This is an optimization exercise on Yosys and OpenROAD, whose aim is small area, not a production implementation. At most, simulation tests tie the RTL to the original design; equivalence was not proved. The series may have gaps, and a smaller design here may also do less where the tests do not look. Only the layout flow was run in runs 4, 6 to 8 and 12; the RTL was not checked for function there.

File: flow/design.v
module traffic( rst, clk,
                dip, bt,
                bt_manual,
                led_red, led_yellow, led_green, led_left,
                led_walk_red, led_walk_green,
                LCD_RS, LCD_RW,
                LCD_DATA, LED_out);
input rst;
input clk;
input [1:0] dip;
input bt;
input [7:0] bt_manual;
output reg [3:0] led_red;
output reg [3:0] led_yellow;
output reg [3:0] led_green;
output reg [3:0] led_left;
output reg [3:0] led_walk_red;
output reg [3:0] led_walk_green;
output reg LCD_RS, LCD_RW;
output reg [7:0] LCD_DATA;
output reg [7:0] LED_out;
reg [9:0] r;
reg clk1;
wire r_first = (r == 10'd0);
wire r_last  = (r == 10'd1);
wire tick = r_last & ~clk1;
always @(posedge clk or posedge rst)
    if (rst) begin
        r <= 10'd0;
        clk1 <= 1'b0;
    end else if (r_first) begin
        case (dip)
            2'b00: r <= 10'd1000;
            2'b01: r <= 10'd100;
            2'b10: r <= 10'd10;
            2'b11: r <= 10'd5;
        endcase
    end else begin
        r <= r - 10'd1;
        if (r_last) clk1 <= ~clk1;
    end
reg [3:0] s1, m1, h1;
reg [2:0] s10, m10;
reg [1:0] h10;
reg bt_d, hplus;
wire s1_9  = s1[3] & s1[0];
wire m1_9  = m1[3] & m1[0];
wire h1_9  = h1[3] & h1[0];
wire s59   = s1_9 & s10[2] & s10[0];
wire m59   = m1_9 & m10[2] & m10[0];
wire w_m   = tick & s59;
wire w_h   = w_m & m59;
wire h_inc = w_h | hplus;
always @(posedge clk or posedge rst)
    if (rst) begin
        bt_d <= 1'b0;
        hplus <= 1'b0;
    end else begin
        bt_d <= bt;
        hplus <= bt & ~bt_d;
    end
always @(posedge clk or posedge rst)
    if (rst) begin
        s1 <= 4'd0; s10 <= 3'd0;
    end else if (tick) begin
        if (s59) begin
            s1 <= 4'd0; s10 <= 3'd0;
        end else if (s1_9) begin
            s1 <= 4'd0; s10 <= s10 + 3'd1;
        end else
            s1 <= s1 + 4'd1;
    end
always @(posedge clk or posedge rst)
    if (rst) begin
        m1 <= 4'd0; m10 <= 3'd0;
    end else if (w_m) begin
        if (m59) begin
            m1 <= 4'd0; m10 <= 3'd0;
        end else if (m1_9) begin
            m1 <= 4'd0; m10 <= m10 + 3'd1;
        end else
            m1 <= m1 + 4'd1;
    end
always @(posedge clk or posedge rst)
    if (rst) begin
        h1 <= 4'd0; h10 <= 2'd0;
    end else if (h_inc) begin
        if (h1_9) begin
            h1 <= 4'd0; h10 <= h10 + 2'd1;
        end else if (h10[1] & h1[1] & h1[0]) begin    
            h1 <= 4'd0; h10 <= 2'd0;
        end else
            h1 <= h1 + 4'd1;
    end
reg daynight;
always @(posedge clk or posedge rst)
    if (rst)
        daynight <= 1'b1;
    else if (h10 == 2'd0 && h1[3])
        daynight <= 1'b0;
    else if (h10[1] & h1[1] & h1[0])
        daynight <= 1'b1;
reg [7:0] bm_d;
reg [3:0] trig;
wire [7:0] bm_e = bt_manual & ~bm_d;
wire [2:0] bm_idx = {bm_e[7] | bm_e[6] | bm_e[5] | bm_e[4],
                     bm_e[7] | bm_e[6] | bm_e[3] | bm_e[2],
                     bm_e[7] | bm_e[5] | bm_e[3] | bm_e[1]};
wire bm_lo_any = |bm_e[3:0];
wire bm_hi_any = |bm_e[7:4];
wire bm_lo_mul = (bm_e[0] & (bm_e[1] | bm_e[2] | bm_e[3])) |
                 (bm_e[1] & (bm_e[2] | bm_e[3])) | (bm_e[2] & bm_e[3]);
wire bm_hi_mul = (bm_e[4] & (bm_e[5] | bm_e[6] | bm_e[7])) |
                 (bm_e[5] & (bm_e[6] | bm_e[7])) | (bm_e[6] & bm_e[7]);
wire bm_mul = bm_lo_mul | bm_hi_mul | (bm_lo_any & bm_hi_any);
wire bm_any = bm_lo_any | bm_hi_any;
always @(posedge clk or posedge rst)
    if (rst) begin
        bm_d <= 8'd0;
        trig <= 4'd0;
    end else begin
        bm_d <= bt_manual;
        trig <= {bm_any & ~bm_mul, bm_idx};
    end
wire trig_any = |trig;
localparam [3:0] SA1 = 4'b0000, SB = 4'b0001, SC = 4'b0010, SD = 4'b0011,
                 SE1 = 4'b0100, SF = 4'b0101, SG = 4'b0110, SH = 4'b0111,
                 SA2 = 4'b1000, SE2 = 4'b1100, SMUL = 4'b1111;
localparam [1:0] M_NIGHT = 2'b00, M_DAY = 2'b01, M_MAN = 2'b10, M_PEND = 2'b11;
reg [7:0] c1;      
reg [6:0] cc;      
reg [1:0] md;
reg [3:0] st, st2;
wire step_end = c1[7] & c1[6] & c1[5] & c1[4] & c1[3] & c1[1];    
wire flick    = c1[7] | (&c1[6:1]);                                
wire pend     = md[1] & md[0];
wire jump     = pend & cc[2];                                      
wire at_lim   = md[1] ? (cc[6] & cc[5] & cc[4] & cc[3]) :
                md[0] ? (cc[5] & cc[3]) : (cc[6] & cc[4]);
wire beyond   = at_lim & cc[0];
wire half     = md[1] ? (cc <= 7'd60) : md[0] ? (cc <= 7'd20) : (cc <= 7'd40);
wire jmul     = (st2 == SMUL);
always @(posedge clk or posedge rst)
    if (rst) begin
        c1 <= 8'd0;
        cc <= 7'd0;
        md <= M_NIGHT;
    end else if (jump) begin
        if (!jmul) begin
            cc <= 7'd0;
            md <= M_MAN;
        end
    end else if (step_end) begin
        c1 <= 8'd0;
        cc <= cc + 7'd1;
    end else if (trig_any) begin
        md <= M_PEND;
        c1 <= 8'd0;
        cc <= 7'd0;
    end else if (beyond) begin
        cc <= 7'd0;
        md <= daynight ? M_NIGHT : M_DAY;
    end else
        c1 <= c1 + 8'd1;
reg [3:0] nxt;
always @(*)
    if (!daynight)
        case (st2)
            SA1: nxt = SD;
            SD:  nxt = SF;
            SF:  nxt = SE1;
            SE1: nxt = SG;
            SG:  nxt = SE2;
            default: nxt = SA1;
        endcase
    else
        case (st2)
            SB:  nxt = SA1;
            SA1: nxt = SC;
            SC:  nxt = SA2;
            SA2: nxt = SE1;
            SE1: nxt = SH;
            default: nxt = SB;
        endcase
always @(posedge clk or posedge rst)
    if (rst) begin
        st <= SB;
        st2 <= SB;
    end else if (jump) begin
        if (!jmul) begin
            st <= st2;
            st2 <= st;
        end
    end else if (trig_any) begin
        if (!step_end)
            st2 <= trig[3] ? {1'b0, trig[2:0]} : SMUL;
        else if (!pend)
            st2 <= st;
    end else if (step_end & at_lim) begin
        st2 <= nxt;
        st <= st2;
    end
reg [2:0] lcls;
reg lh, lle, lwg;
always @(posedge clk or posedge rst)
    if (rst) begin
        lcls <= 3'b001;
        lh <= 1'b1;
        lle <= 1'b0;
        lwg <= 1'b0;
    end else begin
        lcls <= st[2:0];
        lh <= half;
        lle <= ~beyond;
        lwg <= half | (~beyond & ~flick);
    end
wire lv = ~lh | lle;
reg [3:0] p_red, p_grn, p_yel, p_left, p_wr, p_wg;
always @(*) begin
    case (lcls)
        3'd0: begin p_red = 4'b0101; p_grn = 4'b1010; p_yel = 4'b1010; p_left = 4'b0000; p_wr = 4'b1010; p_wg = 4'b0101; end
        3'd1: begin p_red = 4'b0111; p_grn = 4'b1000; p_yel = 4'b1000; p_left = 4'b1000; p_wr = 4'b1110; p_wg = 4'b0001; end
        3'd2: begin p_red = 4'b1101; p_grn = 4'b0010; p_yel = 4'b0010; p_left = 4'b0010; p_wr = 4'b1011; p_wg = 4'b0100; end
        3'd3: begin p_red = 4'b0101; p_grn = 4'b0000; p_yel = 4'b1010; p_left = 4'b1010; p_wr = 4'b1111; p_wg = 4'b0000; end
        3'd4: begin p_red = 4'b1010; p_grn = 4'b0101; p_yel = 4'b0101; p_left = 4'b0000; p_wr = 4'b0101; p_wg = 4'b1010; end
        3'd5: begin p_red = 4'b1011; p_grn = 4'b0100; p_yel = 4'b0100; p_left = 4'b0100; p_wr = 4'b0111; p_wg = 4'b1000; end
        3'd6: begin p_red = 4'b1110; p_grn = 4'b0001; p_yel = 4'b0001; p_left = 4'b0001; p_wr = 4'b1101; p_wg = 4'b0010; end
        default: begin p_red = 4'b1010; p_grn = 4'b0000; p_yel = 4'b0101; p_left = 4'b0101; p_wr = 4'b1111; p_wg = 4'b0000; end
    endcase
    led_red        = lv ? p_red : 4'b0000;
    led_green      = (lv & lh) ? p_grn : 4'b0000;
    led_yellow     = (lv & ~lh) ? p_yel : 4'b0000;
    led_left       = (lv & (lh | (lcls == 3'd5))) ? p_left : 4'b0000;
    led_walk_red   = lv ? (lle ? p_wr : 4'b1111) : 4'b0000;
    led_walk_green = lwg ? p_wg : 4'b0000;
end
localparam [2:0] DELAY = 3'b000, FUNCTION_SET = 3'b001, ENTRY_MODE = 3'b010,
                 DISP_ONOFF = 3'b011, LINE1 = 3'b100, LINE2 = 3'b101,
                 DELAY_T = 3'b110, CLEAR_DISP = 3'b111;
reg [2:0] ls;
reg [6:0] lc;
reg [3:0] ld;      
reg lc_end;
always @(*)
    case (ls)
        DELAY:        lc_end = lc[6] & lc[2] & lc[1] & lc[0];             
        FUNCTION_SET, DISP_ONOFF, ENTRY_MODE:
                      lc_end = lc[4] & lc[3] & lc[2] & lc[1];             
        LINE1, LINE2: lc_end = lc[4] & lc[2];                             
        DELAY_T:      lc_end = lc[6] & lc[4];                             
        default:      lc_end = lc[2] & lc[0];                             
    endcase
reg [2:0] ls_nx;
always @(*)
    case (ls)
        DELAY:        ls_nx = FUNCTION_SET;
        FUNCTION_SET: ls_nx = DISP_ONOFF;
        DISP_ONOFF:   ls_nx = ENTRY_MODE;
        ENTRY_MODE:   ls_nx = LINE1;
        LINE1:        ls_nx = LINE2;
        LINE2:        ls_nx = DELAY_T;
        DELAY_T:      ls_nx = CLEAR_DISP;
        default:      ls_nx = LINE1;
    endcase
always @(posedge clk or posedge rst)
    if (rst) begin
        ls <= DELAY;
        lc <= 7'd0;
    end else if (lc_end) begin
        ls <= ls_nx;
        lc <= 7'd0;
    end else
        lc <= lc + 7'd1;
always @(posedge clk or posedge rst)
    if (rst)
        ld <= 4'd0;
    else if (!ls[0])
        case (lc[3:0])
            4'd7:  ld <= {2'b00, h10};
            4'd8:  ld <= h1;
            4'd10: ld <= {1'b0, m10};
            4'd11: ld <= m1;
            4'd13: ld <= {1'b0, s10};
            4'd14: ld <= s1;
            default: ;
        endcase
    else if (lc == 7'd8)
        ld <= {1'b0, lcls} + 4'd1;
    else
        ld <= {3'b000, daynight};
always @(*) begin
    case (ls)
        DELAY:        LED_out = 8'b1000_0000;
        FUNCTION_SET: LED_out = 8'b0100_0000;
        DISP_ONOFF:   LED_out = 8'b0010_0000;
        ENTRY_MODE:   LED_out = 8'b0001_0000;
        LINE1:        LED_out = 8'b0000_1000;
        LINE2:        LED_out = 8'b0000_0100;
        DELAY_T:      LED_out = 8'b0000_0010;
        default:      LED_out = 8'b0000_0001;
    endcase
    case (ls)
        FUNCTION_SET: {LCD_RS, LCD_RW, LCD_DATA} = 10'b0_0_0011_1000;
        DISP_ONOFF:   {LCD_RS, LCD_RW, LCD_DATA} = 10'b0_0_0000_1100;
        ENTRY_MODE:   {LCD_RS, LCD_RW, LCD_DATA} = 10'b0_0_0000_0110;
        LINE1:
            case (lc)
                7'd0:  {LCD_RS, LCD_RW, LCD_DATA} = 10'b0_0_1000_0000;
                7'd1:  {LCD_RS, LCD_RW, LCD_DATA} = 10'b1_0_0101_0100;
                7'd2:  {LCD_RS, LCD_RW, LCD_DATA} = 10'b1_0_0110_1001;
                7'd3:  {LCD_RS, LCD_RW, LCD_DATA} = 10'b1_0_0110_1101;
                7'd4:  {LCD_RS, LCD_RW, LCD_DATA} = 10'b1_0_0110_0101;
                7'd6:  {LCD_RS, LCD_RW, LCD_DATA} = 10'b1_0_0011_1010;
                7'd8, 7'd9, 7'd11, 7'd12, 7'd14, 7'd15:
                       {LCD_RS, LCD_RW, LCD_DATA} = {6'b1_0_0011, ld};
                7'd10, 7'd13:
                       {LCD_RS, LCD_RW, LCD_DATA} = 10'b1_0_0011_1010;
                default: {LCD_RS, LCD_RW, LCD_DATA} = 10'b1_0_0010_0000;
            endcase
        LINE2:
            case (lc)
                7'd0:  {LCD_RS, LCD_RW, LCD_DATA} = 10'b0_0_1100_0000;
                7'd1:  {LCD_RS, LCD_RW, LCD_DATA} = 10'b1_0_0101_0011;
                7'd2:  {LCD_RS, LCD_RW, LCD_DATA} = 10'b1_0_0111_0100;
                7'd3:  {LCD_RS, LCD_RW, LCD_DATA} = 10'b1_0_0110_0001;
                7'd4:  {LCD_RS, LCD_RW, LCD_DATA} = 10'b1_0_0101_0100;
                7'd5:  {LCD_RS, LCD_RW, LCD_DATA} = 10'b1_0_0110_0101;
                7'd7:  {LCD_RS, LCD_RW, LCD_DATA} = 10'b1_0_0011_1010;
                7'd9:  {LCD_RS, LCD_RW, LCD_DATA} = {6'b1_0_0100, ld};
                7'd10: {LCD_RS, LCD_RW, LCD_DATA} = ld[0] ? 10'b1_0_0010_1000 : 10'b1_0_0010_0000;
                7'd11: {LCD_RS, LCD_RW, LCD_DATA} = ld[0] ? 10'b1_0_0100_1110 : 10'b1_0_0010_1000;
                7'd12: {LCD_RS, LCD_RW, LCD_DATA} = ld[0] ? 10'b1_0_0110_1001 : 10'b1_0_0100_0100;
                7'd13: {LCD_RS, LCD_RW, LCD_DATA} = ld[0] ? 10'b1_0_0110_0111 : 10'b1_0_0110_0001;
                7'd14: {LCD_RS, LCD_RW, LCD_DATA} = ld[0] ? 10'b1_0_0110_1000 : 10'b1_0_0111_1001;
                7'd15: {LCD_RS, LCD_RW, LCD_DATA} = ld[0] ? 10'b1_0_0111_0100 : 10'b1_0_0010_1001;
                7'd16: {LCD_RS, LCD_RW, LCD_DATA} = ld[0] ? 10'b1_0_0010_1001 : 10'b1_0_0010_0000;
                default: {LCD_RS, LCD_RW, LCD_DATA} = 10'b1_0_0010_0000;
            endcase
        DELAY_T:      {LCD_RS, LCD_RW, LCD_DATA} = 10'b0_0_0000_0010;
        CLEAR_DISP:   {LCD_RS, LCD_RW, LCD_DATA} = 10'b0_0_0000_0001;
        default:      {LCD_RS, LCD_RW, LCD_DATA} = 10'b1_1_0000_0000;
    endcase
end
endmodule
File: flow/config.mk
export PLATFORM = sky130hd
export DESIGN_NAME = traffic
export DESIGN_NICKNAME = traffic
export VERILOG_FILES = /design/flow/design.v
export SDC_FILE = /design/flow/constraint.sdc
export NUM_CORES = 4
export LEC_CHECK = 0
export CAP_MARGIN = 20
export CORE_MARGIN = 2
export CORE_UTILIZATION = 40
export SLEW_MARGIN = 20
File: flow/run.sh
#!/bin/bash
# synth_recipe.tcl (not shown) runs the flow's synth.tcl, then flattens the netlist and writes it again
# the make line also repeats each setting of config.mk as NAME=value (left out here)
make -C /OpenROAD-flow-scripts/flow DESIGN_CONFIG=/design/flow/config.mk WORK_HOME=/design/flow/orfs CLKGATE_MAP_FILE= SYNTH_SCRIPT=/design/flow/synth_recipe.tcl finish
File: flow/constraint.sdc
create_clock -name core_clock -period 10.0 [get_ports {clk}]
set_input_delay 2.0000 -clock core_clock [delete_from_list [all_inputs] [get_ports {clk}]]
set_output_delay 2.0000 -clock core_clock [all_outputs]
set_load 0.01 [all_outputs]
run_1/layers.png
(3 px per um) Two of the layers only.
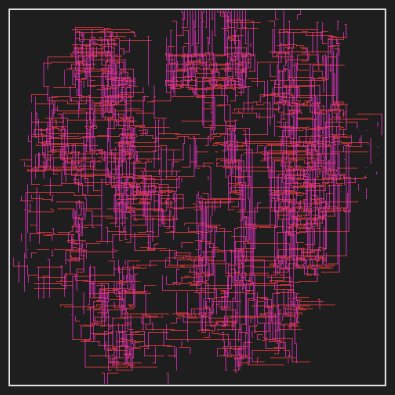
layer	color	wire length
M1	red	6200 um
M2	magenta	7310 um

run_1/m3.png
(3 px per um)
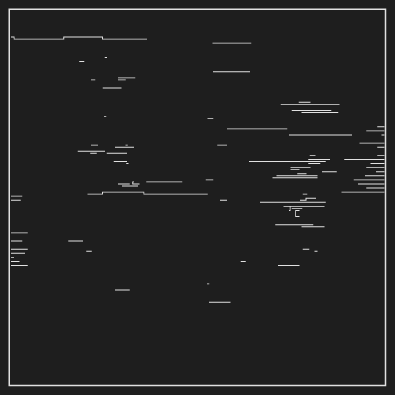
longest straight run	25.3 um
nets with wire on the layer	66
wire length on this layer	586 um

run_1/chip.png
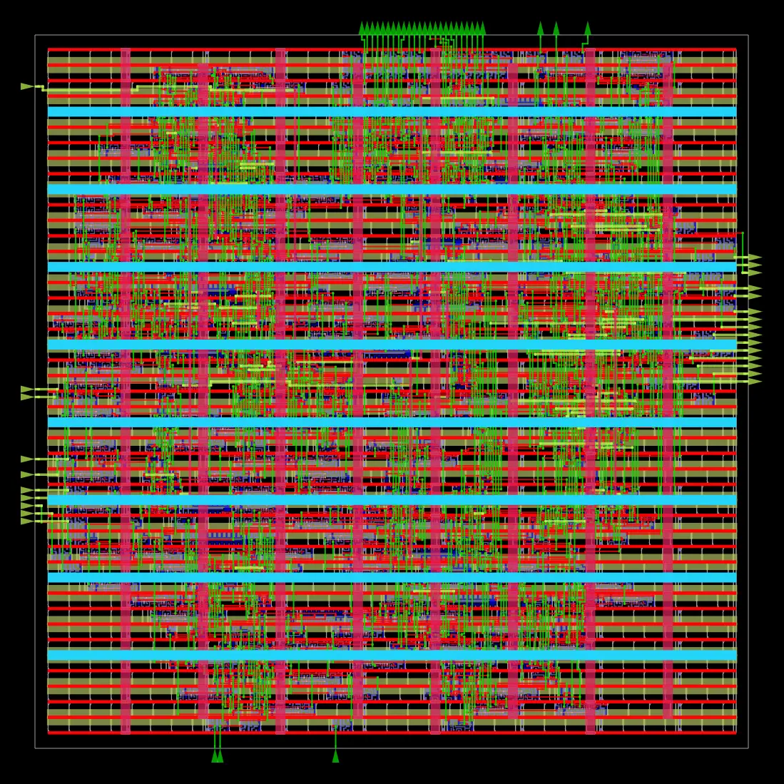
final instance area: 6810 um2
Post-Layout Cell Count: 910

-- run 1: worst max-delay path: stages (launching register included) --
cell and delay, ns:
dfrtp_1 0.43, inv_1 0.14, ha_1 0.56, inv_1 0.23
o21ai_1 0.33, nand3_1 0.11, a311o_1 0.39, o211ai_1 0.09
clkdlybuf4s50_1 0.56
-- run 1: cells in the final DEF (no fill, tap or decap), types with 4 or more instances in the layout --
master and instances:
a31oi_1 12, dfstp_2 5, a21oi_1 40, o21ai_0 65, and2_1 5, and3_1 8
o211ai_1 7, nor2b_1 13, nor3_1 26, or3_1 4, dfrtp_1 86, a22o_1 6
a221o_1 5, o31ai_1 8, nor4_1 6, ha_1 20, a211oi_1 4, nand4_1 8
xor2_1 7, nand3_1 36, nor2_1 67, clkdlybuf4s50_1 54, mux2_2 10, inv_1 32
xnor2_1 11, clkbuf_16 9, o22ai_1 5, nand2_1 61, a21o_1 6, nand2b_1 11
==> impl_results.md, run 1 <==
- Syn_nets: a little over 700
- Met1 WL: 6200 um
- All-Layer GR Usage: 0.187
- Clk root buf: clkbuf_16
- Dpl hpwl: approximately 10000 um
- Largest Register: r
- R2R Path Start: r[1]
- Post-CTS sizing: 0
- YS warnings: 1
- Fraction of final layout cells sized beyond drive strength 1: 0.0716
- # setup viols final: 0
- FF-to-FF path depth: 7
- Number of hold buffers added after cts: 0
- Gr busiest metal: met2
- Largest family of logic cells by synthesized area: simple AND/OR/NAND/NOR gates
- Signal inverters: 36
- Worst-margin pin slew: ~1.1 ns
- Initial antenna violation count: 0
- Post-synth ARST share: 1.00
- Bufs w/o clock: 56
- CLK BUF: 10
- Vias in the first global route: 5193
- H-tree depth: 3
- Num CTS Buffers: 9
- Port Buffers: between 50 and 60
- Remaining Overflow, GRT: 0
- Dpl cells: 894
- Avg Vias per Cell: slightly below 6
- Gpl congestion: 0.908
- Tap Cells: around 180
- Period utilization: 0.518
- Post-synthesis mux area share: 0.0340
- FF-to-FF End: h1[3]
- Met2 Use GR: 0.334
- Post-synthesis cell count: between 600 and 700
- NonClk Buf Share: 0.0816
- DRT antenna net count: 0
- Maxcap violations: 0
- Slew Limit Fails: 0
- GRT met3 Usage: 0.0252
- Fin crit period: around 5.2 ns
- Seq/Total Area, Yosys: 0.390
- Starting DRT DRC Count: slightly below 500
- Multi-input gate area: ~3300 um2
- Min-delay worst type: flip-flop to flip-flop
- Antenna Cells: 0
- Clock latency (worst-skew pair): ~0.35 ns
- Area growth from synthesis to layout: 16.4%
- Initial Util: 0.406
- Hold WS: around 0.38 ns
- CTS Buffer Depth: 2
- Biggest Area Class: multi-input gates
- Number of flops mapped to enable cells by yosys: 0
- RSZ-0062 raised after global routing: false
- Top cells by count, synth: 86 x dfrtp_1, 67 x nor2_1, 65 x o21ai_0
- Grt met1 use: 0.234
- Worst hold stages: 0
- Largest net degree at the start of global routing: 57
- Wire length on met3: between 500 and 600 um
- Status: no timing/DRC/antenna violations
- Worst reg2reg setup slack: around 7.4 ns
- Seq_cells: slightly above 90
- I/O pin cnt: between 50 and 60
- Die Footprint: ~16000 um2
- Nature of the critical path endpoint: primary output
- F_max: ~190 MHz
- Clock-cell share: 0.0491
- Top Metal Used: met4
- Cell area after synthesis: 5850 um2
- Pre-Repair DR Iteration Count: 5
- Final core occ: 0.472
- Hold Fails Final Rpt: 0
- Core Region: 14400 um2
- Top flop regs: r x10, bm_d x8, c1 x8
- Top cell type's share of synthesized area: 0.368
- Synth Area in Adders: 0.0462
- Worst rel slew slack: 0.277
- Total Neg Setup Slack: 0 ns
- Mean Syn Cell Area: approximately 8.5 um2
- Synth Area in Compound Gates: 0.225
- CTS tree: built
- Routed wire length: 14400 um
- Layout fillers: ~1400
- #MultiIn Comb: 527
- Worst setup path start: lc[1]
- Avg WL per Cell: 15.8 um
- Worst Slack Setup Final: 4.82 ns
==> run 1 -> run 2 <==
--- a/flow/config.mk
+++ b/flow/config.mk
@@ -8,4 +8,5 @@
 export CAP_MARGIN = 20
 export CORE_MARGIN = 2
 export CORE_UTILIZATION = 40
+export CTS_BUF_LIST = sky130_fd_sc_hd__clkbuf_8
 export SLEW_MARGIN = 20
==> impl_results.md, run 2 <==
- Largest net degree at the start of global routing: 57
- Area growth from synthesis to layout: 14.6%
- Largest Register: r
- Crit-path cells: inv_1 > ha_1 > inv_1 > o21ai_1 > nand3_1 > a311o_1 > o211ai_1 > clkdlybuf4s50_1
- Nature of the critical path endpoint: primary output
- Status: no timing/DRC/antenna violations
- Slowest cell on the critical path: clkdlybuf4s50_1
- Port Buffers: 54
- Top flop regs: r x10, bm_d x8, c1 x8
- Gpl congestion: about 0.9
- Synth Area in Compound Gates: 0.225
- Period utilization: 0.521
- Post-synthesis cell count: about 700
- Worst reg2reg setup slack: around 7.4 ns
- Avg Vias per Cell: a little under 6
- Worst-margin pin slew: ~1 ns
- Min-delay worst type: flip-flop to flip-flop
- F_max: about 190 MHz
- Number of flops mapped to enable cells by yosys: 0
- Top cells by count, synth: 86 x dfrtp_1, 67 x nor2_1, 65 x o21ai_0
- Layout fillers: 1460
- Initial Util: 0.406
- FF-to-FF path depth: 7
- Core Region: 14400 um2
- Post-synth ARST share: 1.00
- Starting DRT DRC Count: 417
- Remaining Overflow, GRT: 0
- Pre-Repair DR Iteration Count: 5
- Commonest non-fill, non-tap cell in the layout: dfrtp_1
- Hold WS: about 0.39 ns
- Post-CTS sizing: 0
- FF-to-FF End: h1[3]
- Routed wire length: 14300 um
- Final instance area: 6710 um2
- Num CTS Buffers: 9
- Hold Fails Final Rpt: 0
- CTS Buffer Depth: 2
- Largest family of logic cells by synthesized area: simple AND/OR/NAND/NOR gates
- Worst hold stages: 0
- I/O pin cnt: 55
- Clk root buf: clkbuf_8
- Die Footprint: roughly 16000 um2
- DRT antenna net count: 0
- Top cell type's share of synthesized area: 0.368
- All-Layer GR Usage: 0.185
- Buffers & Inverters on Critical Path: 3
- Worst Slack Setup Final: roughly 4.8 ns
- Worst setup path start: lc[1]
- Dpl cells: 894
- CTS tree: built
- Most frequent cells in the layout: 86 x dfrtp_1, 67 x nor2_1, 65 x o21ai_0
- Avg WL per Cell: about 16 um
- Maxcap violations: 0
- WP depth: 8
- Largest stage delay, worst path: around 0.56 ns
- Mean Syn Cell Area: 8.49 um2
- Dpl hpwl: 10400 um
- Cell area after synthesis: a little under 6000 um2
- Fraction of final layout cells sized beyond drive strength 1: 0.0716
- Cell mode on critical path: inv_1
- RSZ-0062 raised after global routing: false
- Syn_nets: between 700 and 800
- Post-synthesis mux area share: 0.0340
- YS warnings: 1
- Seq/Total Area, Yosys: 0.390
- Number of hold buffers added after cts: 0
- Antenna Cells: 0
- H-tree depth: 3
- Slew Limit Fails: 0
- Initial antenna violation count: 0
## run 2: changes by cell type in the layout (fill, tap and decap cells not counted)
cell / delta
clkbuf_16: -9
clkbuf_8: +9
## run 2: routing by layer
metal / vias up / wire length (um) / part of all wire / track usage
met4: 0 / 193 / 0.014 / 0.0575
met3: 15 / 469 / 0.033 / 0.0257
li1: 2577 / - / - / -
met5: - / 0 / 0 / 0
met2: 113 / 7330 / 0.51 / 0.332
met1: 2612 / 6290 / 0.44 / 0.232
## run 2: final cells by class
cell class                 count  area, um2  share of cell area
multi-input combinational    527       3270               0.488
clock buffer                  10        138              0.0205
tap                          184        230              0.0343
clock inverter                 6       95.1              0.0142
timing repair buffer          56        556              0.0828
inverter                      36        136              0.0203
sequential                    91       2280               0.340
## run 2: per-stage QoR
| stage | util |
|---|---|
| floorplan | - |
| global placement | 0.449 |
| detailed placement | 0.449 |
| CTS | 0.465 |
| global route | 0.465 |
| finish | 0.465 |
run_2/class_map.png
(3 px per um) Fill, decap, tap and diode cells in gray.
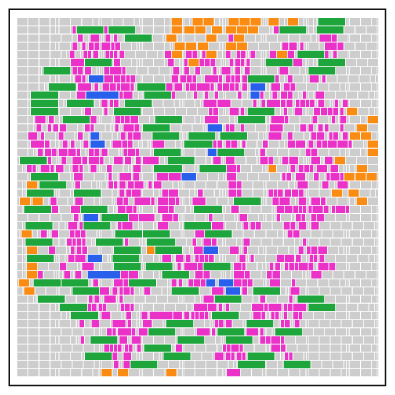
class	color	cells
sequential cells	green	91
remaining buffers and delay cells	orange	56
clock drivers and dummy loads	blue	16
remaining logic cells	magenta	563

run_2/m1.png
(4 px per um) Supply wires on this layer in gray.
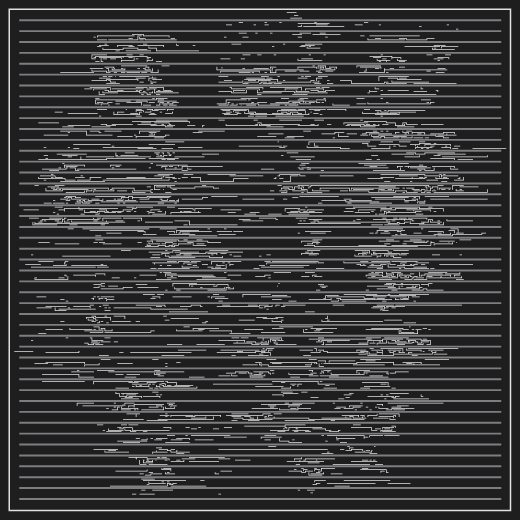
longest straight run	29.4 um
nets with wire on the layer	690

==> run 2 -> run 3 <==
==> flow/config.mk (replaced) <==
export PLATFORM = sky130hd
export DESIGN_NAME = traffic
export DESIGN_NICKNAME = traffic
export VERILOG_FILES = /design/flow/design.v
export SDC_FILE = /design/flow/constraint.sdc
export NUM_CORES = 4
export LEC_CHECK = 0
export ABC_AREA = 1
export CAP_MARGIN = 20
export CORE_MARGIN = 2
export CORE_UTILIZATION = 70
export PLACE_DENSITY = 0.8
export SLEW_MARGIN = 20
==> impl_results.md, run 3 <==
- Buffers & Inverters on Critical Path: 2
- Top cells by count, synth: 228 x nand2_1, 126 x inv_1, 94 x nor2_1
- Largest stage delay, worst path: 0.78 ns
- Dpl hpwl: 11400 um
- Fraction of final layout cells sized beyond drive strength 1: 0.0890
- Nature of the critical path endpoint: primary output
- Vias in the first global route: between 5000 and 6000
- Maxcap violations: 0
- Avg WL per Cell: 14.5 um
- Avg Vias per Cell: 5.76
- Top flop regs: r x10, bm_d x8, c1 x8
- Largest net degree at the start of global routing: a little over 90
- Number of hold buffers added after cts: 0
- Tap Cells: about 110
- Hold Fails Final Rpt: 0
- FF-to-FF path depth: 8
- Worst setup path start: lc[3]
- Bufs w/o clock: 55
- Status: no timing/DRC/antenna violations
- # setup viols final: 0
- Initial antenna violation count: 0
- Synth Area in Adders: 0.0399
- Antenna Cells: 0
- Starting DRT DRC Count: 550
- Gr busiest metal: met2
- Slowest cell on the critical path: dfrtp_1
- CTS tree: built
- Crit-path cells: inv_1 > nand3_1 > nor2_1 > nor2_2 > nand2_1 > nor2_1 > nand2_1 > nand2_1 > nand2_1 > nand2_1 > clkdlybuf4s50_1
- NonClk Buf Share: 0.0785
- Gpl congestion: 0.941
- Number of flops mapped to enable cells by yosys: 0
- Worst reg2reg setup slack: 7.94 ns
- Biggest Area Class: multi-input gates
- Worst rel slew slack: 0.466
- Commonest non-fill, non-tap cell in the layout: nand2_1
- Largest family of logic cells by synthesized area: simple AND/OR/NAND/NOR gates
- CTS Buffer Depth: 2
- RSZ-0062 raised after global routing: false
- Total Neg Setup Slack: 0 ns
- Worst path top cell family by delay: simple AND/OR/NAND/NOR gates
- WP depth: 11
- Num CTS Buffers: 9
- Syn_nets: about 900
- YS warnings: 1
- #MultiIn Comb: ~630
- Clk root buf: clkbuf_8
- Pre-Repair DR Iteration Count: 6
- Worst-margin pin slew: about 0.80 ns
- Post-synthesis cell count: between 800 and 900
- Mean Syn Cell Area: between 7 and 8 um2
- Initial Util: 0.719
- Routed wire length: ~15000 um
- Seq/Total Area, Yosys: 0.364
- CLK BUF: 9
- Clock latency (worst-skew pair): approximately 0.36 ns
- H-tree depth: 3
- Cell area after synthesis: about 6300 um2
- Top cell type's share of synthesized area: 0.343
- Met2 Use GR: 0.542
- Cell mode on critical path: nand2_1
- Seq area share: 0.325
- Die Footprint: 9730 um2
- Fraction of area in multi-input gates: 0.477
-- run 3: per-stage QoR --
stage | util | cell area, um2 | instances | hold WS [ns]
after global routing | 0.806 | 7030 | 1041 | 0.400
after floorplan | - | 6270 | 874 | 0.361
after global placement | 0.784 | 6830 | 1025 | 0.369
final | 0.806 | 7030 | 1041 | 0.390
after CTS | 0.805 | 7020 | 1041 | 0.390
after detailed placement | 0.784 | 6830 | 1025 | 0.374
-- run 3: routing by layer --
layer | wire (um) | up-vias
li1 | - | 2908
met5 | 0 | -
met2 | 7350 | 265
met1 | 6450 | 2783
met3 | 996 | 37
met4 | 276 | 0
run_3/m1.png
(4 px per um) Supply wires on this layer in gray.
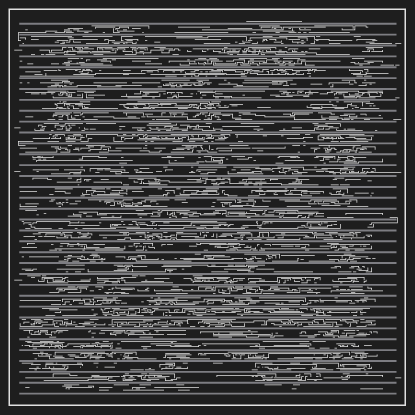
share of all routed wire	43%
main direction	horizontal
nets with wire on the layer	872

run_3/layers.png
(4 px per um) Two of the layers only.
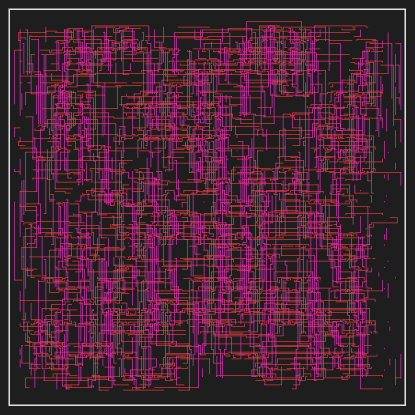
layer	color	wire length
M2	magenta	7350 um
M1	red	6450 um

==> run 3 -> run 4 <==
--- a/flow/design.v
+++ b/flow/design.v
@@ -20,49 +20,51 @@
 output reg [7:0] LCD_DATA;
 output reg [7:0] LED_out;
 reg [9:0] r;
-reg clk1;
+reg ph;
 wire r_first = (r == 10'd0);
-wire r_last  = (r == 10'd1);
-wire tick = r_last & ~clk1;
+wire tick_d = r_first & ~ph;
 always @(posedge clk or posedge rst)
     if (rst) begin
         r <= 10'd0;
-        clk1 <= 1'b0;
-    end else if (r_first) begin
-        case (dip)
-            2'b00: r <= 10'd1000;
-            2'b01: r <= 10'd100;
-            2'b10: r <= 10'd10;
-            2'b11: r <= 10'd5;
-        endcase
+        ph <= 1'b1;
     end else begin
-        r <= r - 10'd1;
-        if (r_last) clk1 <= ~clk1;
+        ph <= ph ^ r_first;
+        if (r_first)
+            case (dip)
+                2'b00: r <= 10'b1000000100;
+                2'b01: r <= 10'b1001110110;
+                2'b10: r <= 10'b0111000111;
+                2'b11: r <= 10'b0011100000;
+            endcase
+        else
+            r <= {r[8:0], ~(r[9] ^ r[6])};
     end
 reg [3:0] s1, m1, h1;
 reg [2:0] s10, m10;
 reg [1:0] h10;
-reg bt_d, hplus;
+reg bt_d, bt_d2, hplus_d;
 wire s1_9  = s1[3] & s1[0];
 wire m1_9  = m1[3] & m1[0];
 wire h1_9  = h1[3] & h1[0];
 wire s59   = s1_9 & s10[2] & s10[0];
 wire m59   = m1_9 & m10[2] & m10[0];
-wire w_m   = tick & s59;
+wire w_m   = tick_d & s59;
 wire w_h   = w_m & m59;
-wire h_inc = w_h | hplus;
+wire h_inc = w_h | hplus_d;
 always @(posedge clk or posedge rst)
     if (rst) begin
         bt_d <= 1'b0;
-        hplus <= 1'b0;
+        bt_d2 <= 1'b0;
+        hplus_d <= 1'b0;
     end else begin
         bt_d <= bt;
-        hplus <= bt & ~bt_d;
+        bt_d2 <= bt_d;
+        hplus_d <= bt_d & ~bt_d2;
     end
 always @(posedge clk or posedge rst)
     if (rst) begin
         s1 <= 4'd0; s10 <= 3'd0;
-    end else if (tick) begin
+    end else if (tick_d) begin
         if (s59) begin
             s1 <= 4'd0; s10 <= 3'd0;
         end else if (s1_9) begin
@@ -92,14 +94,7 @@
         end else
             h1 <= h1 + 4'd1;
     end
-reg daynight;
-always @(posedge clk or posedge rst)
-    if (rst)
-        daynight <= 1'b1;
-    else if (h10 == 2'd0 && h1[3])
-        daynight <= 1'b0;
-    else if (h10[1] & h1[1] & h1[0])
-        daynight <= 1'b1;
+wire daynight = ~((h10 == 2'd0 & h1[3]) | (h10 == 2'd1) | (h10[1] & ~(h1[1] & h1[0])));
 reg [7:0] bm_d;
 reg [3:0] trig;
 wire [7:0] bm_e = bt_manual & ~bm_d;
@@ -274,17 +269,7 @@
 always @(posedge clk or posedge rst)
     if (rst)
         ld <= 4'd0;
-    else if (!ls[0])
-        case (lc[3:0])
-            4'd7:  ld <= {2'b00, h10};
-            4'd8:  ld <= h1;
-            4'd10: ld <= {1'b0, m10};
-            4'd11: ld <= m1;
-            4'd13: ld <= {1'b0, s10};
-            4'd14: ld <= s1;
-            default: ;
-        endcase
-    else if (lc == 7'd8)
+    else if (lc[3:0] == 4'd8)
         ld <= {1'b0, lcls} + 4'd1;
     else
         ld <= {3'b000, daynight};
@@ -311,8 +296,12 @@
                 7'd3:  {LCD_RS, LCD_RW, LCD_DATA} = 10'b1_0_0110_1101;
                 7'd4:  {LCD_RS, LCD_RW, LCD_DATA} = 10'b1_0_0110_0101;
                 7'd6:  {LCD_RS, LCD_RW, LCD_DATA} = 10'b1_0_0011_1010;
-                7'd8, 7'd9, 7'd11, 7'd12, 7'd14, 7'd15:
-                       {LCD_RS, LCD_RW, LCD_DATA} = {6'b1_0_0011, ld};
+                7'd8:  {LCD_RS, LCD_RW, LCD_DATA} = {8'b1_0_0011_00, h10};
+                7'd9:  {LCD_RS, LCD_RW, LCD_DATA} = {6'b1_0_0011, h1};
+                7'd11: {LCD_RS, LCD_RW, LCD_DATA} = {7'b1_0_0011_0, m10};
+                7'd12: {LCD_RS, LCD_RW, LCD_DATA} = {6'b1_0_0011, m1};
+                7'd14: {LCD_RS, LCD_RW, LCD_DATA} = {7'b1_0_0011_0, s10};
+                7'd15: {LCD_RS, LCD_RW, LCD_DATA} = {6'b1_0_0011, s1};
                 7'd10, 7'd13:
                        {LCD_RS, LCD_RW, LCD_DATA} = 10'b1_0_0011_1010;
                 default: {LCD_RS, LCD_RW, LCD_DATA} = 10'b1_0_0010_0000;
==> flow/flow/run.sh (new file) <==
#!/bin/bash
# Own layout flow: the standard flow (standard.sh), with
#  - the standard synthesis, except that ABC maps the logic with an area-oriented
#    script (flow/abc.script) instead of ORFS's speed script;
#  - port buffers of the smallest buffer cell;
#  - clock tree buffers from CTS_BUF_LIST without dummy loads.
# Each tool's output is in orfs/logs/; make's own output in own_flow_make.log.
set -euo pipefail
W=$(pwd)
F=$W/flow
sed -e "s|^  log_cmd abc {\*}\$abc_args|  set abc_args [lreplace \$abc_args 1 1 $F/abc.script]\n  log_cmd abc {*}\$abc_args|" \
    "$FLOW_HOME/scripts/synth.tcl" > "$W/own_synth_body.tcl"
grep -q "$F/abc.script" "$W/own_synth_body.tcl"
sed -e "s|source \$::env(SCRIPTS_DIR)/synth.tcl|source $W/own_synth_body.tcl|" "$W/synth_recipe.tcl" > "$W/own_synth.tcl"
grep -q own_synth_body "$W/own_synth.tcl"
CTS="-sink_clustering_enable -repair_clock_nets -dont_use_dummy_load -buf_list sky130_fd_sc_hd__clkbuf_8"
bash "$W/standard.sh" "SYNTH_SCRIPT=$W/own_synth.tcl" \
    "BUFFER_PORTS_ARGS=-buffer_cell sky130_fd_sc_hd__buf_1" \
    "CTS_ARGS=$CTS" finish > "$W/own_flow_make.log" 2>&1
==> flow/flow/abc.script (new file) <==
strash
&get -n
&deepsyn -T 20
&put
dch -f
amap
topo
stime -c
==> flow/standard.sh (new file) <==
#!/bin/bash
# synth_recipe.tcl (not shown) runs the flow's synth.tcl, then flattens the netlist and writes it again
# the make line also repeats each setting of config.mk as NAME=value (left out here)
make -C /OpenROAD-flow-scripts/flow DESIGN_CONFIG=/design/flow/config.mk WORK_HOME=/design/flow/orfs CLKGATE_MAP_FILE= SYNTH_SCRIPT=/design/flow/synth_recipe.tcl "${@:-finish}"
==> flow/config.mk (replaced) <==
export PLATFORM = sky130hd
export DESIGN_NAME = traffic
export DESIGN_NICKNAME = traffic
export VERILOG_FILES = /design/flow/design.v
export SDC_FILE = /design/flow/constraint.sdc
export NUM_CORES = 4
export LEC_CHECK = 0
export CAP_MARGIN = 20
export CORE_MARGIN = 2
export CORE_UTILIZATION = 40
export SLEW_MARGIN = 20
removed: flow/run.sh
==> impl_results.md, run 4 <==
- DRT antenna net count: 0
- CTS tree: built
- Crit-path cells: clkinv_1 > nand2_1 > nor2_1 > or3_1 > a2111o_1 > a2111oi_0 > a211oi_1 > buf_1
- Fraction of final layout cells sized beyond drive strength 1: 0.0237
- CTS Buffer Depth: 2
- Final instance area: between 5000 and 6000 um2
- Post-synth ARST share: 1.00
- Top cell type's share of synthesized area: 0.432
- Seq/Total Area, Yosys: 0.458
- Hold WS: 0.382 ns
- Top Metal Used: met4
- RSZ-0062 raised after global routing: false
- Fin crit period: roughly 5 ns
- Met2 Wirelength: approximately 5500 um
- Hold Fails Final Rpt: 0
- Grt met1 use: 0.235
- Commonest non-fill, non-tap cell in the layout: nor2_1
- Starting DRT DRC Count: about 260
- Status: no timing/DRC/antenna violations
- Mean Syn Cell Area: just over 8 um2
- Area growth from synthesis to layout: 10.8%
- Slowest cell on the critical path: dfrtp_1
- Num CTS Buffers: 9
- Number of flops mapped to enable cells by yosys: 0
- Worst-margin pin slew: 0.861 ns
- Top cells by count, synth: 139 x nor2_1, 95 x clkinv_1, 86 x dfrtp_1
- Cell area after synthesis: around 5000 um2
- Most frequent cells in the layout: 139 x nor2_1, 94 x clkinv_1, 86 x dfrtp_1
- Worst rel slew slack: 0.422
- Gr busiest metal: met2
- Maxcap violations: 0
- Total Neg Setup Slack: 0 ns
- Post-Layout Cell Count: ~840
- Slew Limit Fails: 0
- Nature of the critical path endpoint: primary output
- Vias in the first global route: about 4100
- Min-delay worst type: flip-flop to flip-flop
- Avg Vias per Cell: roughly 5.2
- Pre-Repair DR Iteration Count: 7
[run 4: area by class of cell]
cell class	count	area (um2)	area share
multi-input cells	426	2340	0.423
flip-flops and latches	91	2280	0.413
inverters	95	358	0.0648
repair buffers	55	210	0.0381
well taps	168	210	0.0381
clock buffers	9	124	0.0224
[run 4: logic make-up (layout without fill, tap and decap cells)]
| logic type | count (synthesis) | in the layout | share of synthesized area |
|---|---|---|---|
| adder cells (fa/ha/maj) | 25 | 25 | 0.0627 |
| AND/OR/NAND/NOR | 246 | 246 | 0.212 |
| buffers and inverters | 97 | 159 | 0.0730 |
| flip-flops | 91 | 91 | 0.458 |
| AO/OA/AOI/OAI | 155 | 155 | 0.194 |
[run 4: path summary, 6_finish.rpt]
| kind | endpoint | startpoint | slack [ns] | cells after the start |
|---|---|---|---|---|
| max | LCD_DATA[0] | lc[2] | 5.00 | 8 |
| min | bt_d2 | bt_d | 0.38 | 0 |
| max reg2reg | h10[0] | r[1] | 5.48 | 15 |
| min reg2reg | bt_d2 | bt_d | 0.38 | 0 |
| max in group asynchronous | lc[2] | rst | 7.20 | 3 |
| min in group asynchronous | bm_d[2] | rst | 1.69 | 2 |
run_4/class_map.png
(3 px per um) Fill, decap, tap and diode cells in gray.
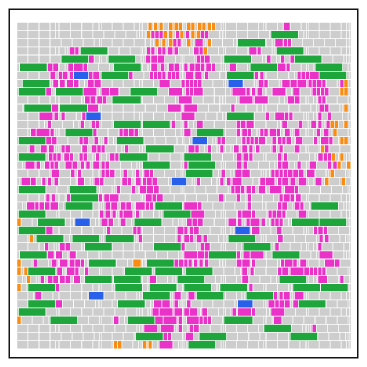
class	color	cells
remaining buffers and delay cells	orange	55
remaining logic cells	magenta	521
clock-net drivers	blue	9
sequential cells	green	91

run_4/layers.png
(3 px per um) Two of the layers only.
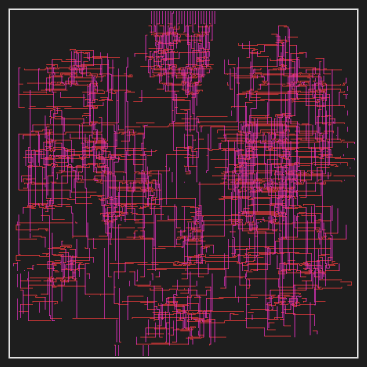
Vias: 4411
routed wire length: 11600 um
Avg WL per Cell: 13.7 um
All-Layer GR Usage: 0.182

==> run 4 -> run 5 <==
--- a/flow/design.v
+++ b/flow/design.v
@@ -19,25 +19,26 @@
 output reg LCD_RS, LCD_RW;
 output reg [7:0] LCD_DATA;
 output reg [7:0] LED_out;
+localparam [9:0] R_FIRST = 10'b0000110011;
 reg [9:0] r;
 reg ph;
-wire r_first = (r == 10'd0);
+wire r_first = (r == R_FIRST);
 wire tick_d = r_first & ~ph;
 always @(posedge clk or posedge rst)
     if (rst) begin
-        r <= 10'd0;
+        r <= R_FIRST;
         ph <= 1'b1;
     end else begin
         ph <= ph ^ r_first;
         if (r_first)
             case (dip)
-                2'b00: r <= 10'b1000000100;
-                2'b01: r <= 10'b1001110110;
-                2'b10: r <= 10'b0111000111;
-                2'b11: r <= 10'b0011100000;
+                2'b00: r <= 10'b1101001111;
+                2'b01: r <= 10'b0101100111;
+                2'b10: r <= 10'b1101101011;
+                2'b11: r <= 10'b0101100001;
             endcase
         else
-            r <= {r[8:0], ~(r[9] ^ r[6])};
+            r <= {r[8:0], r[9] ^ r[6]};
     end
 reg [3:0] s1, m1, h1;
 reg [2:0] s10, m10;
@@ -122,12 +123,14 @@
                  SE1 = 4'b0100, SF = 4'b0101, SG = 4'b0110, SH = 4'b0111,
                  SA2 = 4'b1000, SE2 = 4'b1100, SMUL = 4'b1111;
 localparam [1:0] M_NIGHT = 2'b00, M_DAY = 2'b01, M_MAN = 2'b10, M_PEND = 2'b11;
-reg [7:0] c1;      
+localparam [6:0] C1_START = 7'b0000001, C1_E0 = 7'b1100000, C1_E1 = 7'b1111000;
+reg c1p;
+reg [6:0] c1q;
 reg [6:0] cc;      
 reg [1:0] md;
 reg [3:0] st, st2;
-wire step_end = c1[7] & c1[6] & c1[5] & c1[4] & c1[3] & c1[1];    
-wire flick    = c1[7] | (&c1[6:1]);                                
+wire step_end = c1p & (c1q == C1_E1);                               
+wire flick    = c1p;                                               
 wire pend     = md[1] & md[0];
 wire jump     = pend & cc[2];                                      
 wire at_lim   = md[1] ? (cc[6] & cc[5] & cc[4] & cc[3]) :
@@ -135,9 +138,20 @@
 wire beyond   = at_lim & cc[0];
 wire half     = md[1] ? (cc <= 7'd60) : md[0] ? (cc <= 7'd20) : (cc <= 7'd40);
 wire jmul     = (st2 == SMUL);
+wire c1_run = ~jump & ~step_end & ~trig_any & ~beyond;
+always @(posedge clk or posedge rst)
+    if (rst) begin
+        c1p <= 1'b0;
+        c1q <= C1_START;
+    end else if (c1_run) begin
+        c1p <= c1p | (c1q == C1_E0);
+        c1q <= {c1q[5:0], c1q[6] ^ c1q[5]};
+    end else begin
+        c1p <= 1'b0;
+        c1q <= C1_START;
+    end
 always @(posedge clk or posedge rst)
     if (rst) begin
-        c1 <= 8'd0;
         cc <= 7'd0;
         md <= M_NIGHT;
     end else if (jump) begin
@@ -146,17 +160,14 @@
             md <= M_MAN;
         end
     end else if (step_end) begin
-        c1 <= 8'd0;
         cc <= cc + 7'd1;
     end else if (trig_any) begin
         md <= M_PEND;
-        c1 <= 8'd0;
         cc <= 7'd0;
     end else if (beyond) begin
         cc <= 7'd0;
         md <= daynight ? M_NIGHT : M_DAY;
-    end else
-        c1 <= c1 + 8'd1;
+    end
 reg [3:0] nxt;
 always @(*)
     if (!daynight)
==> impl_results.md, run 5 <==
- Final instance area: between 5000 and 6000 um2
- FF-to-FF path depth: 18
- Post-synth ARST share: 1.00
- Buffers & Inverters on Critical Path: 4
- Initial Util: 0.405
- Port Buffers: between 50 and 60
- Avg WL per Cell: between 10 and 15 um
- Biggest Area Class: sequential cells
- WP depth: 12
- Slew Limit Fails: 0
- #MultiIn Comb: roughly 390
- Hold WS: approximately 0.38 ns
- Top flop regs: r x10, bm_d x8
- Core Region: around 12000 um2
- Placed instance area: roughly 5200 um2
- Worst rel slew slack: 0.549
- Seq_cells: 91
- Number of flops mapped to enable cells by yosys: 0
- Worst Slack Setup Final: 5.07 ns
- Multi-input gate area: between 2000 and 2500 um2
- YS warnings: 1
- Routed wire length: ~11000 um
- Clock latency (worst-skew pair): between 0.3 and 0.4 ns
- Post-synthesis cell count: between 500 and 600
- Status: no timing/DRC/antenna violations
- Commonest non-fill, non-tap cell in the layout: nor2_1
- DRT antenna net count: 0
- CLK BUF: 9
- Worst-margin pin slew: 0.677 ns
- Clk root buf: clkbuf_8
- Num CTS Buffers: 9
- Worst hold stages: 0
- Most frequent cells in the layout: 125 x nor2_1, 92 x clkinv_1, 81 x dfrtp_1
- Worst path top cell family by delay: simple AND/OR/NAND/NOR gates
- Bufs w/o clock: 55
- Hold Fails Final Rpt: 0
- Largest net degree at the start of global routing: 57
- Avg Vias per Cell: approximately 5.4
- I/O pin cnt: 55
- Tap Cells: around 150
- F_max: 203 MHz
- Crit-path cells: clkinv_1 > nand2_1 > nor2_1 > clkinv_1 > nor2_1 > clkinv_1 > o21ai_0 > o211ai_1 > o21ai_0 > o2111ai_1 > a21o_1 > buf_1
- Largest Register: r
- Top cells by count, synth: 125 x nor2_1, 93 x clkinv_1, 81 x dfrtp_1
- Initial antenna violation count: 0
- Min-delay worst type: flip-flop to flip-flop
- Final core occ: 0.448
- Largest stage delay, worst path: around 0.4 ns
- Cell area after synthesis: approximately 4800 um2
- Mean Syn Cell Area: between 8 and 9 um2
- Pre-Repair DR Iteration Count: 4
- All-Layer GR Usage: 0.182
- Clock-cell share: 0.0232
- Worst reg2reg setup slack: about 5.7 ns
- CTS tree: built
- Total Neg Setup Slack: 0 ns
- Signal inverters: 93
- Seq area share: 0.429
- Fraction of area in multi-input gates: 0.408
- CTS Buffer Depth: 2
- # setup viols final: 0
- Remaining Overflow, GRT: 0
- Area growth from synthesis to layout: 10.4%
==> run 5: cell count changes after synthesis, sizes merged, moves of 6 or more <==
| cell | previous run | this run |
|---|---|---|
| nor2 | 139 | 125 |
| nor2b | 4 | 12 |
| nor3 | 31 | 23 |
| ha | 25 | 19 |
| a21oi | 48 | 35 |
| o21ai | 31 | 19 |
==> run 5: layer usage <==
layer | up-vias | track usage | part of all wire | routed length (um)
li1 | 2119 | - | - | -
met1 | 1996 | 0.224 | 0.44 | 4870
met2 | 107 | 0.319 | 0.50 | 5570
met3 | 16 | 0.0446 | 0.045 | 504
met4 | 0 | 0.0520 | 0.018 | 195
met5 | - | 0 | 0 | 0
==> run 5: cell families after synthesis <==
family / count (synthesis) / synth area share
simple gates: 227 / 0.207
compound gates: 138 / 0.192
buf+inv: 97 / 0.0754
flops: 91 / 0.474
fa+ha+maj: 19 / 0.0492
xor+xnor: 1 / 0.00181
==> run 5: path summary, 6_finish.rpt <==
| path | startpoint | end |
|---|---|---|
| max in group asynchronous | rst | lc[6] |
| max reg2reg | r[0] | h10[1] |
| min reg2reg | bt_d | bt_d2 |
| max | lc[6] | LCD_DATA[5] |
| min in group asynchronous | rst | r[2] |
| min | bt_d | bt_d2 |
run_5/m1.png
(4 px per um) Supply wires on this layer in gray.
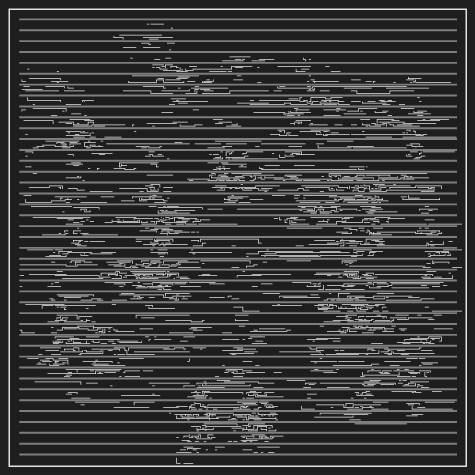
main direction	horizontal
wire length on this layer	4870 um
nets with wire on the layer	607

run_5/layers.png
(3 px per um) Two of the layers only.
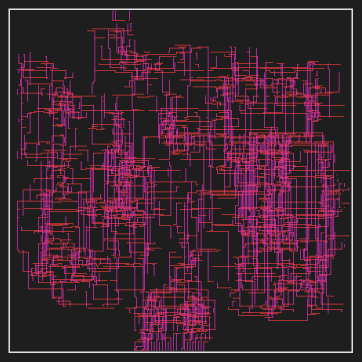
layer	color	wire length
M1	red	4870 um
M2	magenta	5570 um

--- run 6 (changed files replaced; the others as in run 5) ---
==> flow/design.v <==
module traffic( rst, clk,
                dip, bt,
                bt_manual,
                led_red, led_yellow, led_green, led_left,
                led_walk_red, led_walk_green,
                LCD_RS, LCD_RW,
                LCD_DATA, LED_out);
input rst;
input clk;
input [1:0] dip;
input bt;
input [7:0] bt_manual;
output reg [3:0] led_red;
output reg [3:0] led_yellow;
output reg [3:0] led_green;
output reg [3:0] led_left;
output reg [3:0] led_walk_red;
output reg [3:0] led_walk_green;
output reg LCD_RS, LCD_RW;
output reg [7:0] LCD_DATA;
output reg [7:0] LED_out;
localparam [9:0] R_FIRST = 10'b0000110011;
reg [9:0] r;
reg ph;
wire r_first = (r == R_FIRST);
wire tick_d = r_first & ~ph;
always @(posedge clk or posedge rst)
    if (rst) begin
        r <= R_FIRST;
        ph <= 1'b1;
    end else begin
        ph <= ph ^ r_first;
        if (r_first)
            case (dip)
                2'b00: r <= 10'b1101001111;
                2'b01: r <= 10'b0101100111;
                2'b10: r <= 10'b1101101011;
                2'b11: r <= 10'b0101100001;
            endcase
        else
            r <= {r[8:0], r[9] ^ r[6]};
    end
reg [3:0] s1, m1, h1;
reg [2:0] s10, m10;
reg [1:0] h10;
reg bt_d, bt_d2, hplus_d;
wire s1_9  = s1[3] & s1[0];
wire m1_9  = m1[3] & m1[0];
wire h1_9  = h1[3] & h1[0];
wire s59   = s1_9 & s10[2] & s10[0];
wire m59   = m1_9 & m10[2] & m10[0];
wire w_m   = tick_d & s59;
wire w_h   = w_m & m59;
wire h_inc = w_h | hplus_d;
always @(posedge clk or posedge rst)
    if (rst) begin
        bt_d <= 1'b0;
        bt_d2 <= 1'b0;
        hplus_d <= 1'b0;
    end else begin
        bt_d <= bt;
        bt_d2 <= bt_d;
        hplus_d <= bt_d & ~bt_d2;
    end
always @(posedge clk or posedge rst)
    if (rst) begin
        s1 <= 4'd0; s10 <= 3'd0;
    end else if (tick_d) begin
        if (s59) begin
            s1 <= 4'd0; s10 <= 3'd0;
        end else if (s1_9) begin
            s1 <= 4'd0; s10 <= s10 + 3'd1;
        end else
            s1 <= s1 + 4'd1;
    end
always @(posedge clk or posedge rst)
    if (rst) begin
        m1 <= 4'd0; m10 <= 3'd0;
    end else if (w_m) begin
        if (m59) begin
            m1 <= 4'd0; m10 <= 3'd0;
        end else if (m1_9) begin
            m1 <= 4'd0; m10 <= m10 + 3'd1;
        end else
            m1 <= m1 + 4'd1;
    end
always @(posedge clk or posedge rst)
    if (rst) begin
        h1 <= 4'd0; h10 <= 2'd0;
    end else if (h_inc) begin
        if (h1_9) begin
            h1 <= 4'd0; h10 <= h10 + 2'd1;
        end else if (h10[1] & h1[1] & h1[0]) begin    
            h1 <= 4'd0; h10 <= 2'd0;
        end else
            h1 <= h1 + 4'd1;
    end
wire daynight = ~((h10 == 2'd0 & h1[3]) | (h10 == 2'd1) | (h10[1] & ~(h1[1] & h1[0])));
reg [7:0] bm_d;
reg [3:0] trig;
wire [7:0] bm_e = bt_manual & ~bm_d;
wire [2:0] bm_idx = {bm_e[7] | bm_e[6] | bm_e[5] | bm_e[4],
                     bm_e[7] | bm_e[6] | bm_e[3] | bm_e[2],
                     bm_e[7] | bm_e[5] | bm_e[3] | bm_e[1]};
wire bm_lo_any = |bm_e[3:0];
wire bm_hi_any = |bm_e[7:4];
wire bm_lo_mul = (bm_e[0] & (bm_e[1] | bm_e[2] | bm_e[3])) |
                 (bm_e[1] & (bm_e[2] | bm_e[3])) | (bm_e[2] & bm_e[3]);
wire bm_hi_mul = (bm_e[4] & (bm_e[5] | bm_e[6] | bm_e[7])) |
                 (bm_e[5] & (bm_e[6] | bm_e[7])) | (bm_e[6] & bm_e[7]);
wire bm_mul = bm_lo_mul | bm_hi_mul | (bm_lo_any & bm_hi_any);
wire bm_any = bm_lo_any | bm_hi_any;
always @(posedge clk or posedge rst)
    if (rst) begin
        bm_d <= 8'd0;
        trig <= 4'd0;
    end else begin
        bm_d <= bt_manual;
        trig <= {bm_any & ~bm_mul, bm_idx};
    end
wire trig_any = |trig;
localparam [3:0] SA1 = 4'b0000, SB = 4'b0001, SC = 4'b0010, SD = 4'b0011,
                 SE1 = 4'b0100, SF = 4'b0101, SG = 4'b0110, SH = 4'b0111,
                 SA2 = 4'b1000, SE2 = 4'b1100, SMUL = 4'b1111;
localparam [1:0] M_NIGHT = 2'b00, M_DAY = 2'b01, M_MAN = 2'b10, M_PEND = 2'b11;
localparam [6:0] C1_START = 7'b0000001, C1_E0 = 7'b1100000, C1_E1 = 7'b1111000;
reg c1p;
reg [6:0] c1q;
reg [6:0] cc;      
reg [1:0] md;
reg [3:0] st, st2;
wire step_end = c1p & (c1q == C1_E1);                               
wire flick    = c1p;                                               
wire pend     = md[1] & md[0];
wire jump     = pend & cc[2];                                      
wire at_lim   = md[1] ? (cc[6] & cc[5] & cc[4] & cc[3]) :
                md[0] ? (cc[5] & cc[3]) : (cc[6] & cc[4]);
wire beyond   = at_lim & cc[0];
wire half     = md[1] ? (cc <= 7'd60) : md[0] ? (cc <= 7'd20) : (cc <= 7'd40);
wire jmul     = (st2 == SMUL);
wire c1_run = ~jump & ~step_end & ~trig_any & ~beyond;
always @(posedge clk or posedge rst)
    if (rst) begin
        c1p <= 1'b0;
        c1q <= C1_START;
    end else if (c1_run) begin
        c1p <= c1p | (c1q == C1_E0);
        c1q <= {c1q[5:0], c1q[6] ^ c1q[5]};
    end else begin
        c1p <= 1'b0;
        c1q <= C1_START;
    end
always @(posedge clk or posedge rst)
    if (rst) begin
        cc <= 7'd0;
        md <= M_NIGHT;
    end else if (jump) begin
        if (!jmul) begin
            cc <= 7'd0;
            md <= M_MAN;
        end
    end else if (step_end) begin
        cc <= cc + 7'd1;
    end else if (trig_any) begin
        md <= M_PEND;
        cc <= 7'd0;
    end else if (beyond) begin
        cc <= 7'd0;
        md <= daynight ? M_NIGHT : M_DAY;
    end
reg [3:0] nxt;
always @(*)
    if (!daynight)
        case (st2)
            SA1: nxt = SD;
            SD:  nxt = SF;
            SF:  nxt = SE1;
            SE1: nxt = SG;
            SG:  nxt = SE2;
            default: nxt = SA1;
        endcase
    else
        case (st2)
            SB:  nxt = SA1;
            SA1: nxt = SC;
            SC:  nxt = SA2;
            SA2: nxt = SE1;
            SE1: nxt = SH;
            default: nxt = SB;
        endcase
always @(posedge clk or posedge rst)
    if (rst) begin
        st <= SB;
        st2 <= SB;
    end else if (jump) begin
        if (!jmul) begin
            st <= st2;
            st2 <= st;
        end
    end else if (trig_any) begin
        if (!step_end)
            st2 <= trig[3] ? {1'b0, trig[2:0]} : SMUL;
        else if (!pend)
            st2 <= st;
    end else if (step_end & at_lim) begin
        st2 <= nxt;
        st <= st2;
    end
reg [2:0] lcls;
reg lh, lle, lwg;
always @(posedge clk or posedge rst)
    if (rst) begin
        lcls <= 3'b001;
        lh <= 1'b1;
        lle <= 1'b0;
        lwg <= 1'b0;
    end else begin
        lcls <= st[2:0];
        lh <= half;
        lle <= ~beyond;
        lwg <= half | (~beyond & ~flick);
    end
wire lv = ~lh | lle;
wire [2:0] c = lcls;
wire [3:0] y  = {~c[2] & ~(c[1] & ~c[0]), c[2] & ~(c[1] & ~c[0]),
                 ~c[2] & ~(~c[1] & c[0]), c[2] & ~(~c[1] & c[0])};
wire [3:0] wg = {c[2] & ~c[1], ~c[2] & ~c[0], c[2] & ~c[0], ~c[2] & ~c[1]};
wire no_grn   = c[1] & c[0];
wire has_left = c[1] | c[0];
wire left_2nd = c[2] & ~c[1] & c[0];
always @(*) begin
    led_red        = {4{lv}} & ~y;
    led_yellow     = {4{lv & ~lh}} & y;
    led_green      = {4{lv & lh & ~no_grn}} & y;
    led_left       = {4{lv & has_left}} & y & {lh, lh | left_2nd, lh, lh};
    led_walk_red   = {4{lv}} & ({4{~lle}} | ~wg);
    led_walk_green = {4{lwg}} & wg;
end
localparam [2:0] DELAY = 3'b000, FUNCTION_SET = 3'b001, ENTRY_MODE = 3'b010,
                 DISP_ONOFF = 3'b011, LINE1 = 3'b100, LINE2 = 3'b101,
                 DELAY_T = 3'b110, CLEAR_DISP = 3'b111;
reg [2:0] ls;
reg [6:0] lc;
reg [2:0] ld;      
reg lc_end;
always @(*)
    case (ls)
        DELAY:        lc_end = lc[6] & lc[2] & lc[1] & lc[0];             
        FUNCTION_SET, DISP_ONOFF, ENTRY_MODE:
                      lc_end = lc[4] & lc[3] & lc[2] & lc[1];             
        LINE1, LINE2: lc_end = lc[4] & lc[2];                             
        DELAY_T:      lc_end = lc[6] & lc[4];                             
        default:      lc_end = lc[2] & lc[0];                             
    endcase
reg [2:0] ls_nx;
always @(*)
    case (ls)
        DELAY:        ls_nx = FUNCTION_SET;
        FUNCTION_SET: ls_nx = DISP_ONOFF;
        DISP_ONOFF:   ls_nx = ENTRY_MODE;
        ENTRY_MODE:   ls_nx = LINE1;
        LINE1:        ls_nx = LINE2;
        LINE2:        ls_nx = DELAY_T;
        DELAY_T:      ls_nx = CLEAR_DISP;
        default:      ls_nx = LINE1;
    endcase
always @(posedge clk or posedge rst)
    if (rst) begin
        ls <= DELAY;
        lc <= 7'd0;
    end else if (lc_end) begin
        ls <= ls_nx;
        lc <= 7'd0;
    end else
        lc <= lc + 7'd1;
always @(posedge clk or posedge rst)
    if (rst)
        ld <= 3'd0;
    else if (lc[3:0] == 4'd8)
        ld <= lcls;
    else
        ld <= {2'b00, daynight};
always @(*) begin
    case (ls)
        DELAY:        LED_out = 8'b1000_0000;
        FUNCTION_SET: LED_out = 8'b0100_0000;
        DISP_ONOFF:   LED_out = 8'b0010_0000;
        ENTRY_MODE:   LED_out = 8'b0001_0000;
        LINE1:        LED_out = 8'b0000_1000;
        LINE2:        LED_out = 8'b0000_0100;
        DELAY_T:      LED_out = 8'b0000_0010;
        default:      LED_out = 8'b0000_0001;
    endcase
    case (ls)
        FUNCTION_SET: {LCD_RS, LCD_RW, LCD_DATA} = 10'b0_0_0011_1000;
        DISP_ONOFF:   {LCD_RS, LCD_RW, LCD_DATA} = 10'b0_0_0000_1100;
        ENTRY_MODE:   {LCD_RS, LCD_RW, LCD_DATA} = 10'b0_0_0000_0110;
        LINE1:
            if (lc[4]) {LCD_RS, LCD_RW, LCD_DATA} = 10'b1_0_0010_0000; else
            case (lc[3:0])
                4'd0:  {LCD_RS, LCD_RW, LCD_DATA} = 10'b0_0_1000_0000;
                4'd1:  {LCD_RS, LCD_RW, LCD_DATA} = 10'b1_0_0101_0100;
                4'd2:  {LCD_RS, LCD_RW, LCD_DATA} = 10'b1_0_0110_1001;
                4'd3:  {LCD_RS, LCD_RW, LCD_DATA} = 10'b1_0_0110_1101;
                4'd4:  {LCD_RS, LCD_RW, LCD_DATA} = 10'b1_0_0110_0101;
                4'd6:  {LCD_RS, LCD_RW, LCD_DATA} = 10'b1_0_0011_1010;
                4'd8:  {LCD_RS, LCD_RW, LCD_DATA} = {8'b1_0_0011_00, h10};
                4'd9:  {LCD_RS, LCD_RW, LCD_DATA} = {6'b1_0_0011, h1};
                4'd11: {LCD_RS, LCD_RW, LCD_DATA} = {7'b1_0_0011_0, m10};
                4'd12: {LCD_RS, LCD_RW, LCD_DATA} = {6'b1_0_0011, m1};
                4'd14: {LCD_RS, LCD_RW, LCD_DATA} = {7'b1_0_0011_0, s10};
                4'd15: {LCD_RS, LCD_RW, LCD_DATA} = {6'b1_0_0011, s1};
                4'd10, 4'd13:
                       {LCD_RS, LCD_RW, LCD_DATA} = 10'b1_0_0011_1010;
                default: {LCD_RS, LCD_RW, LCD_DATA} = 10'b1_0_0010_0000;
            endcase
        LINE2:
            if (lc[4]) {LCD_RS, LCD_RW, LCD_DATA} = (ld[0] & ~lc[3] & ~lc[2] & ~lc[1] & ~lc[0]) ? 10'b1_0_0010_1001 : 10'b1_0_0010_0000; else
            case (lc[3:0])
                4'd0:  {LCD_RS, LCD_RW, LCD_DATA} = 10'b0_0_1100_0000;
                4'd1:  {LCD_RS, LCD_RW, LCD_DATA} = 10'b1_0_0101_0011;
                4'd2:  {LCD_RS, LCD_RW, LCD_DATA} = 10'b1_0_0111_0100;
                4'd3:  {LCD_RS, LCD_RW, LCD_DATA} = 10'b1_0_0110_0001;
                4'd4:  {LCD_RS, LCD_RW, LCD_DATA} = 10'b1_0_0101_0100;
                4'd5:  {LCD_RS, LCD_RW, LCD_DATA} = 10'b1_0_0110_0101;
                4'd7:  {LCD_RS, LCD_RW, LCD_DATA} = 10'b1_0_0011_1010;
                4'd9:  {LCD_RS, LCD_RW, LCD_DATA} = {6'b1_0_0100, {1'b0, ld} + 4'd1};
                4'd10: {LCD_RS, LCD_RW, LCD_DATA} = ld[0] ? 10'b1_0_0010_1000 : 10'b1_0_0010_0000;
                4'd11: {LCD_RS, LCD_RW, LCD_DATA} = ld[0] ? 10'b1_0_0100_1110 : 10'b1_0_0010_1000;
                4'd12: {LCD_RS, LCD_RW, LCD_DATA} = ld[0] ? 10'b1_0_0110_1001 : 10'b1_0_0100_0100;
                4'd13: {LCD_RS, LCD_RW, LCD_DATA} = ld[0] ? 10'b1_0_0110_0111 : 10'b1_0_0110_0001;
                4'd14: {LCD_RS, LCD_RW, LCD_DATA} = ld[0] ? 10'b1_0_0110_1000 : 10'b1_0_0111_1001;
                4'd15: {LCD_RS, LCD_RW, LCD_DATA} = ld[0] ? 10'b1_0_0111_0100 : 10'b1_0_0010_1001;
                default: {LCD_RS, LCD_RW, LCD_DATA} = 10'b1_0_0010_0000;
            endcase
        DELAY_T:      {LCD_RS, LCD_RW, LCD_DATA} = 10'b0_0_0000_0010;
        CLEAR_DISP:   {LCD_RS, LCD_RW, LCD_DATA} = 10'b0_0_0000_0001;
        default:      {LCD_RS, LCD_RW, LCD_DATA} = 10'b1_1_0000_0000;
    endcase
end
endmodule
==> flow/flow/abc.script <==
strash
&get -n
&deepsyn -T 60
&put
dch -f
amap
topo
stime -c
==> impl_results.md, run 6 <==
- Status: no timing/DRC/antenna violations
- Top cell type's share of synthesized area: 0.431
- # setup viols final: 0
- Period utilization: 0.482
- Most common cell in the synthesized netlist: nor2_1
- Nature of the critical path endpoint: primary output
- Avg WL per Cell: 14.2 um
- DRT antenna net count: 0
- CTS Buffer Depth: 2
- Largest family of logic cells by synthesized area: simple AND/OR/NAND/NOR gates
- Initial Util: 0.408
- Maxcap violations: 0
- Critical Path Sink: LCD_DATA[5]
- Simple-gate share of the synthesized area: 0.207
- Worst-margin pin slew: 0.835 ns
- Row count: 39
- Dpl hpwl: between 8000 and 9000 um
- FF-to-FF End: h10[0]
- Area growth from synthesis to layout: 10.8%
- Post-synthesis cell count: approximately 550
- R2R Path Start: r[6]
- WP depth: 10
- Seq/Total Area, Yosys: 0.488
- Number of flops mapped to enable cells by yosys: 0
- Routed wire length: 10600 um
- FF-to-FF path depth: 13
- Antenna Cells: 0
- Dpl cells: 741
- F_max: between 200 and 250 MHz
- Worst Slack Setup Final: about 5.2 ns
- Min-delay worst type: flip-flop to flip-flop
- Fraction of final layout cells sized beyond drive strength 1: 0.0346
- Port Buffers: 54
- Clk root buf: clkbuf_8
- Syn_nets: 575
- Layout fillers: ~1100
- Clock sink count: 90
- Vias in the first global route: around 3900
- Post-CTS sizing: 0
- First-pass GRT wire length: 18100 um
- Number of hold buffers added after cts: 0
- H-tree depth: 3
- Top cells by count, synth: 111 x nor2_1, 86 x clkinv_1, 80 x dfrtp_1
- RSZ-0062 raised after global routing: false
- Buffers & Inverters on Critical Path: 3
- WHS Endpoint: bt_d2
- Worst setup path start: lc[0]
- Worst reg2reg setup slack: between 5 and 6 ns
- Critical Path Fanout Max: 7
- Post-Layout Cell Count: between 700 and 800
- Starting DRT DRC Count: 277
- Slew Limit Fails: 0
- Worst path required time: ~8 ns
- Gpl congestion: between 0.9 and 1
- XOR/XNOR share of the synthesized area: 0
- Die height: 112 um
- Hold Crit Start: bt_d
- Post-synthesis mux area share: 0
- Final core occ: 0.452
- I/O pin cnt: 55
- Die Footprint: around 12000 um2
- Vias: a little over 4000
- Post-synth ARST share: 1.00
- Worst rel slew slack: 0.438
- Crit-path cells: clkinv_1 > ha_1 > nor2_1 > clkinv_1 > a22oi_1 > o21ai_0 > a21oi_1 > nor2_1 > o32a_1 > buf_1
- Core Region: approximately 11000 um2
- Largest Register: r
- Total Neg Setup Slack: 0 ns
- Largest net degree at the start of global routing: 70
- YS warnings: 1
- Mean Syn Cell Area: approximately 8.5 um2
- Worst hold stages: 0
- Hold Fails Final Rpt: 0
- Top flop regs: r x10, bm_d x8
- Worst path top cell family by delay: compound AO/OA/AOI/OAI gates
- Num CTS Buffers: 9
- Commonest non-fill, non-tap cell in the layout: nor2_1
- Avg Vias per Cell: approximately 5.4
- Cell area after synthesis: about 4600 um2
- Slowest cell on the critical path: dfrtp_1
- Synth area leader: dfrtp_1
- CTS tree: built
- Pre-Repair DR Iteration Count: 7
- Largest stage delay, worst path: ~0.45 ns
- # Post-CTS Setup Buffers: 0
- Most frequent cells in the layout: 111 x nor2_1, 85 x clkinv_1, 80 x dfrtp_1
- Clock latency (worst-skew pair): approximately 0.37 ns
- Multi-input gate area: ~2000 um2
- Fin crit period: 4.82 ns
- Register area: roughly 2300 um2
- Initial antenna violation count: 0
- Max reg flops: 10
- Synth Area in Compound Gates: 0.192
- Remaining Overflow, GRT: 0
- Synth Area in Adders: 0.0404
- All-Layer GR Usage: 0.177
-- run 6: metal layers --
layer,wire length (um),GRT usage
met4,338,0.0955
met2,5090,0.285
met3,436,0.0365
met1,4760,0.226
met5,0,0
-- run 6: layout make-up --
cell class | count | area share
clock buffers | 9 | 0.0241
inverters | 86 | 0.0630
multi-input cells | 367 | 0.397
flip-flops and latches | 90 | 0.440
well taps | 143 | 0.0348
repair buffers | 55 | 0.0409
-- run 6: metrics by stage --
stage / cell area [um2] / hold slack (ns)
after floorplan: 4640 / 0.347
after global placement: 5020 / 0.351
after detailed placement: 5020 / 0.354
after CTS: 5140 / 0.376
after global routing: 5140 / 0.392
final: 5140 / 0.375
-- run 6: logic make-up after synthesis --
group | after synthesis
fa+ha+maj | 15
flops | 90
buf+inv | 90
compound gates | 132
simple gates | 220
run_6/m3.png
(3 px per um)
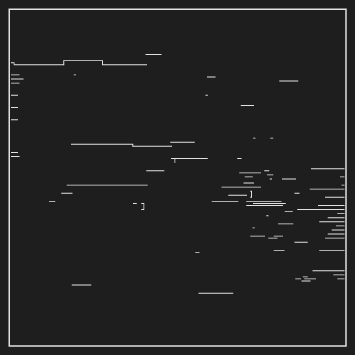
share of all routed wire	4.1%
wire length on this layer	436 um
longest straight run	26.7 um
nets with wire on the layer	61
main direction	horizontal

run_6/class_map.png
(3 px per um) Fill, decap, tap and diode cells in gray.
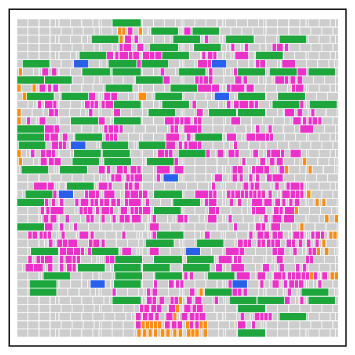
class	color	cells
clock-net drivers	blue	9
remaining buffers and delay cells	orange	55
sequential cells	green	90
remaining logic cells	magenta	453

==> run 6 -> run 7 <==
--- a/flow/design.v
+++ b/flow/design.v
@@ -126,17 +126,19 @@
 localparam [6:0] C1_START = 7'b0000001, C1_E0 = 7'b1100000, C1_E1 = 7'b1111000;
 reg c1p;
 reg [6:0] c1q;
-reg [6:0] cc;      
+reg hf;
+reg [5:0] d;
 reg [1:0] md;
 reg [3:0] st, st2;
 wire step_end = c1p & (c1q == C1_E1);                               
 wire flick    = c1p;                                               
 wire pend     = md[1] & md[0];
-wire jump     = pend & cc[2];                                      
-wire at_lim   = md[1] ? (cc[6] & cc[5] & cc[4] & cc[3]) :
-                md[0] ? (cc[5] & cc[3]) : (cc[6] & cc[4]);
-wire beyond   = at_lim & cc[0];
-wire half     = md[1] ? (cc <= 7'd60) : md[0] ? (cc <= 7'd20) : (cc <= 7'd40);
+wire jump     = pend & ~d[2] & ~d[1] & ~d[0];                      
+wire d_zero   = (d == 6'd0);
+wire at_lim   = ~hf & (d == 6'd1);                                 
+wire beyond   = ~hf & d_zero;                                      
+wire half     = hf;
+wire [5:0] d_half = md[1] ? 6'd60 : md[0] ? 6'd20 : 6'd40;
 wire jmul     = (st2 == SMUL);
 wire c1_run = ~jump & ~step_end & ~trig_any & ~beyond;
 always @(posedge clk or posedge rst)
@@ -152,20 +154,28 @@
     end
 always @(posedge clk or posedge rst)
     if (rst) begin
-        cc <= 7'd0;
+        hf <= 1'b1;
+        d <= 6'd40;
         md <= M_NIGHT;
     end else if (jump) begin
         if (!jmul) begin
-            cc <= 7'd0;
+            hf <= 1'b1;
+            d <= 6'd60;
             md <= M_MAN;
         end
     end else if (step_end) begin
-        cc <= cc + 7'd1;
+        if (hf & d_zero) begin
+            hf <= 1'b0;
+            d <= d_half;
+        end else
+            d <= d - 6'd1;
     end else if (trig_any) begin
         md <= M_PEND;
-        cc <= 7'd0;
+        hf <= 1'b1;
+        d <= 6'd60;
     end else if (beyond) begin
-        cc <= 7'd0;
+        hf <= 1'b1;
+        d <= daynight ? 6'd40 : 6'd20;
         md <= daynight ? M_NIGHT : M_DAY;
     end
 reg [3:0] nxt;
==> impl_results.md, run 7 <==
- FF-to-FF path depth: 17
- Seq/Total Area, Yosys: 0.487
- Nature of the critical path endpoint: primary output
- GRT met3 Usage: 0.0474
- Most frequent cells in the layout: 116 x nor2_1, 77 x clkinv_1, 77 x dfrtp_1
- Worst hold stages: 0
- Avg Vias per Cell: between 5 and 6
- Largest net degree at the start of global routing: a little over 90
- Maxcap violations: 0
- Die Footprint: 12500 um2
- H-tree depth: 3
- # setup viols final: 0
- Placed instance area: around 5000 um2
- Post-synth ARST share: 1.00
- Number of hold buffers added after cts: 0
- # Post-CTS Setup Buffers: 0
- DRT antenna net count: 0
- Fin crit period: a little under 5 ns
- Critical Path Sink: LCD_DATA[5]
- Met2 Use GR: 0.292
- Worst rel slew slack: 0.453
- Synth area leader: dfrtp_1
- Worst setup path start: lc[3]
- Hold Crit Start: st[0]
- Commonest non-fill, non-tap cell in the layout: nor2_1
- RSZ-0062 raised after global routing: false
- Period utilization: 0.492
- FF-to-FF End: h10[0]
- Vias in the first global route: about 4000
- WHS Endpoint: lcls[0]
- Min-delay worst type: flip-flop to flip-flop
- Status: no timing/DRC/antenna violations
- Routed wire length: ~11000 um
- Critical Path Fanout Max: 13
- CTS tree: built
- Port Buffers: 54
- Avg WL per Cell: 14.0 um
- Top Metal Used: met4
- Final instance area: approximately 5200 um2
- Worst Slack Setup Final: 5.08 ns
- Total Neg Setup Slack: 0 ns
- Met2 Wirelength: 5050 um
- Fraction of final layout cells sized beyond drive strength 1: 0.0395
- Top cells by count, synth: 116 x nor2_1, 78 x clkinv_1, 77 x dfrtp_1
- Initial Util: 0.409
- Initial antenna violation count: 0
- Cell area after synthesis: ~4700 um2
- Area growth from synthesis to layout: 10.8%
- R2R Path Start: r[1]
- Dpl cells: between 700 and 800
- Hold WS: approximately 0.37 ns
- Gpl congestion: slightly above 0.9
- Dpl hpwl: between 7000 and 8000 um
- All-Layer GR Usage: 0.179
- YS warnings: 1
- Top flop regs: r x10, bm_d x8
- Starting DRT DRC Count: around 310
- Vias: between 4000 and 5000
- Clk root buf: clkbuf_8
- Grt met1 use: 0.227
- Slew Limit Fails: 0
- Core Region: approximately 11000 um2
- Post-synthesis cell count: 548
- Wire length on met3: about 600 um
- Remaining Overflow, GRT: 0
- Worst reg2reg setup slack: 5.15 ns
- Number of flops mapped to enable cells by yosys: 0
- Worst path required time: approximately 8 ns
- Pre-Repair DR Iteration Count: 5
- CTS Buffer Depth: 2
- Met1 WL: 4620 um
- Antenna Cells: 0
- Top cell type's share of synthesized area: 0.414
- F_max: between 200 and 250 MHz
- Post-CTS sizing: 0
- Row count: 39
- Max reg flops: 10
- Post-Layout Cell Count: between 700 and 800
- Gr busiest metal: met2
- Clock sink count: 90
- I/O pin cnt: 55
- First-pass GRT wire length: about 18000 um
==> run 7: cell types whose count changed after synthesis, moves of 5 or more <==
| cell | previous run | this run |
|---|---|---|
| nor2_1 | 111 | 116 |
| a211oi_1 | 11 | 6 |
| clkinv_1 | 86 | 78 |
| o21ai_0 | 30 | 25 |
| a21oi_1 | 18 | 33 |
| o21a_1 | 3 | 10 |
| nor3_1 | 34 | 24 |
==> run 7: layout make-up <==
class,instances,area [um2]
repair buffers,55,214
clock buffers,9,124
inverters,78,294
flip-flops and latches,90,2270
multi-input cells,376,2080
fillers,1134,6210
well taps,143,179
==> run 7: critical path, cell delays in order, from the launching register on <==
cell and delay (ns):
dfrtp_1 0.60, clkinv_1 0.37, nor2_1 0.27, clkinv_1 0.13, nor2_1 0.21, nand2_1 0.10
a2111o_1 0.42, o32a_1 0.34, buf_1 0.13
==> run 7: cells by family after synthesis <==
family                   Yosys count  share of synthesized area
buffers and inverters             82                     0.0661
flip-flops                        90                      0.487
AO/OA/AOI/OAI                    135                      0.190
adder cells (fa/ha/maj)           15                     0.0403
XOR/XNOR                           1                    0.00188
AND/OR/NAND/NOR                  225                      0.214
run_7/m1.png
(4 px per um) Supply wires on this layer in gray.
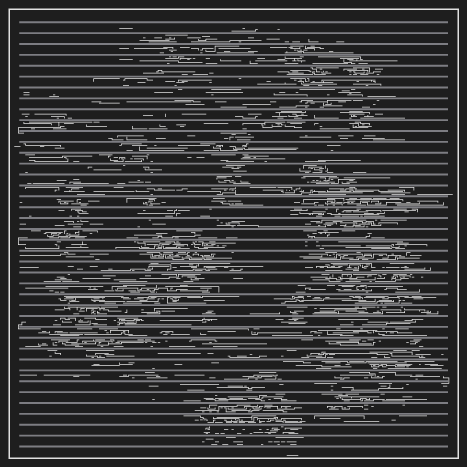
main direction	horizontal
share of all routed wire	44%
nets with wire on the layer	579
wire length on this layer	4620 um
longest straight run	17.5 um

run_7/chip.png
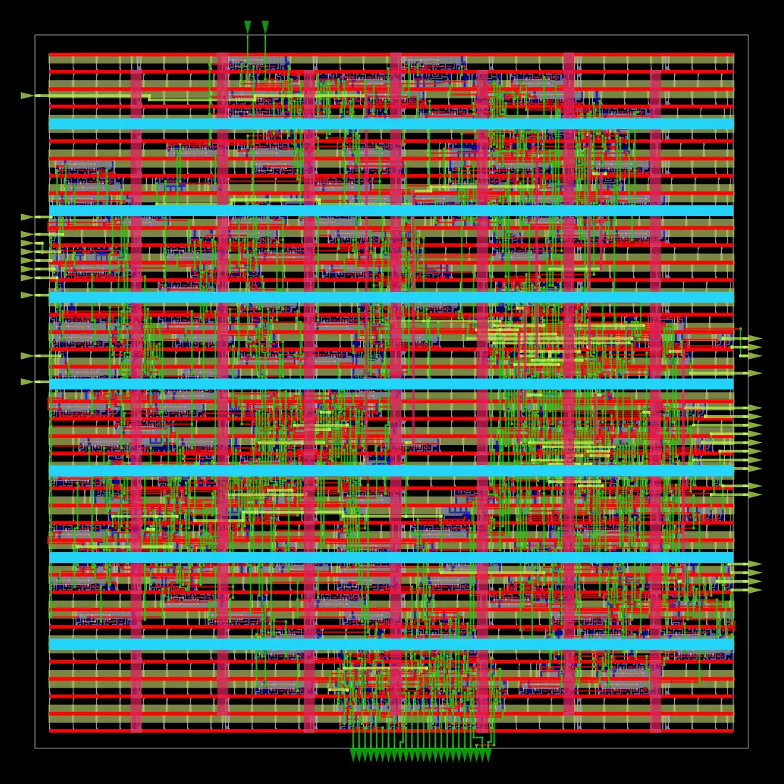
die width: 112 um
final core occ: 0.454

==> run 7 -> run 8 <==
--- a/flow/design.v
+++ b/flow/design.v
@@ -62,38 +62,37 @@
         bt_d2 <= bt_d;
         hplus_d <= bt_d & ~bt_d2;
     end
+wire e_s1  = tick_d;
+wire e_s10 = tick_d & s1_9;
+wire e_m1  = w_m;
+wire e_m10 = w_m & m1_9;
+wire wrap23 = h10[1] & h1[1] & h1[0];
 always @(posedge clk or posedge rst)
     if (rst) begin
         s1 <= 4'd0; s10 <= 3'd0;
-    end else if (tick_d) begin
-        if (s59) begin
-            s1 <= 4'd0; s10 <= 3'd0;
-        end else if (s1_9) begin
-            s1 <= 4'd0; s10 <= s10 + 3'd1;
-        end else
-            s1 <= s1 + 4'd1;
-    end
-always @(posedge clk or posedge rst)
-    if (rst) begin
         m1 <= 4'd0; m10 <= 3'd0;
-    end else if (w_m) begin
-        if (m59) begin
-            m1 <= 4'd0; m10 <= 3'd0;
-        end else if (m1_9) begin
-            m1 <= 4'd0; m10 <= m10 + 3'd1;
-        end else
-            m1 <= m1 + 4'd1;
-    end
-always @(posedge clk or posedge rst)
-    if (rst) begin
         h1 <= 4'd0; h10 <= 2'd0;
-    end else if (h_inc) begin
-        if (h1_9) begin
-            h1 <= 4'd0; h10 <= h10 + 2'd1;
-        end else if (h10[1] & h1[1] & h1[0]) begin    
-            h1 <= 4'd0; h10 <= 2'd0;
-        end else
-            h1 <= h1 + 4'd1;
+    end else begin
+        s1  <= s1 ^ {e_s1 & s1[0] & (s1[3] | (s1[1] & s1[2])),
+                     e_s1 & s1[0] & s1[1],
+                     e_s1 & s1[0] & ~s1[3],
+                     e_s1};
+        s10 <= s10 ^ {e_s10 & s10[0] & (s10[1] | s10[2]),
+                      e_s10 & s10[0] & ~s10[2],
+                      e_s10};
+        m1  <= m1 ^ {e_m1 & m1[0] & (m1[3] | (m1[1] & m1[2])),
+                     e_m1 & m1[0] & m1[1],
+                     e_m1 & m1[0] & ~m1[3],
+                     e_m1};
+        m10 <= m10 ^ {e_m10 & m10[0] & (m10[1] | m10[2]),
+                      e_m10 & m10[0] & ~m10[2],
+                      e_m10};
+        h1  <= h1 ^ {h_inc & h1[0] & (h1[3] | (h1[1] & h1[2])),
+                     h_inc & h1[0] & h1[1] & ~h10[1],
+                     h_inc & h1[0] & ~h1[3],
+                     h_inc};
+        h10 <= h10 ^ {h_inc & ((h1_9 & h10[0]) | wrap23),
+                      h_inc & h1_9};
     end
 wire daynight = ~((h10 == 2'd0 & h1[3]) | (h10 == 2'd1) | (h10[1] & ~(h1[1] & h1[0])));
 reg [7:0] bm_d;
==> impl_results.md, run 8 <==
- Status: no timing/DRC/antenna violations
- Min-delay worst type: flip-flop to flip-flop
- Pre-Repair DR Iteration Count: 5
- Core Region: ~11000 um2
- Final instance area: 5050 um2
- YS warnings: 1
- Syn_nets: between 500 and 600
- Dpl hpwl: 8170 um
- Hold Crit Start: bt_d
- Post-Layout Cell Count: ~730
- Post-CTS sizing: 0
- Hold WS: 0.379 ns
- FF-to-FF path depth: 12
- Worst Slack Setup Final: 5.07 ns
- Dpl cells: slightly above 700
- # Post-CTS Setup Buffers: 0
- Max reg flops: 10
- Most frequent cells in the layout: 100 x nor2_1, 77 x dfrtp_1, 72 x clkinv_1
- Die width: between 100 and 150 um
- Port Buffers: 54
- Initial antenna violation count: 0
- First-pass GRT wire length: between 15000 and 20000 um
- Top cell type's share of synthesized area: 0.426
- Post-synth ARST share: 1.00
- Fin crit period: 4.93 ns
- Avg Vias per Cell: between 5 and 6
- Fraction of final layout cells sized beyond drive strength 1: 0.0443
- Maxcap violations: 0
- Remaining Overflow, GRT: 0
- Final core occ: 0.462
- Period utilization: 0.493
- Crit-path cells: clkinv_1 > ha_1 > clkinv_1 > nor2_1 > o21ai_0 > o221ai_1 > nor4_1 > a211oi_1 > o21a_1 > o21ai_0 > buf_1
- Seq/Total Area, Yosys: 0.502
- Placed instance area: between 4000 and 5000 um2
- F_max: approximately 200 MHz
- Worst path required time: roughly 8 ns
- Total Neg Setup Slack: 0 ns
- Largest stage delay, worst path: ~0.44 ns
- Cell area after synthesis: between 4000 and 5000 um2
==> run 8: cell count changes after synthesis, moves of 5 or more <==
| cell | delta |
|---|---|
| nand2_1 | +7 |
| clkinv_1 | -5 |
| a21oi_1 | -14 |
| o21ai_0 | +14 |
| nor3_1 | -7 |
| nor2_1 | -16 |
==> run 8: layer usage <==
metal / track usage / routed length (um) / part of all wire
met5: 0 / 0 / 0
met4: 0.0741 / 253 / 0.024
met3: 0.0335 / 483 / 0.046
met2: 0.313 / 5080 / 0.48
met1: 0.239 / 4700 / 0.45
==> run 8: cell families (layout without fill, tap and decap cells) <==
logic type,Yosys count,after routing,share of synthesized area
buffers and inverters,77,139,0.0640
AOI/OAI and AO/OA,131,131,0.186
adders and majority gates,13,13,0.0360
and+or+nand+nor,214,214,0.212
DFF,90,90,0.502
==> run 8: final cells by class <==
class / count / area [um2] / area share
tap: 140 / 175 / 0.0347
multi-input combinational: 358 / 1960 / 0.389
sequential: 90 / 2270 / 0.449
clock buffer: 9 / 124 / 0.0245
inverter: 73 / 275 / 0.0545
timing repair buffer: 57 / 245 / 0.0486
run_8/class_map.png
(3 px per um) Fill, decap, tap and diode cells in gray.
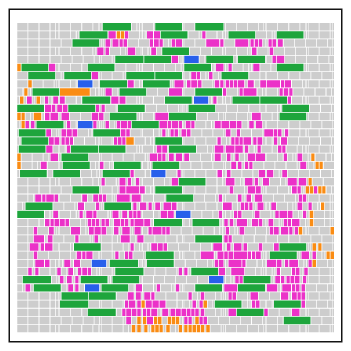
class	color	cells
sequential cells	green	90
clock-net drivers	blue	9
remaining buffers and delay cells	orange	57
remaining logic cells	magenta	431

run_8/layers.png
(3 px per um) Two of the layers only.
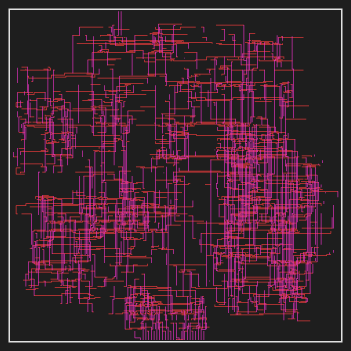
Vias: 3888
routed wire length: 10500 um
All-Layer GR Usage: 0.186
Avg WL per Cell: 14.5 um

==> run 8 -> run 9 <==
--- a/flow/design.v
+++ b/flow/design.v
@@ -98,17 +98,15 @@
 reg [7:0] bm_d;
 reg [3:0] trig;
 wire [7:0] bm_e = bt_manual & ~bm_d;
-wire [2:0] bm_idx = {bm_e[7] | bm_e[6] | bm_e[5] | bm_e[4],
-                     bm_e[7] | bm_e[6] | bm_e[3] | bm_e[2],
-                     bm_e[7] | bm_e[5] | bm_e[3] | bm_e[1]};
-wire bm_lo_any = |bm_e[3:0];
-wire bm_hi_any = |bm_e[7:4];
-wire bm_lo_mul = (bm_e[0] & (bm_e[1] | bm_e[2] | bm_e[3])) |
-                 (bm_e[1] & (bm_e[2] | bm_e[3])) | (bm_e[2] & bm_e[3]);
-wire bm_hi_mul = (bm_e[4] & (bm_e[5] | bm_e[6] | bm_e[7])) |
-                 (bm_e[5] & (bm_e[6] | bm_e[7])) | (bm_e[6] & bm_e[7]);
-wire bm_mul = bm_lo_mul | bm_hi_mul | (bm_lo_any & bm_hi_any);
+wire a01 = bm_e[0] | bm_e[1], m01 = bm_e[0] & bm_e[1];
+wire a23 = bm_e[2] | bm_e[3], m23 = bm_e[2] & bm_e[3];
+wire a45 = bm_e[4] | bm_e[5], m45 = bm_e[4] & bm_e[5];
+wire a67 = bm_e[6] | bm_e[7], m67 = bm_e[6] & bm_e[7];
+wire bm_lo_any = a01 | a23, bm_lo_mul = m01 | m23 | (a01 & a23);
+wire bm_hi_any = a45 | a67, bm_hi_mul = m45 | m67 | (a45 & a67);
 wire bm_any = bm_lo_any | bm_hi_any;
+wire bm_mul = bm_lo_mul | bm_hi_mul | (bm_lo_any & bm_hi_any);
+wire [2:0] bm_idx = {bm_hi_any, a23 | a67, bm_e[1] | bm_e[3] | bm_e[5] | bm_e[7]};
 always @(posedge clk or posedge rst)
     if (rst) begin
         bm_d <= 8'd0;
==> impl_results.md, run 9 <==
- Antenna Cells: 0
- Post-Layout Cell Count: between 700 and 800
- Seq/Total Area, Yosys: 0.501
- CTS tree: built
- Worst hold stages: 0
- Register area: roughly 2300 um2
- Die width: approximately 110 um
- Commonest non-fill, non-tap cell in the layout: nor2_1
- Clock sink count: 90
- Pre-Repair DR Iteration Count: 4
- First-pass GRT wire length: around 19000 um
- Worst Slack Setup Final: between 5 and 6 ns
- Dpl hpwl: roughly 8300 um
- Hold Crit Start: r[3]
- Post-synthesis cell count: 529
- F_max: slightly above 200 MHz
- Top cell type's share of synthesized area: 0.425
- Clock latency (worst-skew pair): 0.35 ns
- Die Footprint: around 12000 um2
- CLK BUF: 9
- CTS Buffer Depth: 2
- Core Region: 10900 um2
- Hold WS: 0.374 ns
- FF-to-FF path depth: 13
- Bufs w/o clock: 55
- Period utilization: 0.482
- Most frequent cells in the layout: 104 x nor2_1, 83 x clkinv_1, 77 x dfrtp_1
- Post-synth ARST share: 1.00
- Vias in the first global route: 3822
- NonClk Buf Share: 0.0425
- Crit-path cells: clkinv_1 > nor2_1 > clkinv_1 > nor2_1 > nor3_1 > o32ai_1 > o21ai_0 > nor2_1 > o22ai_1 > buf_1
- Seq_cells: 90
- Total Neg Setup Slack: 0 ns
- Tap Cells: 140
- Worst rel slew slack: 0.470
- # setup viols final: 0
- Top cells by count, synth: 104 x nor2_1, 84 x clkinv_1, 77 x dfrtp_1
- Slew Limit Fails: 0
- Largest net degree at the start of global routing: 91
- #MultiIn Comb: 351
- Die height: 110 um
- Met2 Use GR: 0.314
- Row count: 38
- Top flop regs: r x10, bm_d x8
- Clock-cell share: 0.0246
- Critical Path Fanout Max: 11
- GRT met3 Usage: 0.0472
- Largest stage delay, worst path: roughly 0.52 ns
- Nature of the critical path endpoint: primary output
- Signal inverters: 84
- Synth area leader: dfrtp_1
- Number of hold buffers added after cts: 0
- Num CTS Buffers: 9
- Initial Util: 0.414
- Met2 Wirelength: roughly 5400 um
- DRT antenna net count: 0
- Met1 WL: roughly 4700 um
- Slowest cell on the critical path: dfrtp_1
- All-Layer GR Usage: 0.185
- Avg Vias per Cell: ~5.5
- Biggest Area Class: sequential cells
- I/O pin cnt: between 50 and 60
- RSZ-0062 raised after global routing: false
- Seq area share: 0.451
- Clk root buf: clkbuf_8
- Cell mode on critical path: nor2_1
- Gr busiest metal: met2
- Min-delay worst type: flip-flop to flip-flop
- Post-CTS sizing: 0
- Mean Syn Cell Area: between 8 and 9 um2
- FF-to-FF End: h1[2]
- Final core occ: 0.460
- Maxcap violations: 0
- Dpl cells: 720
- Starting DRT DRC Count: roughly 220
- Initial antenna violation count: 0
- Final instance area: 5030 um2
- Gpl congestion: 0.966
- Status: no timing/DRC/antenna violations
- Placed instance area: 4900 um2
- Cell area after synthesis: around 4500 um2
- Top Metal Used: met4
- Worst-margin pin slew: approximately 0.8 ns
- Port Buffers: 54
- Remaining Overflow, GRT: 0
- Layout fillers: 1108
- Hold Fails Final Rpt: 0
- Wire length on met3: roughly 450 um
- Area growth from synthesis to layout: 11.0%
==> run 9: critical path, delay by kind of cell, from the launching register on <==
family	cells	cell delay, ns
flops	1	0.52
simple gates	4	0.75
buf+inv	3	0.73
compound gates	3	0.50
==> run 9: cell families (layout without fill, tap and decap cells) <==
kind of cell / after synthesis / count (layout) / synth area share
and+or+nand+nor: 209 / 209 / 0.200
AOI/OAI and AO/OA: 129 / 129 / 0.190
DFF: 90 / 90 / 0.501
buffers and inverters: 88 / 148 / 0.0729
adders and majority gates: 13 / 13 / 0.0359
==> run 9: worst max-delay path by stage <==
stage,end,slack (ns),depth (start not counted)
final,LCD_DATA[4],5.18,10
after global routing,LCD_DATA[3],4.85,11
after CTS,LCD_DATA[4],5.21,10
after detailed placement,LCD_DATA[4],5.60,10
after global placement,LCD_DATA[3],5.71,11
after floorplan,LCD_DATA[0],6.13,10
run_9/m1.png
(4 px per um) Supply wires on this layer in gray.
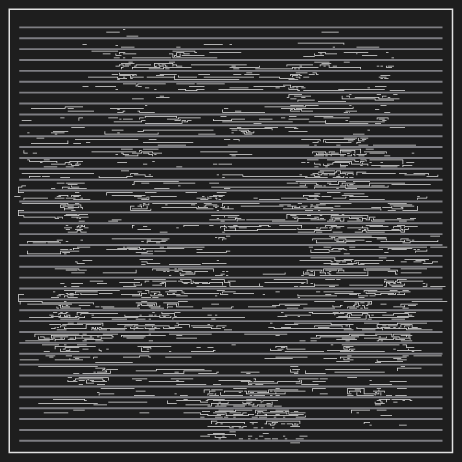
grt met1 use: 0.224
routed wire length: 10900 um
Vias: 3992

run_9/layers.png
(3 px per um) Two of the layers only.
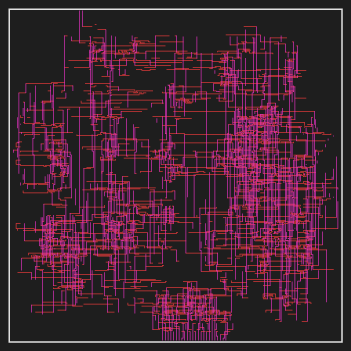
layer	color	wire length
M2	magenta	5370 um
M1	red	4690 um

==> run 9 -> run 10 <==
--- a/flow/design.v
+++ b/flow/design.v
@@ -175,26 +175,12 @@
         d <= daynight ? 6'd40 : 6'd20;
         md <= daynight ? M_NIGHT : M_DAY;
     end
-reg [3:0] nxt;
-always @(*)
-    if (!daynight)
-        case (st2)
-            SA1: nxt = SD;
-            SD:  nxt = SF;
-            SF:  nxt = SE1;
-            SE1: nxt = SG;
-            SG:  nxt = SE2;
-            default: nxt = SA1;
-        endcase
-    else
-        case (st2)
-            SB:  nxt = SA1;
-            SA1: nxt = SC;
-            SC:  nxt = SA2;
-            SA2: nxt = SE1;
-            SE1: nxt = SH;
-            default: nxt = SB;
-        endcase
+wire s0 = st2[0], s1x = st2[1], s2 = st2[2], s3 = st2[3], dn = daynight;
+wire [3:0] nxt = {(~s0 & s1x & ~s2 & dn) | (~s0 & s1x & s2 & ~dn),
+                  (s0 & s1x & ~s2 & ~dn) | (~s0 & ~s1x & s2 & ~s3) | (~s2 & s3 & dn) |
+                  (~s0 & s2 & ~s3 & ~dn) | (s0 & ~s1x & s2 & ~dn),
+                  ~s0 & ~s1x & ~s3,
+                  (~s0 & ~s1x & ~s2 & ~s3 & ~dn) | (s0 & s1x & ~s2) | (s2 & dn)};
 always @(posedge clk or posedge rst)
     if (rst) begin
         st <= SB;
==> flow/flow/abc.script (replaced) <==
strash
&get -n
&deepsyn -T 60
&put
dch -f
amap -Q 0
topo
stime -c
==> impl_results.md, run 10 <==
- Gpl congestion: ~0.94
- Synth area leader: dfrtp_1
- Top post-synthesis cells by area: dfrtp_1 42%, nor2_1 8.3%, dfstp_2 7.5%, clkinv_1 7.1%, o21ai_0 3.7%
- Post-CTS sizing: 0
- Top cells by count, synth: 101 x nor2_1, 86 x clkinv_1, 77 x dfrtp_1
- Multi-input gate area: 1950 um2
- Cell mode on critical path: nor2_1
- Fin crit period: between 4 and 5 ns
- RSZ-0062 raised after global routing: false
- Mean Syn Cell Area: roughly 8.5 um2
- Nature of the critical path endpoint: primary output
- Cell area after synthesis: about 4600 um2
- Largest stage delay, worst path: around 0.5 ns
- Dpl cells: 728
- Clock Skew: between 0.02 and 0.03 ns
- Total Neg Setup Slack: 0 ns
- Top flop regs: r x10, bm_d x8
- All-Layer GR Usage: 0.181
- DRT antenna net count: 0
- Row count: 38
- Hold Fails Final Rpt: 0
- Post-synth ARST share: 1.00
- Avg WL per Cell: approximately 14 um
- Min-delay worst type: flip-flop to flip-flop
- Status: no timing/DRC/antenna violations
- Worst rel slew slack: 0.534
- H-tree depth: 3
- Fraction of final layout cells sized beyond drive strength 1: 0.0419
- Num CTS Buffers: 9
- Placed instance area: slightly below 5000 um2
- Vias in the first global route: 3736
- Hold WS: ~0.38 ns
- Critical Path Fanout Max: 9
- Clock latency (worst-skew pair): 0.36 ns
- Worst path required time: approximately 8 ns
- # Post-CTS Setup Buffers: 0
- Post-Layout Cell Count: between 700 and 800
- CTS Buffer Depth: 2
- Initial antenna violation count: 0
- Largest net degree at the start of global routing: 82
- # setup viols final: 0
- Final #Nets: between 600 and 700
- Pre-Repair DR Iteration Count: 5
- Starting DRT DRC Count: roughly 220
- Worst-margin pin slew: 0.699 ns
- Antenna Cells: 0
- Slowest cell on the critical path: dfrtp_1
- Core Region: between 10000 and 15000 um2
- Worst path top cell family by delay: compound AO/OA/AOI/OAI gates
- Remaining Overflow, GRT: 0
- Area growth from synthesis to layout: 11.1%
- Top cell type's share of synthesized area: 0.423
- Commonest non-fill, non-tap cell in the layout: nor2_1
- WS Path Type: flip-flop to primary output
- Die height: between 100 and 150 um
- F_max: roughly 200 MHz
- Slew Limit Fails: 0
- Max reg flops: 10
- Register area: ~2300 um2
- DP Worst Slack: approximately 5.6 ns
- Initial Util: 0.415
- Clk root buf: clkbuf_8
- Crit-path cells: clkinv_1 > nor2_1 > clkinv_1 > a2111oi_0 > o22a_1 > nor2_1 > nor2_1 > o21ai_0 > buf_1
- CTS tree: built
- Clock sink count: 90
- Worst Slack Setup Final: ~5 ns
- Buffers & Inverters on Critical Path: 3
- Die Footprint: around 12000 um2
- Syn_nets: between 500 and 600
- Post-synthesis cell count: between 500 and 600
- Period utilization: 0.485
- Layout fillers: about 1100
- Dpl hpwl: between 8000 and 9000 um
- Number of hold buffers added after cts: 0
- Worst-path clk slew: around 0.09 ns
- Die width: ~110 um
- Maxcap violations: 0
- Largest Register: r
- First-pass GRT wire length: 18100 um
- YS warnings: 1
- I/O pin cnt: 55
- Number of flops mapped to enable cells by yosys: 0
- Seq/Total Area, Yosys: 0.498
- Most frequent cells in the layout: 101 x nor2_1, 85 x clkinv_1, 77 x dfrtp_1
- Port Buffers: 54
- Final core occ: 0.461
- Final instance area: 5060 um2
- CP Launch Type: flip-flop
- Avg Vias per Cell: roughly 5.3
- Most common cell in the synthesized netlist: nor2_1
==> run 10: logic make-up after synthesis <==
group	Yosys count	share of synthesized area
compound gates	131	0.184
fa+ha+maj	13	0.0357
buf+inv	90	0.0741
flops	90	0.498
simple gates	212	0.209
==> run 10: cell type report <==
type | instances | share of cell area
Clock buffer | 9 | 0.0245
Inverter | 86 | 0.0640
Multi-Input combinational cell | 356 | 0.385
Sequential cell | 90 | 0.448
Tap cell | 140 | 0.0346
Timing Repair Buffer | 56 | 0.0437
==> run 10: final timing paths <==
path                              from          end  slack, ns  cells past startpoint
worst max register to register  c1q[0]       st2[2]       7.08                     10
worst min register to register    bt_d        bt_d2       0.38                      0
min in group asynchronous          rst         bt_d       1.50                      2
worst min-delay path              bt_d        bt_d2       0.38                      0
worst max-delay path             lc[3]  LCD_DATA[3]       5.15                      9
max in group asynchronous          rst        lc[5]       7.56                      3
==> run 10: metal layers <==
metal	GRT usage	wire [um]	vias to the layer above
met4	0.0708	189	0
met1	0.261	5200	1826
met3	0.0355	557	17
met2	0.268	4730	142
li1	-	-	1956
met5	0	0	-
run_10/m3.png
(3 px per um)
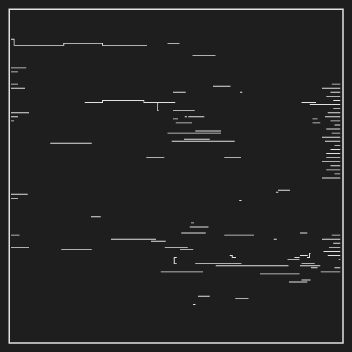
Vias: 3941
routed wire length: 10700 um
GRT met3 Usage: 0.0355

run_10/m1.png
(4 px per um) Supply wires on this layer in gray.
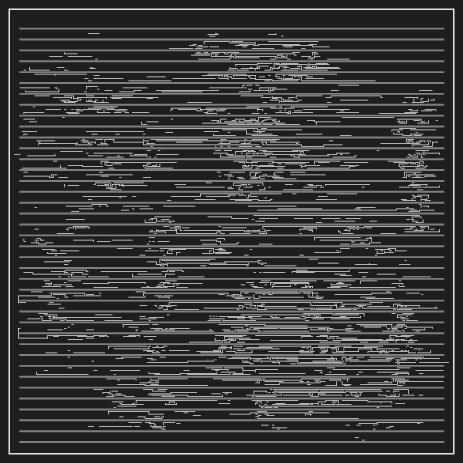
wire length on this layer	5200 um
main direction	horizontal
nets with wire on the layer	556
share of all routed wire	49%

==> run 10 -> run 11 <==
--- a/flow/flow/run.sh
+++ b/flow/flow/run.sh
@@ -13,7 +13,7 @@
 grep -q "$F/abc.script" "$W/own_synth_body.tcl"
 sed -e "s|source \$::env(SCRIPTS_DIR)/synth.tcl|source $W/own_synth_body.tcl|" "$W/synth_recipe.tcl" > "$W/own_synth.tcl"
 grep -q own_synth_body "$W/own_synth.tcl"
-CTS="-sink_clustering_enable -repair_clock_nets -dont_use_dummy_load -buf_list sky130_fd_sc_hd__clkbuf_8"
+CTS="-sink_clustering_enable -repair_clock_nets -dont_use_dummy_load -buf_list {sky130_fd_sc_hd__clkbuf_2 sky130_fd_sc_hd__clkbuf_4 sky130_fd_sc_hd__clkbuf_8}"
 bash "$W/standard.sh" "SYNTH_SCRIPT=$W/own_synth.tcl" \
     "BUFFER_PORTS_ARGS=-buffer_cell sky130_fd_sc_hd__buf_1" \
     "CTS_ARGS=$CTS" finish > "$W/own_flow_make.log" 2>&1
==> flow/flow/abc.script (replaced) <==
strash
&get -n
&deepsyn -T 60
&put
dch -f
amap
topo
stime -c
==> impl_results.md, run 11 <==
- YS warnings: 1
- FF-to-FF End: st2[2]
- Synth Area in Adders: 0.0357
- Number of hold buffers added after cts: 0
- All-Layer GR Usage: 0.181
- CTS Buffer Depth: 2
- Most frequent cells in the layout: 101 x nor2_1, 85 x clkinv_1, 77 x dfrtp_1
- Largest Register: r
- Clock sink count: 90
- Final core occ: 0.461
- Top cell type's share of synthesized area: 0.423
- Post-Layout Cell Count: roughly 740
- WHS Endpoint: bt_d2
- Post-synthesis mux area share: 0
- Number of flops mapped to enable cells by yosys: 0
- Top post-synthesis cells by area: dfrtp_1 42%, nor2_1 8.3%, dfstp_2 7.5%, clkinv_1 7.1%, o21ai_0 3.7%
- WS Path Type: flip-flop to primary output
- FF-to-FF path depth: 10
- CTS tree: built
- Core Region: ~11000 um2
- Final instance area: ~5000 um2
- Worst path required time: approximately 8.0 ns
- Row count: 38
- Starting DRT DRC Count: 219
- Initial antenna violation count: 0
- Area growth from synthesis to layout: 11.1%
- Vias in the first global route: ~3700
- Min-delay worst type: flip-flop to flip-flop
- Crit-path cells: clkinv_1 > nor2_1 > clkinv_1 > a2111oi_0 > o22a_1 > nor2_1 > nor2_1 > o21ai_0 > buf_1
- Most common cell in the synthesized netlist: nor2_1
- Critical Path Sink: LCD_DATA[3]
- Fraction of final layout cells sized beyond drive strength 1: 0.0419
- Dpl cells: 728
- Num CTS Buffers: 9
- Hold Crit Start: bt_d
- Port Buffers: 54
- Top flop regs: r x10, bm_d x8
- Die width: between 100 and 150 um
- Vias: around 3900
- Fin crit period: ~4.9 ns
- Worst rel slew slack: 0.534
- Final #Nets: roughly 630
- Clock latency (worst-skew pair): 0.36 ns
- Period utilization: 0.485
- # Post-CTS Setup Buffers: 0
- Worst-margin pin slew: 0.699 ns
- Worst path top cell family by delay: compound AO/OA/AOI/OAI gates
- Avg WL per Cell: around 14 um
- Commonest non-fill, non-tap cell in the layout: nor2_1
- Synth Area in Compound Gates: 0.184
- Syn_nets: about 560
- Initial Util: 0.415
- Nature of the critical path endpoint: primary output
- Cell mode on critical path: nor2_1
- Routed wire length: approximately 11000 um
- Clock Skew: 0.0278 ns
- Worst-path clk slew: around 0.090 ns
- Largest family of logic cells by synthesized area: simple AND/OR/NAND/NOR gates
- Worst setup path start: lc[3]
- Top cells by count, synth: 101 x nor2_1, 86 x clkinv_1, 77 x dfrtp_1
- Status: no timing/DRC/antenna violations
- Slowest cell on the critical path: dfrtp_1
- Seq/Total Area, Yosys: 0.498
- Worst hold stages: 0
- Register area: 2270 um2
- Maxcap violations: 0
[run 11: cell counts after synthesis]
Identical to the previous run, type by type.
[run 11: worst reg2reg max path, delay by kind of cell (launching register included)]
family	cells	cell delay (ns)
AO/OA/AOI/OAI	3	0.59
buffers and inverters	3	0.54
flip-flops	1	0.37
AND/OR/NAND/NOR	4	1.29
[run 11: routing by layer]
metal | up-vias | GRT usage | part of all wire
met5 | - | 0 | 0
met4 | 0 | 0.0708 | 0.018
met3 | 17 | 0.0355 | 0.052
met2 | 142 | 0.268 | 0.44
met1 | 1826 | 0.261 | 0.49
li1 | 1956 | - | -
[run 11: area by class of cell]
| cell class | count | share of cell area |
|---|---|---|
| sequential | 90 | 0.448 |
| multi-input combinational | 356 | 0.385 |
| inverter | 86 | 0.0640 |
| timing repair buffer | 56 | 0.0437 |
| tap | 140 | 0.0346 |
| clock buffer | 9 | 0.0245 |
run_11/chip.png
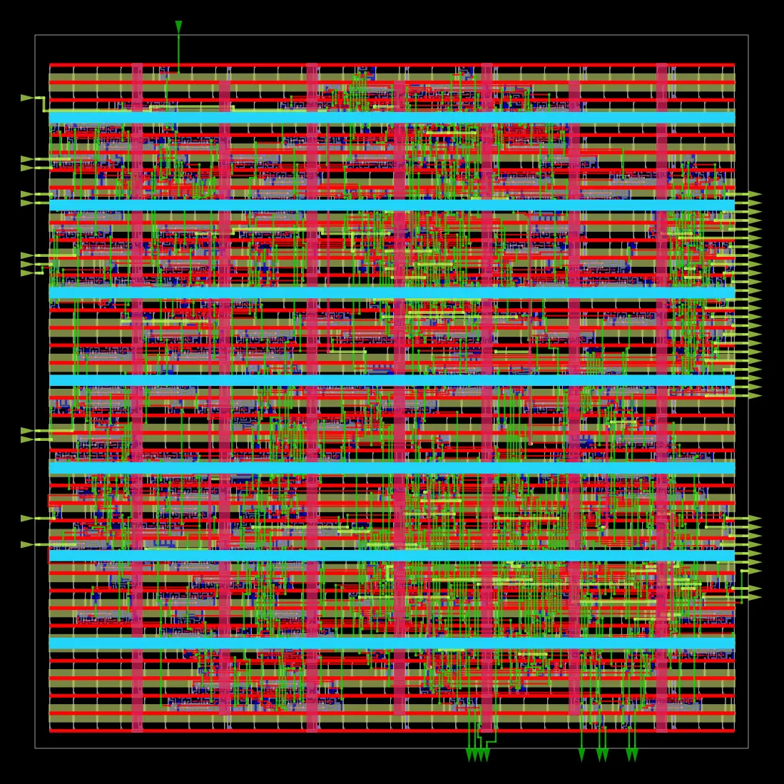
I/O pin cnt: 55
Die Footprint: 12300 um2
die height: 111 um

run_11/class_map.png
(3 px per um) Fill, decap, tap and diode cells in gray.
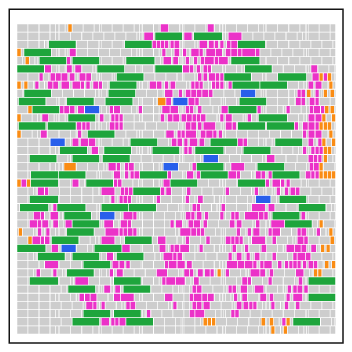
class	color	cells
remaining buffers and delay cells	orange	56
clock-net drivers	blue	9
sequential cells	green	90
remaining logic cells	magenta	442

## Run 12: large edit since run 11, in outline
flow/design.v: 334 -> 1048 lines; modules unchanged: 0
  oneshot: new, 17 lines
  clockHz: new, 35 lines
  second: new, 26 lines
  minute: new, 35 lines
  hour: new, 38 lines
  hourbt: new, 8 lines
  daynight: new, 16 lines
  clock: new, 56 lines
  statework: new, 514 lines
  lcdstate: new, 34 lines
  LCD: new, 197 lines
  traffic: edited, 334 -> 72 lines
==> module traffic as of run 12 <==
module traffic( rst, clk,
                    dip, bt,
                    bt_manual,
                led_red, led_yellow, led_green, led_left,
                led_walk_red, led_walk_green,
                LCD_RS, LCD_RW,
                LCD_DATA, LED_out);
input rst;
input clk;
input [1:0] dip;
input bt;
input [7:0] bt_manual;
output [3:0] led_red;
output [3:0] led_yellow;
output [3:0] led_green;
output [3:0] led_left;
output [3:0] led_walk_red;
output [3:0] led_walk_green;          
output LCD_RS, LCD_RW;
output [7:0] LCD_DATA;
output [7:0] LED_out;
wire rstn;
assign rstn = ~rst;
wire [3:0] hour_10, hour1, min_10, min1, sec_10, sec1;   
wire daynight;           
wire [3:0] st;           
wire [3:0] state2;       
	clock			TIME(
						.clk		(clk),
						.rst		(rstn),
						.dip        (dip),
						.bt         (bt),
						.sec_10	    (sec_10),
						.sec1		(sec1),
						.min_10	    (min_10),
						.min1		(min1),
						.hour_10	(hour_10),
						.hour1	    (hour1),
						.daynight   (daynight) );
   statework      SWK(
            .clk                    (clk),
            .rst                    (rstn),
            .daynight               (daynight),
            .st                     (st),
            .bt_manual              (bt_manual),
            .led_red                (led_red),
            .led_yellow             (led_yellow),
            .led_green              (led_green),
            .led_left               (led_left),
            .led_walk_red           (led_walk_red),
            .led_walk_green         (led_walk_green) );
  lcdstate       lcdstate(
                    .clk        (clk),
                    .rst        (rstn),
                    .st         (st),
                    .state2     (state2)    );          
    LCD             LCD(
                      .clk          (clk),
                      .rst          (rstn),
                      .hour_10      (hour_10),
                      .hour1        (hour1),
                      .min_10       (min_10),
                      .min1         (min1),
                      .sec_10       (sec_10),
                      .sec1         (sec1),
                      .daynight     (daynight),
                      .state2           (state2),
                                            .LCD_RS       (LCD_RS),
                      .LCD_RW       (LCD_RW),
                      .LCD_DATA     (LCD_DATA),
                      .LED_out      (LED_out)   );
 endmodule
==> module second as of run 12 <==
module second(clk, en, rst, w_m, sec_10, sec1);
	input 	clk, en, rst;
	output 	[3:0] sec_10, sec1;
	output	w_m;        
	reg		[3:0] sec_10, sec1;
	always @(posedge clk or negedge rst)
		if(!rst) begin
			sec1 		<= 4'b0;
			sec_10	<= 4'd0;
		end
		else if(en) begin
		if(sec_10 == 4'd5 && sec1 == 4'd9) begin  
			sec1		<= 4'd0;
			sec_10	<= 4'd0;
		end
		else if(sec1 == 4'd9) begin
			sec1 		<= 4'd0;
			sec_10	    <= sec_10 + 4'd1;
		end
		else begin
			sec1 		<= sec1 + 4'd1;
			sec_10	<= sec_10;
		end
		end
	assign w_m = en && sec_10 == 4'd5 && sec1 == 4'd9;
endmodule
==> module lcdstate as of run 12 <==
module lcdstate(clk, rst, st, state2);   
input clk, rst;
input [3:0] st;
output [3:0] state2;
parameter stateA1 = 4'b0000;
parameter stateB = 4'b0001;
parameter stateC = 4'b0010;
parameter stateD = 4'b0011;
parameter stateE1 = 4'b0100;
parameter stateF = 4'b0101;
parameter stateG = 4'b0110;
parameter stateH = 4'b0111;
parameter stateA2 = 4'b1000;
parameter stateE2 = 4'b1100;
reg [3:0] state2;
always @(posedge clk or negedge rst) begin
    if(!rst)
        state2 <= 4'b0010;
     else begin
        case(st)
            stateA1 : state2 <= 4'b0001;
            stateA2 : state2 <= 4'b0001;
            stateB  : state2 <= 4'b0010;
            stateC  : state2 <= 4'b0011;
            stateD  : state2 <= 4'b0100;
            stateE1 : state2 <= 4'b0101;
            stateE2 : state2 <= 4'b0101;
            stateF  : state2 <= 4'b0110;
            stateG  : state2 <= 4'b0111;
            stateH  : state2 <= 4'b1000;
        endcase
        end
   end 
 endmodule           
==> module oneshot as of run 12 <==
module oneshot(clk, rst, bt, bt_trig);
parameter WIDTH = 1;
input clk, rst;
input [WIDTH-1:0] bt;
reg [WIDTH-1:0] bt_reg;
output reg [WIDTH-1:0] bt_trig;
always @(negedge rst or posedge clk) begin
    if(!rst) begin
        bt_reg <= {WIDTH{1'b0}};
        bt_trig <= {WIDTH{1'b0}};
      end
      else begin
        bt_reg <= bt;
        bt_trig <= bt & ~ bt_reg;
      end
   end
   endmodule
==> module hour as of run 12 <==
module	hour	(
						clk,
						w_h,
						rst,
						hplus,
						hour_10,
						hour1 );
	input				clk;
	input				rst;
	input				w_h;        
	input                  hplus;   
	output			[3:0] hour_10, hour1;
	reg				[3:0] hour_10,hour1;
	always @ (posedge clk or negedge rst) begin
		if(!rst) begin
			hour1 <= 4'd0;
			hour_10	<= 4'd0;
		end
		else if (w_h || hplus) begin
		if ( hour1 == 9 ) begin
			hour1 <= 4'd0;
			hour_10   <= hour_10 + 4'd1;
		end
		else if ( hour_10 == 2 && hour1 == 3 ) begin   
			hour1 	<= 4'd0;
			hour_10	<= 4'd0;
		end
				else if (hplus) begin
			hour1 <= hour1 + 4'd1;
			hour_10 <= hour_10;
		end
			else  begin
			hour1 <= hour1 + 2'd1;
			hour_10 <= hour_10;
		end
		end
	end
endmodule
==> flow/run.sh (new file) <==
#!/bin/bash
# synth_recipe.tcl (not shown) runs the flow's synth.tcl, then flattens the netlist and writes it again
# the make line also repeats each setting of config.mk as NAME=value (left out here)
make -C /OpenROAD-flow-scripts/flow DESIGN_CONFIG=/design/flow/config.mk WORK_HOME=/design/flow/orfs CLKGATE_MAP_FILE= SYNTH_SCRIPT=/design/flow/synth_recipe.tcl finish
removed: flow/flow/run.sh
removed: flow/flow/abc.script
removed: flow/standard.sh
==> impl_results.md, run 12 <==
- Starting DRT DRC Count: between 800 and 900
- Pre-Repair DR Iteration Count: 5
- First-pass GRT wire length: 48400 um
- CP Launch Type: input pin
- Worst-path clk slew: ~0.060 ns
- Number of hold buffers added after cts: 0
- Largest stage delay, worst path: between 0.7 and 0.8 ns
- Largest net degree at the start of global routing: 113
- Clock sink count: between 200 and 250
- Dpl cells: around 1700
- Register area: between 5000 and 6000 um2
- Post-synth ARST share: 1.00
- Worst path required time: between 10 and 15 ns
- Worst Slack Setup Final: between 5 and 6 ns
- Worst path top cell family by delay: buffers and inverters
- CTS Buffer Depth: 3
- Cell area after synthesis: ~13000 um2
- Core Region: 30700 um2
- Mean Syn Cell Area: a little over 9 um2
- R2R Path Start: SWK.cnt_circle[8]
- All-Layer GR Usage: 0.175
- Area growth from synthesis to layout: 14.3%
- Fin crit period: a little over 4 ns
- Fraction of final layout cells sized beyond drive strength 1: 0.0712
- CTS tree: built
- Vias in the first global route: 9582
- Avg Vias per Cell: 5.50
- Post-Layout Cell Count: about 1800
- RSZ-0062 raised after global routing: false
- Commonest non-fill, non-tap cell in the layout: dfrtp_1
- Crit-path cells: clkdlybuf4s50_1 > inv_8 > buf_4 > buf_4
- I/O pin cnt: 55
- Status: no timing/DRC/antenna violations
- Clk root buf: clkbuf_16
- Synth Area in Adders: 0.0339
- Top flop regs: LCD.cnt x32, SWK.cnt_1h x32, SWK.cnt_circle x32
- Syn_nets: ~1400
- Hold Crit Start: SWK.O2.bt_reg[4]
- Multi-input gate area: 6090 um2
- # Post-CTS Setup Buffers: 0
- YS warnings: 10
- Avg WL per Cell: between 15 and 20 um
- Top cell type's share of synthesized area: 0.453
- Routed wire length: between 20000 and 30000 um
- Synth Area in Compound Gates: 0.136
- Slowest cell on the critical path: buf_4
- Nature of the critical path endpoint: asynchronous set/reset pin
- DRT antenna net count: 0
- Cell mode on critical path: buf_4
- Num CTS Buffers: 28
- Period utilization: 0.415
- H-tree depth: 1
- Synth area leader: dfrtp_1
- Placed instance area: 13400 um2
- # setup viols final: 0
- Critical Path Fanout Max: approximately 110
- Dpl hpwl: just under 20000 um
- F_max: between 200 and 250 MHz
- Gpl congestion: between 0.8 and 0.9
- Layout fillers: approximately 2900
- Clock Skew: 0.0105 ns
- Clock latency (worst-skew pair): roughly 0.55 ns
- Hold Fails Final Rpt: 0
- Worst setup path start: rst
- Hold WS: 0.392 ns
- Most common cell in the synthesized netlist: dfrtp_1
- Maxcap violations: 0
- Buffers & Inverters on Critical Path: 4
- DP Worst Slack: ~5 ns
- Remaining Overflow, GRT: 0
- Worst rel slew slack: 0.325
[run 12: area by class of cell]
type,count,area share
Sequential cell,238,0.417
Inverter,54,0.0147
Tap cell,396,0.0346
Clock inverter,10,0.00970
Multi-Input combinational cell,985,0.425
Clock buffer,42,0.0575
Timing Repair Buffer,61,0.0414
[run 12: routing by layer]
layer / vias to the layer above / part of all wire / global-route usage
li1: 4801 / - / -
met5: - / 0 / 0
met1: 4759 / 0.49 / 0.256
met4: 0 / 0.017 / 0.0420
met3: 47 / 0.045 / 0.0262
met2: 213 / 0.44 / 0.275
[run 12: path summary, 6_finish.rpt]
| check | slack [ns] | endpoint | depth (start not counted) |
|---|---|---|---|
| worst max-delay path | 5.85 | LCD.cnt[10] | 4 |
| worst min-delay path | 0.39 | SWK.O2.bt_trig[4] | 1 |
| worst max register to register | 6.49 | SWK.cnt_circle[27] | 7 |
| worst min register to register | 0.39 | SWK.O2.bt_trig[4] | 1 |
| max in group core_clock | 6.40 | LCD_RS | 1 |
| min in group asynchronous | 2.03 | SWK.led_green[2] | 2 |
run_12/class_map.png
(2 px per um) Fill, decap, tap and diode cells in gray.
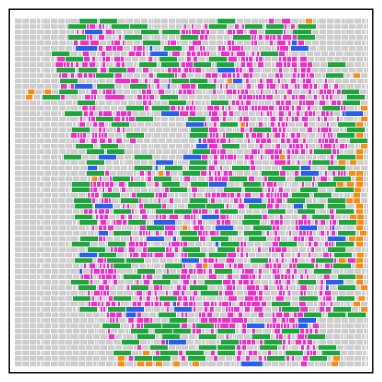
final instance area: 14300 um2
Seq area share: 0.417
final core occ: 0.466
row count: 64

run_12/chip.png
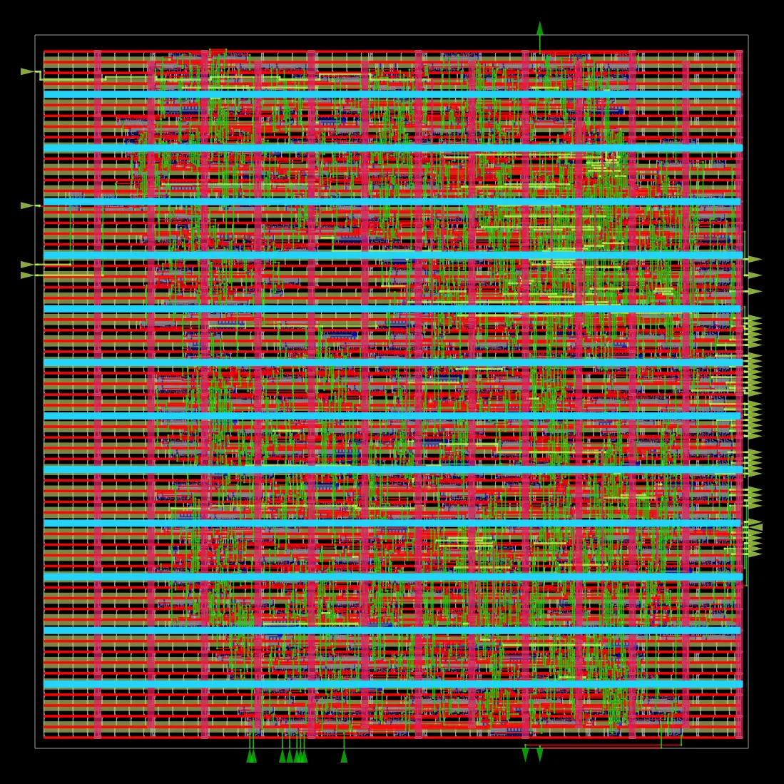
die height: 181 um
Die Footprint: 32800 um2

## separate check: timing with driven ports
The flow's constraints put no driver on any port. The routed layouts listed below were extracted and timed again, unchanged, in two steps.
Step 1 (the two cells are an assumption about what drives the block):
set clk [get_ports {clk}]
set_driving_cell -lib_cell sky130_fd_sc_hd__clkbuf_16 $clk
set_driving_cell -lib_cell sky130_fd_sc_hd__buf_2 [delete_from_list [all_inputs] $clk]
Step 2, shift: input delay + t, output delay - t, t = (earliest + latest rising clock arrival at the registers) / 2. This alone moves slack from input paths to output paths.
Three values: ideal ports, drivers, drivers and shift; two values: the first two.
run | t, ns | slack for setup (ns) | worst setup path after step 2 | clock arrival spread, ns | pins driven straight from the clock port
run 1 | 0.387 | 4.819 / 4.779 / 5.166 | register to output | 0.012 / 0.012 | 1
run 2 | 0.404 | 4.790 / 4.752 / 5.156 | register to output | 0.014 / 0.014 | 1
run 3 | 0.390 | 5.256 / 5.220 / 5.610 | register to output | 0.019 / 0.019 | 1
run 4 | 0.390 | 5.004 / 4.972 / 5.362 | register to output | 0.038 / 0.038 | 1
run 5 | 0.384 | 5.065 / 5.033 / 5.416 | register to output | 0.029 / 0.029 | 1
run 6 | 0.388 | 5.180 / 5.149 / 5.537 | register to output | 0.032 / 0.032 | 1
run 7 | 0.385 | 5.078 / 5.043 / 5.154 | register to register | 0.026 / 0.025 | 1
run 8 | 0.371 | 5.068 / 5.038 / 5.409 | register to output | 0.034 / 0.034 | 1
run 9 | 0.373 | 5.182 / 5.147 / 5.520 | register to output | 0.034 / 0.034 | 1
run 10 | 0.373 | 5.148 / 5.117 / 5.491 | register to output | 0.029 / 0.029 | 1
run 11 | 0.373 | 5.148 / 5.117 / 5.491 | register to output | 0.029 / 0.029 | 1
run 12 | 0.594 | 5.851 / 5.879 / 5.285 | input, reset recovery | 0.010 / 0.010 | 1
After both steps every run listed still meets setup and hold. The setup slack of run 12, which loses most, moves by +0.028 ns with the drivers and by -0.566 ns with both steps. Setup slack includes reset recovery checks.
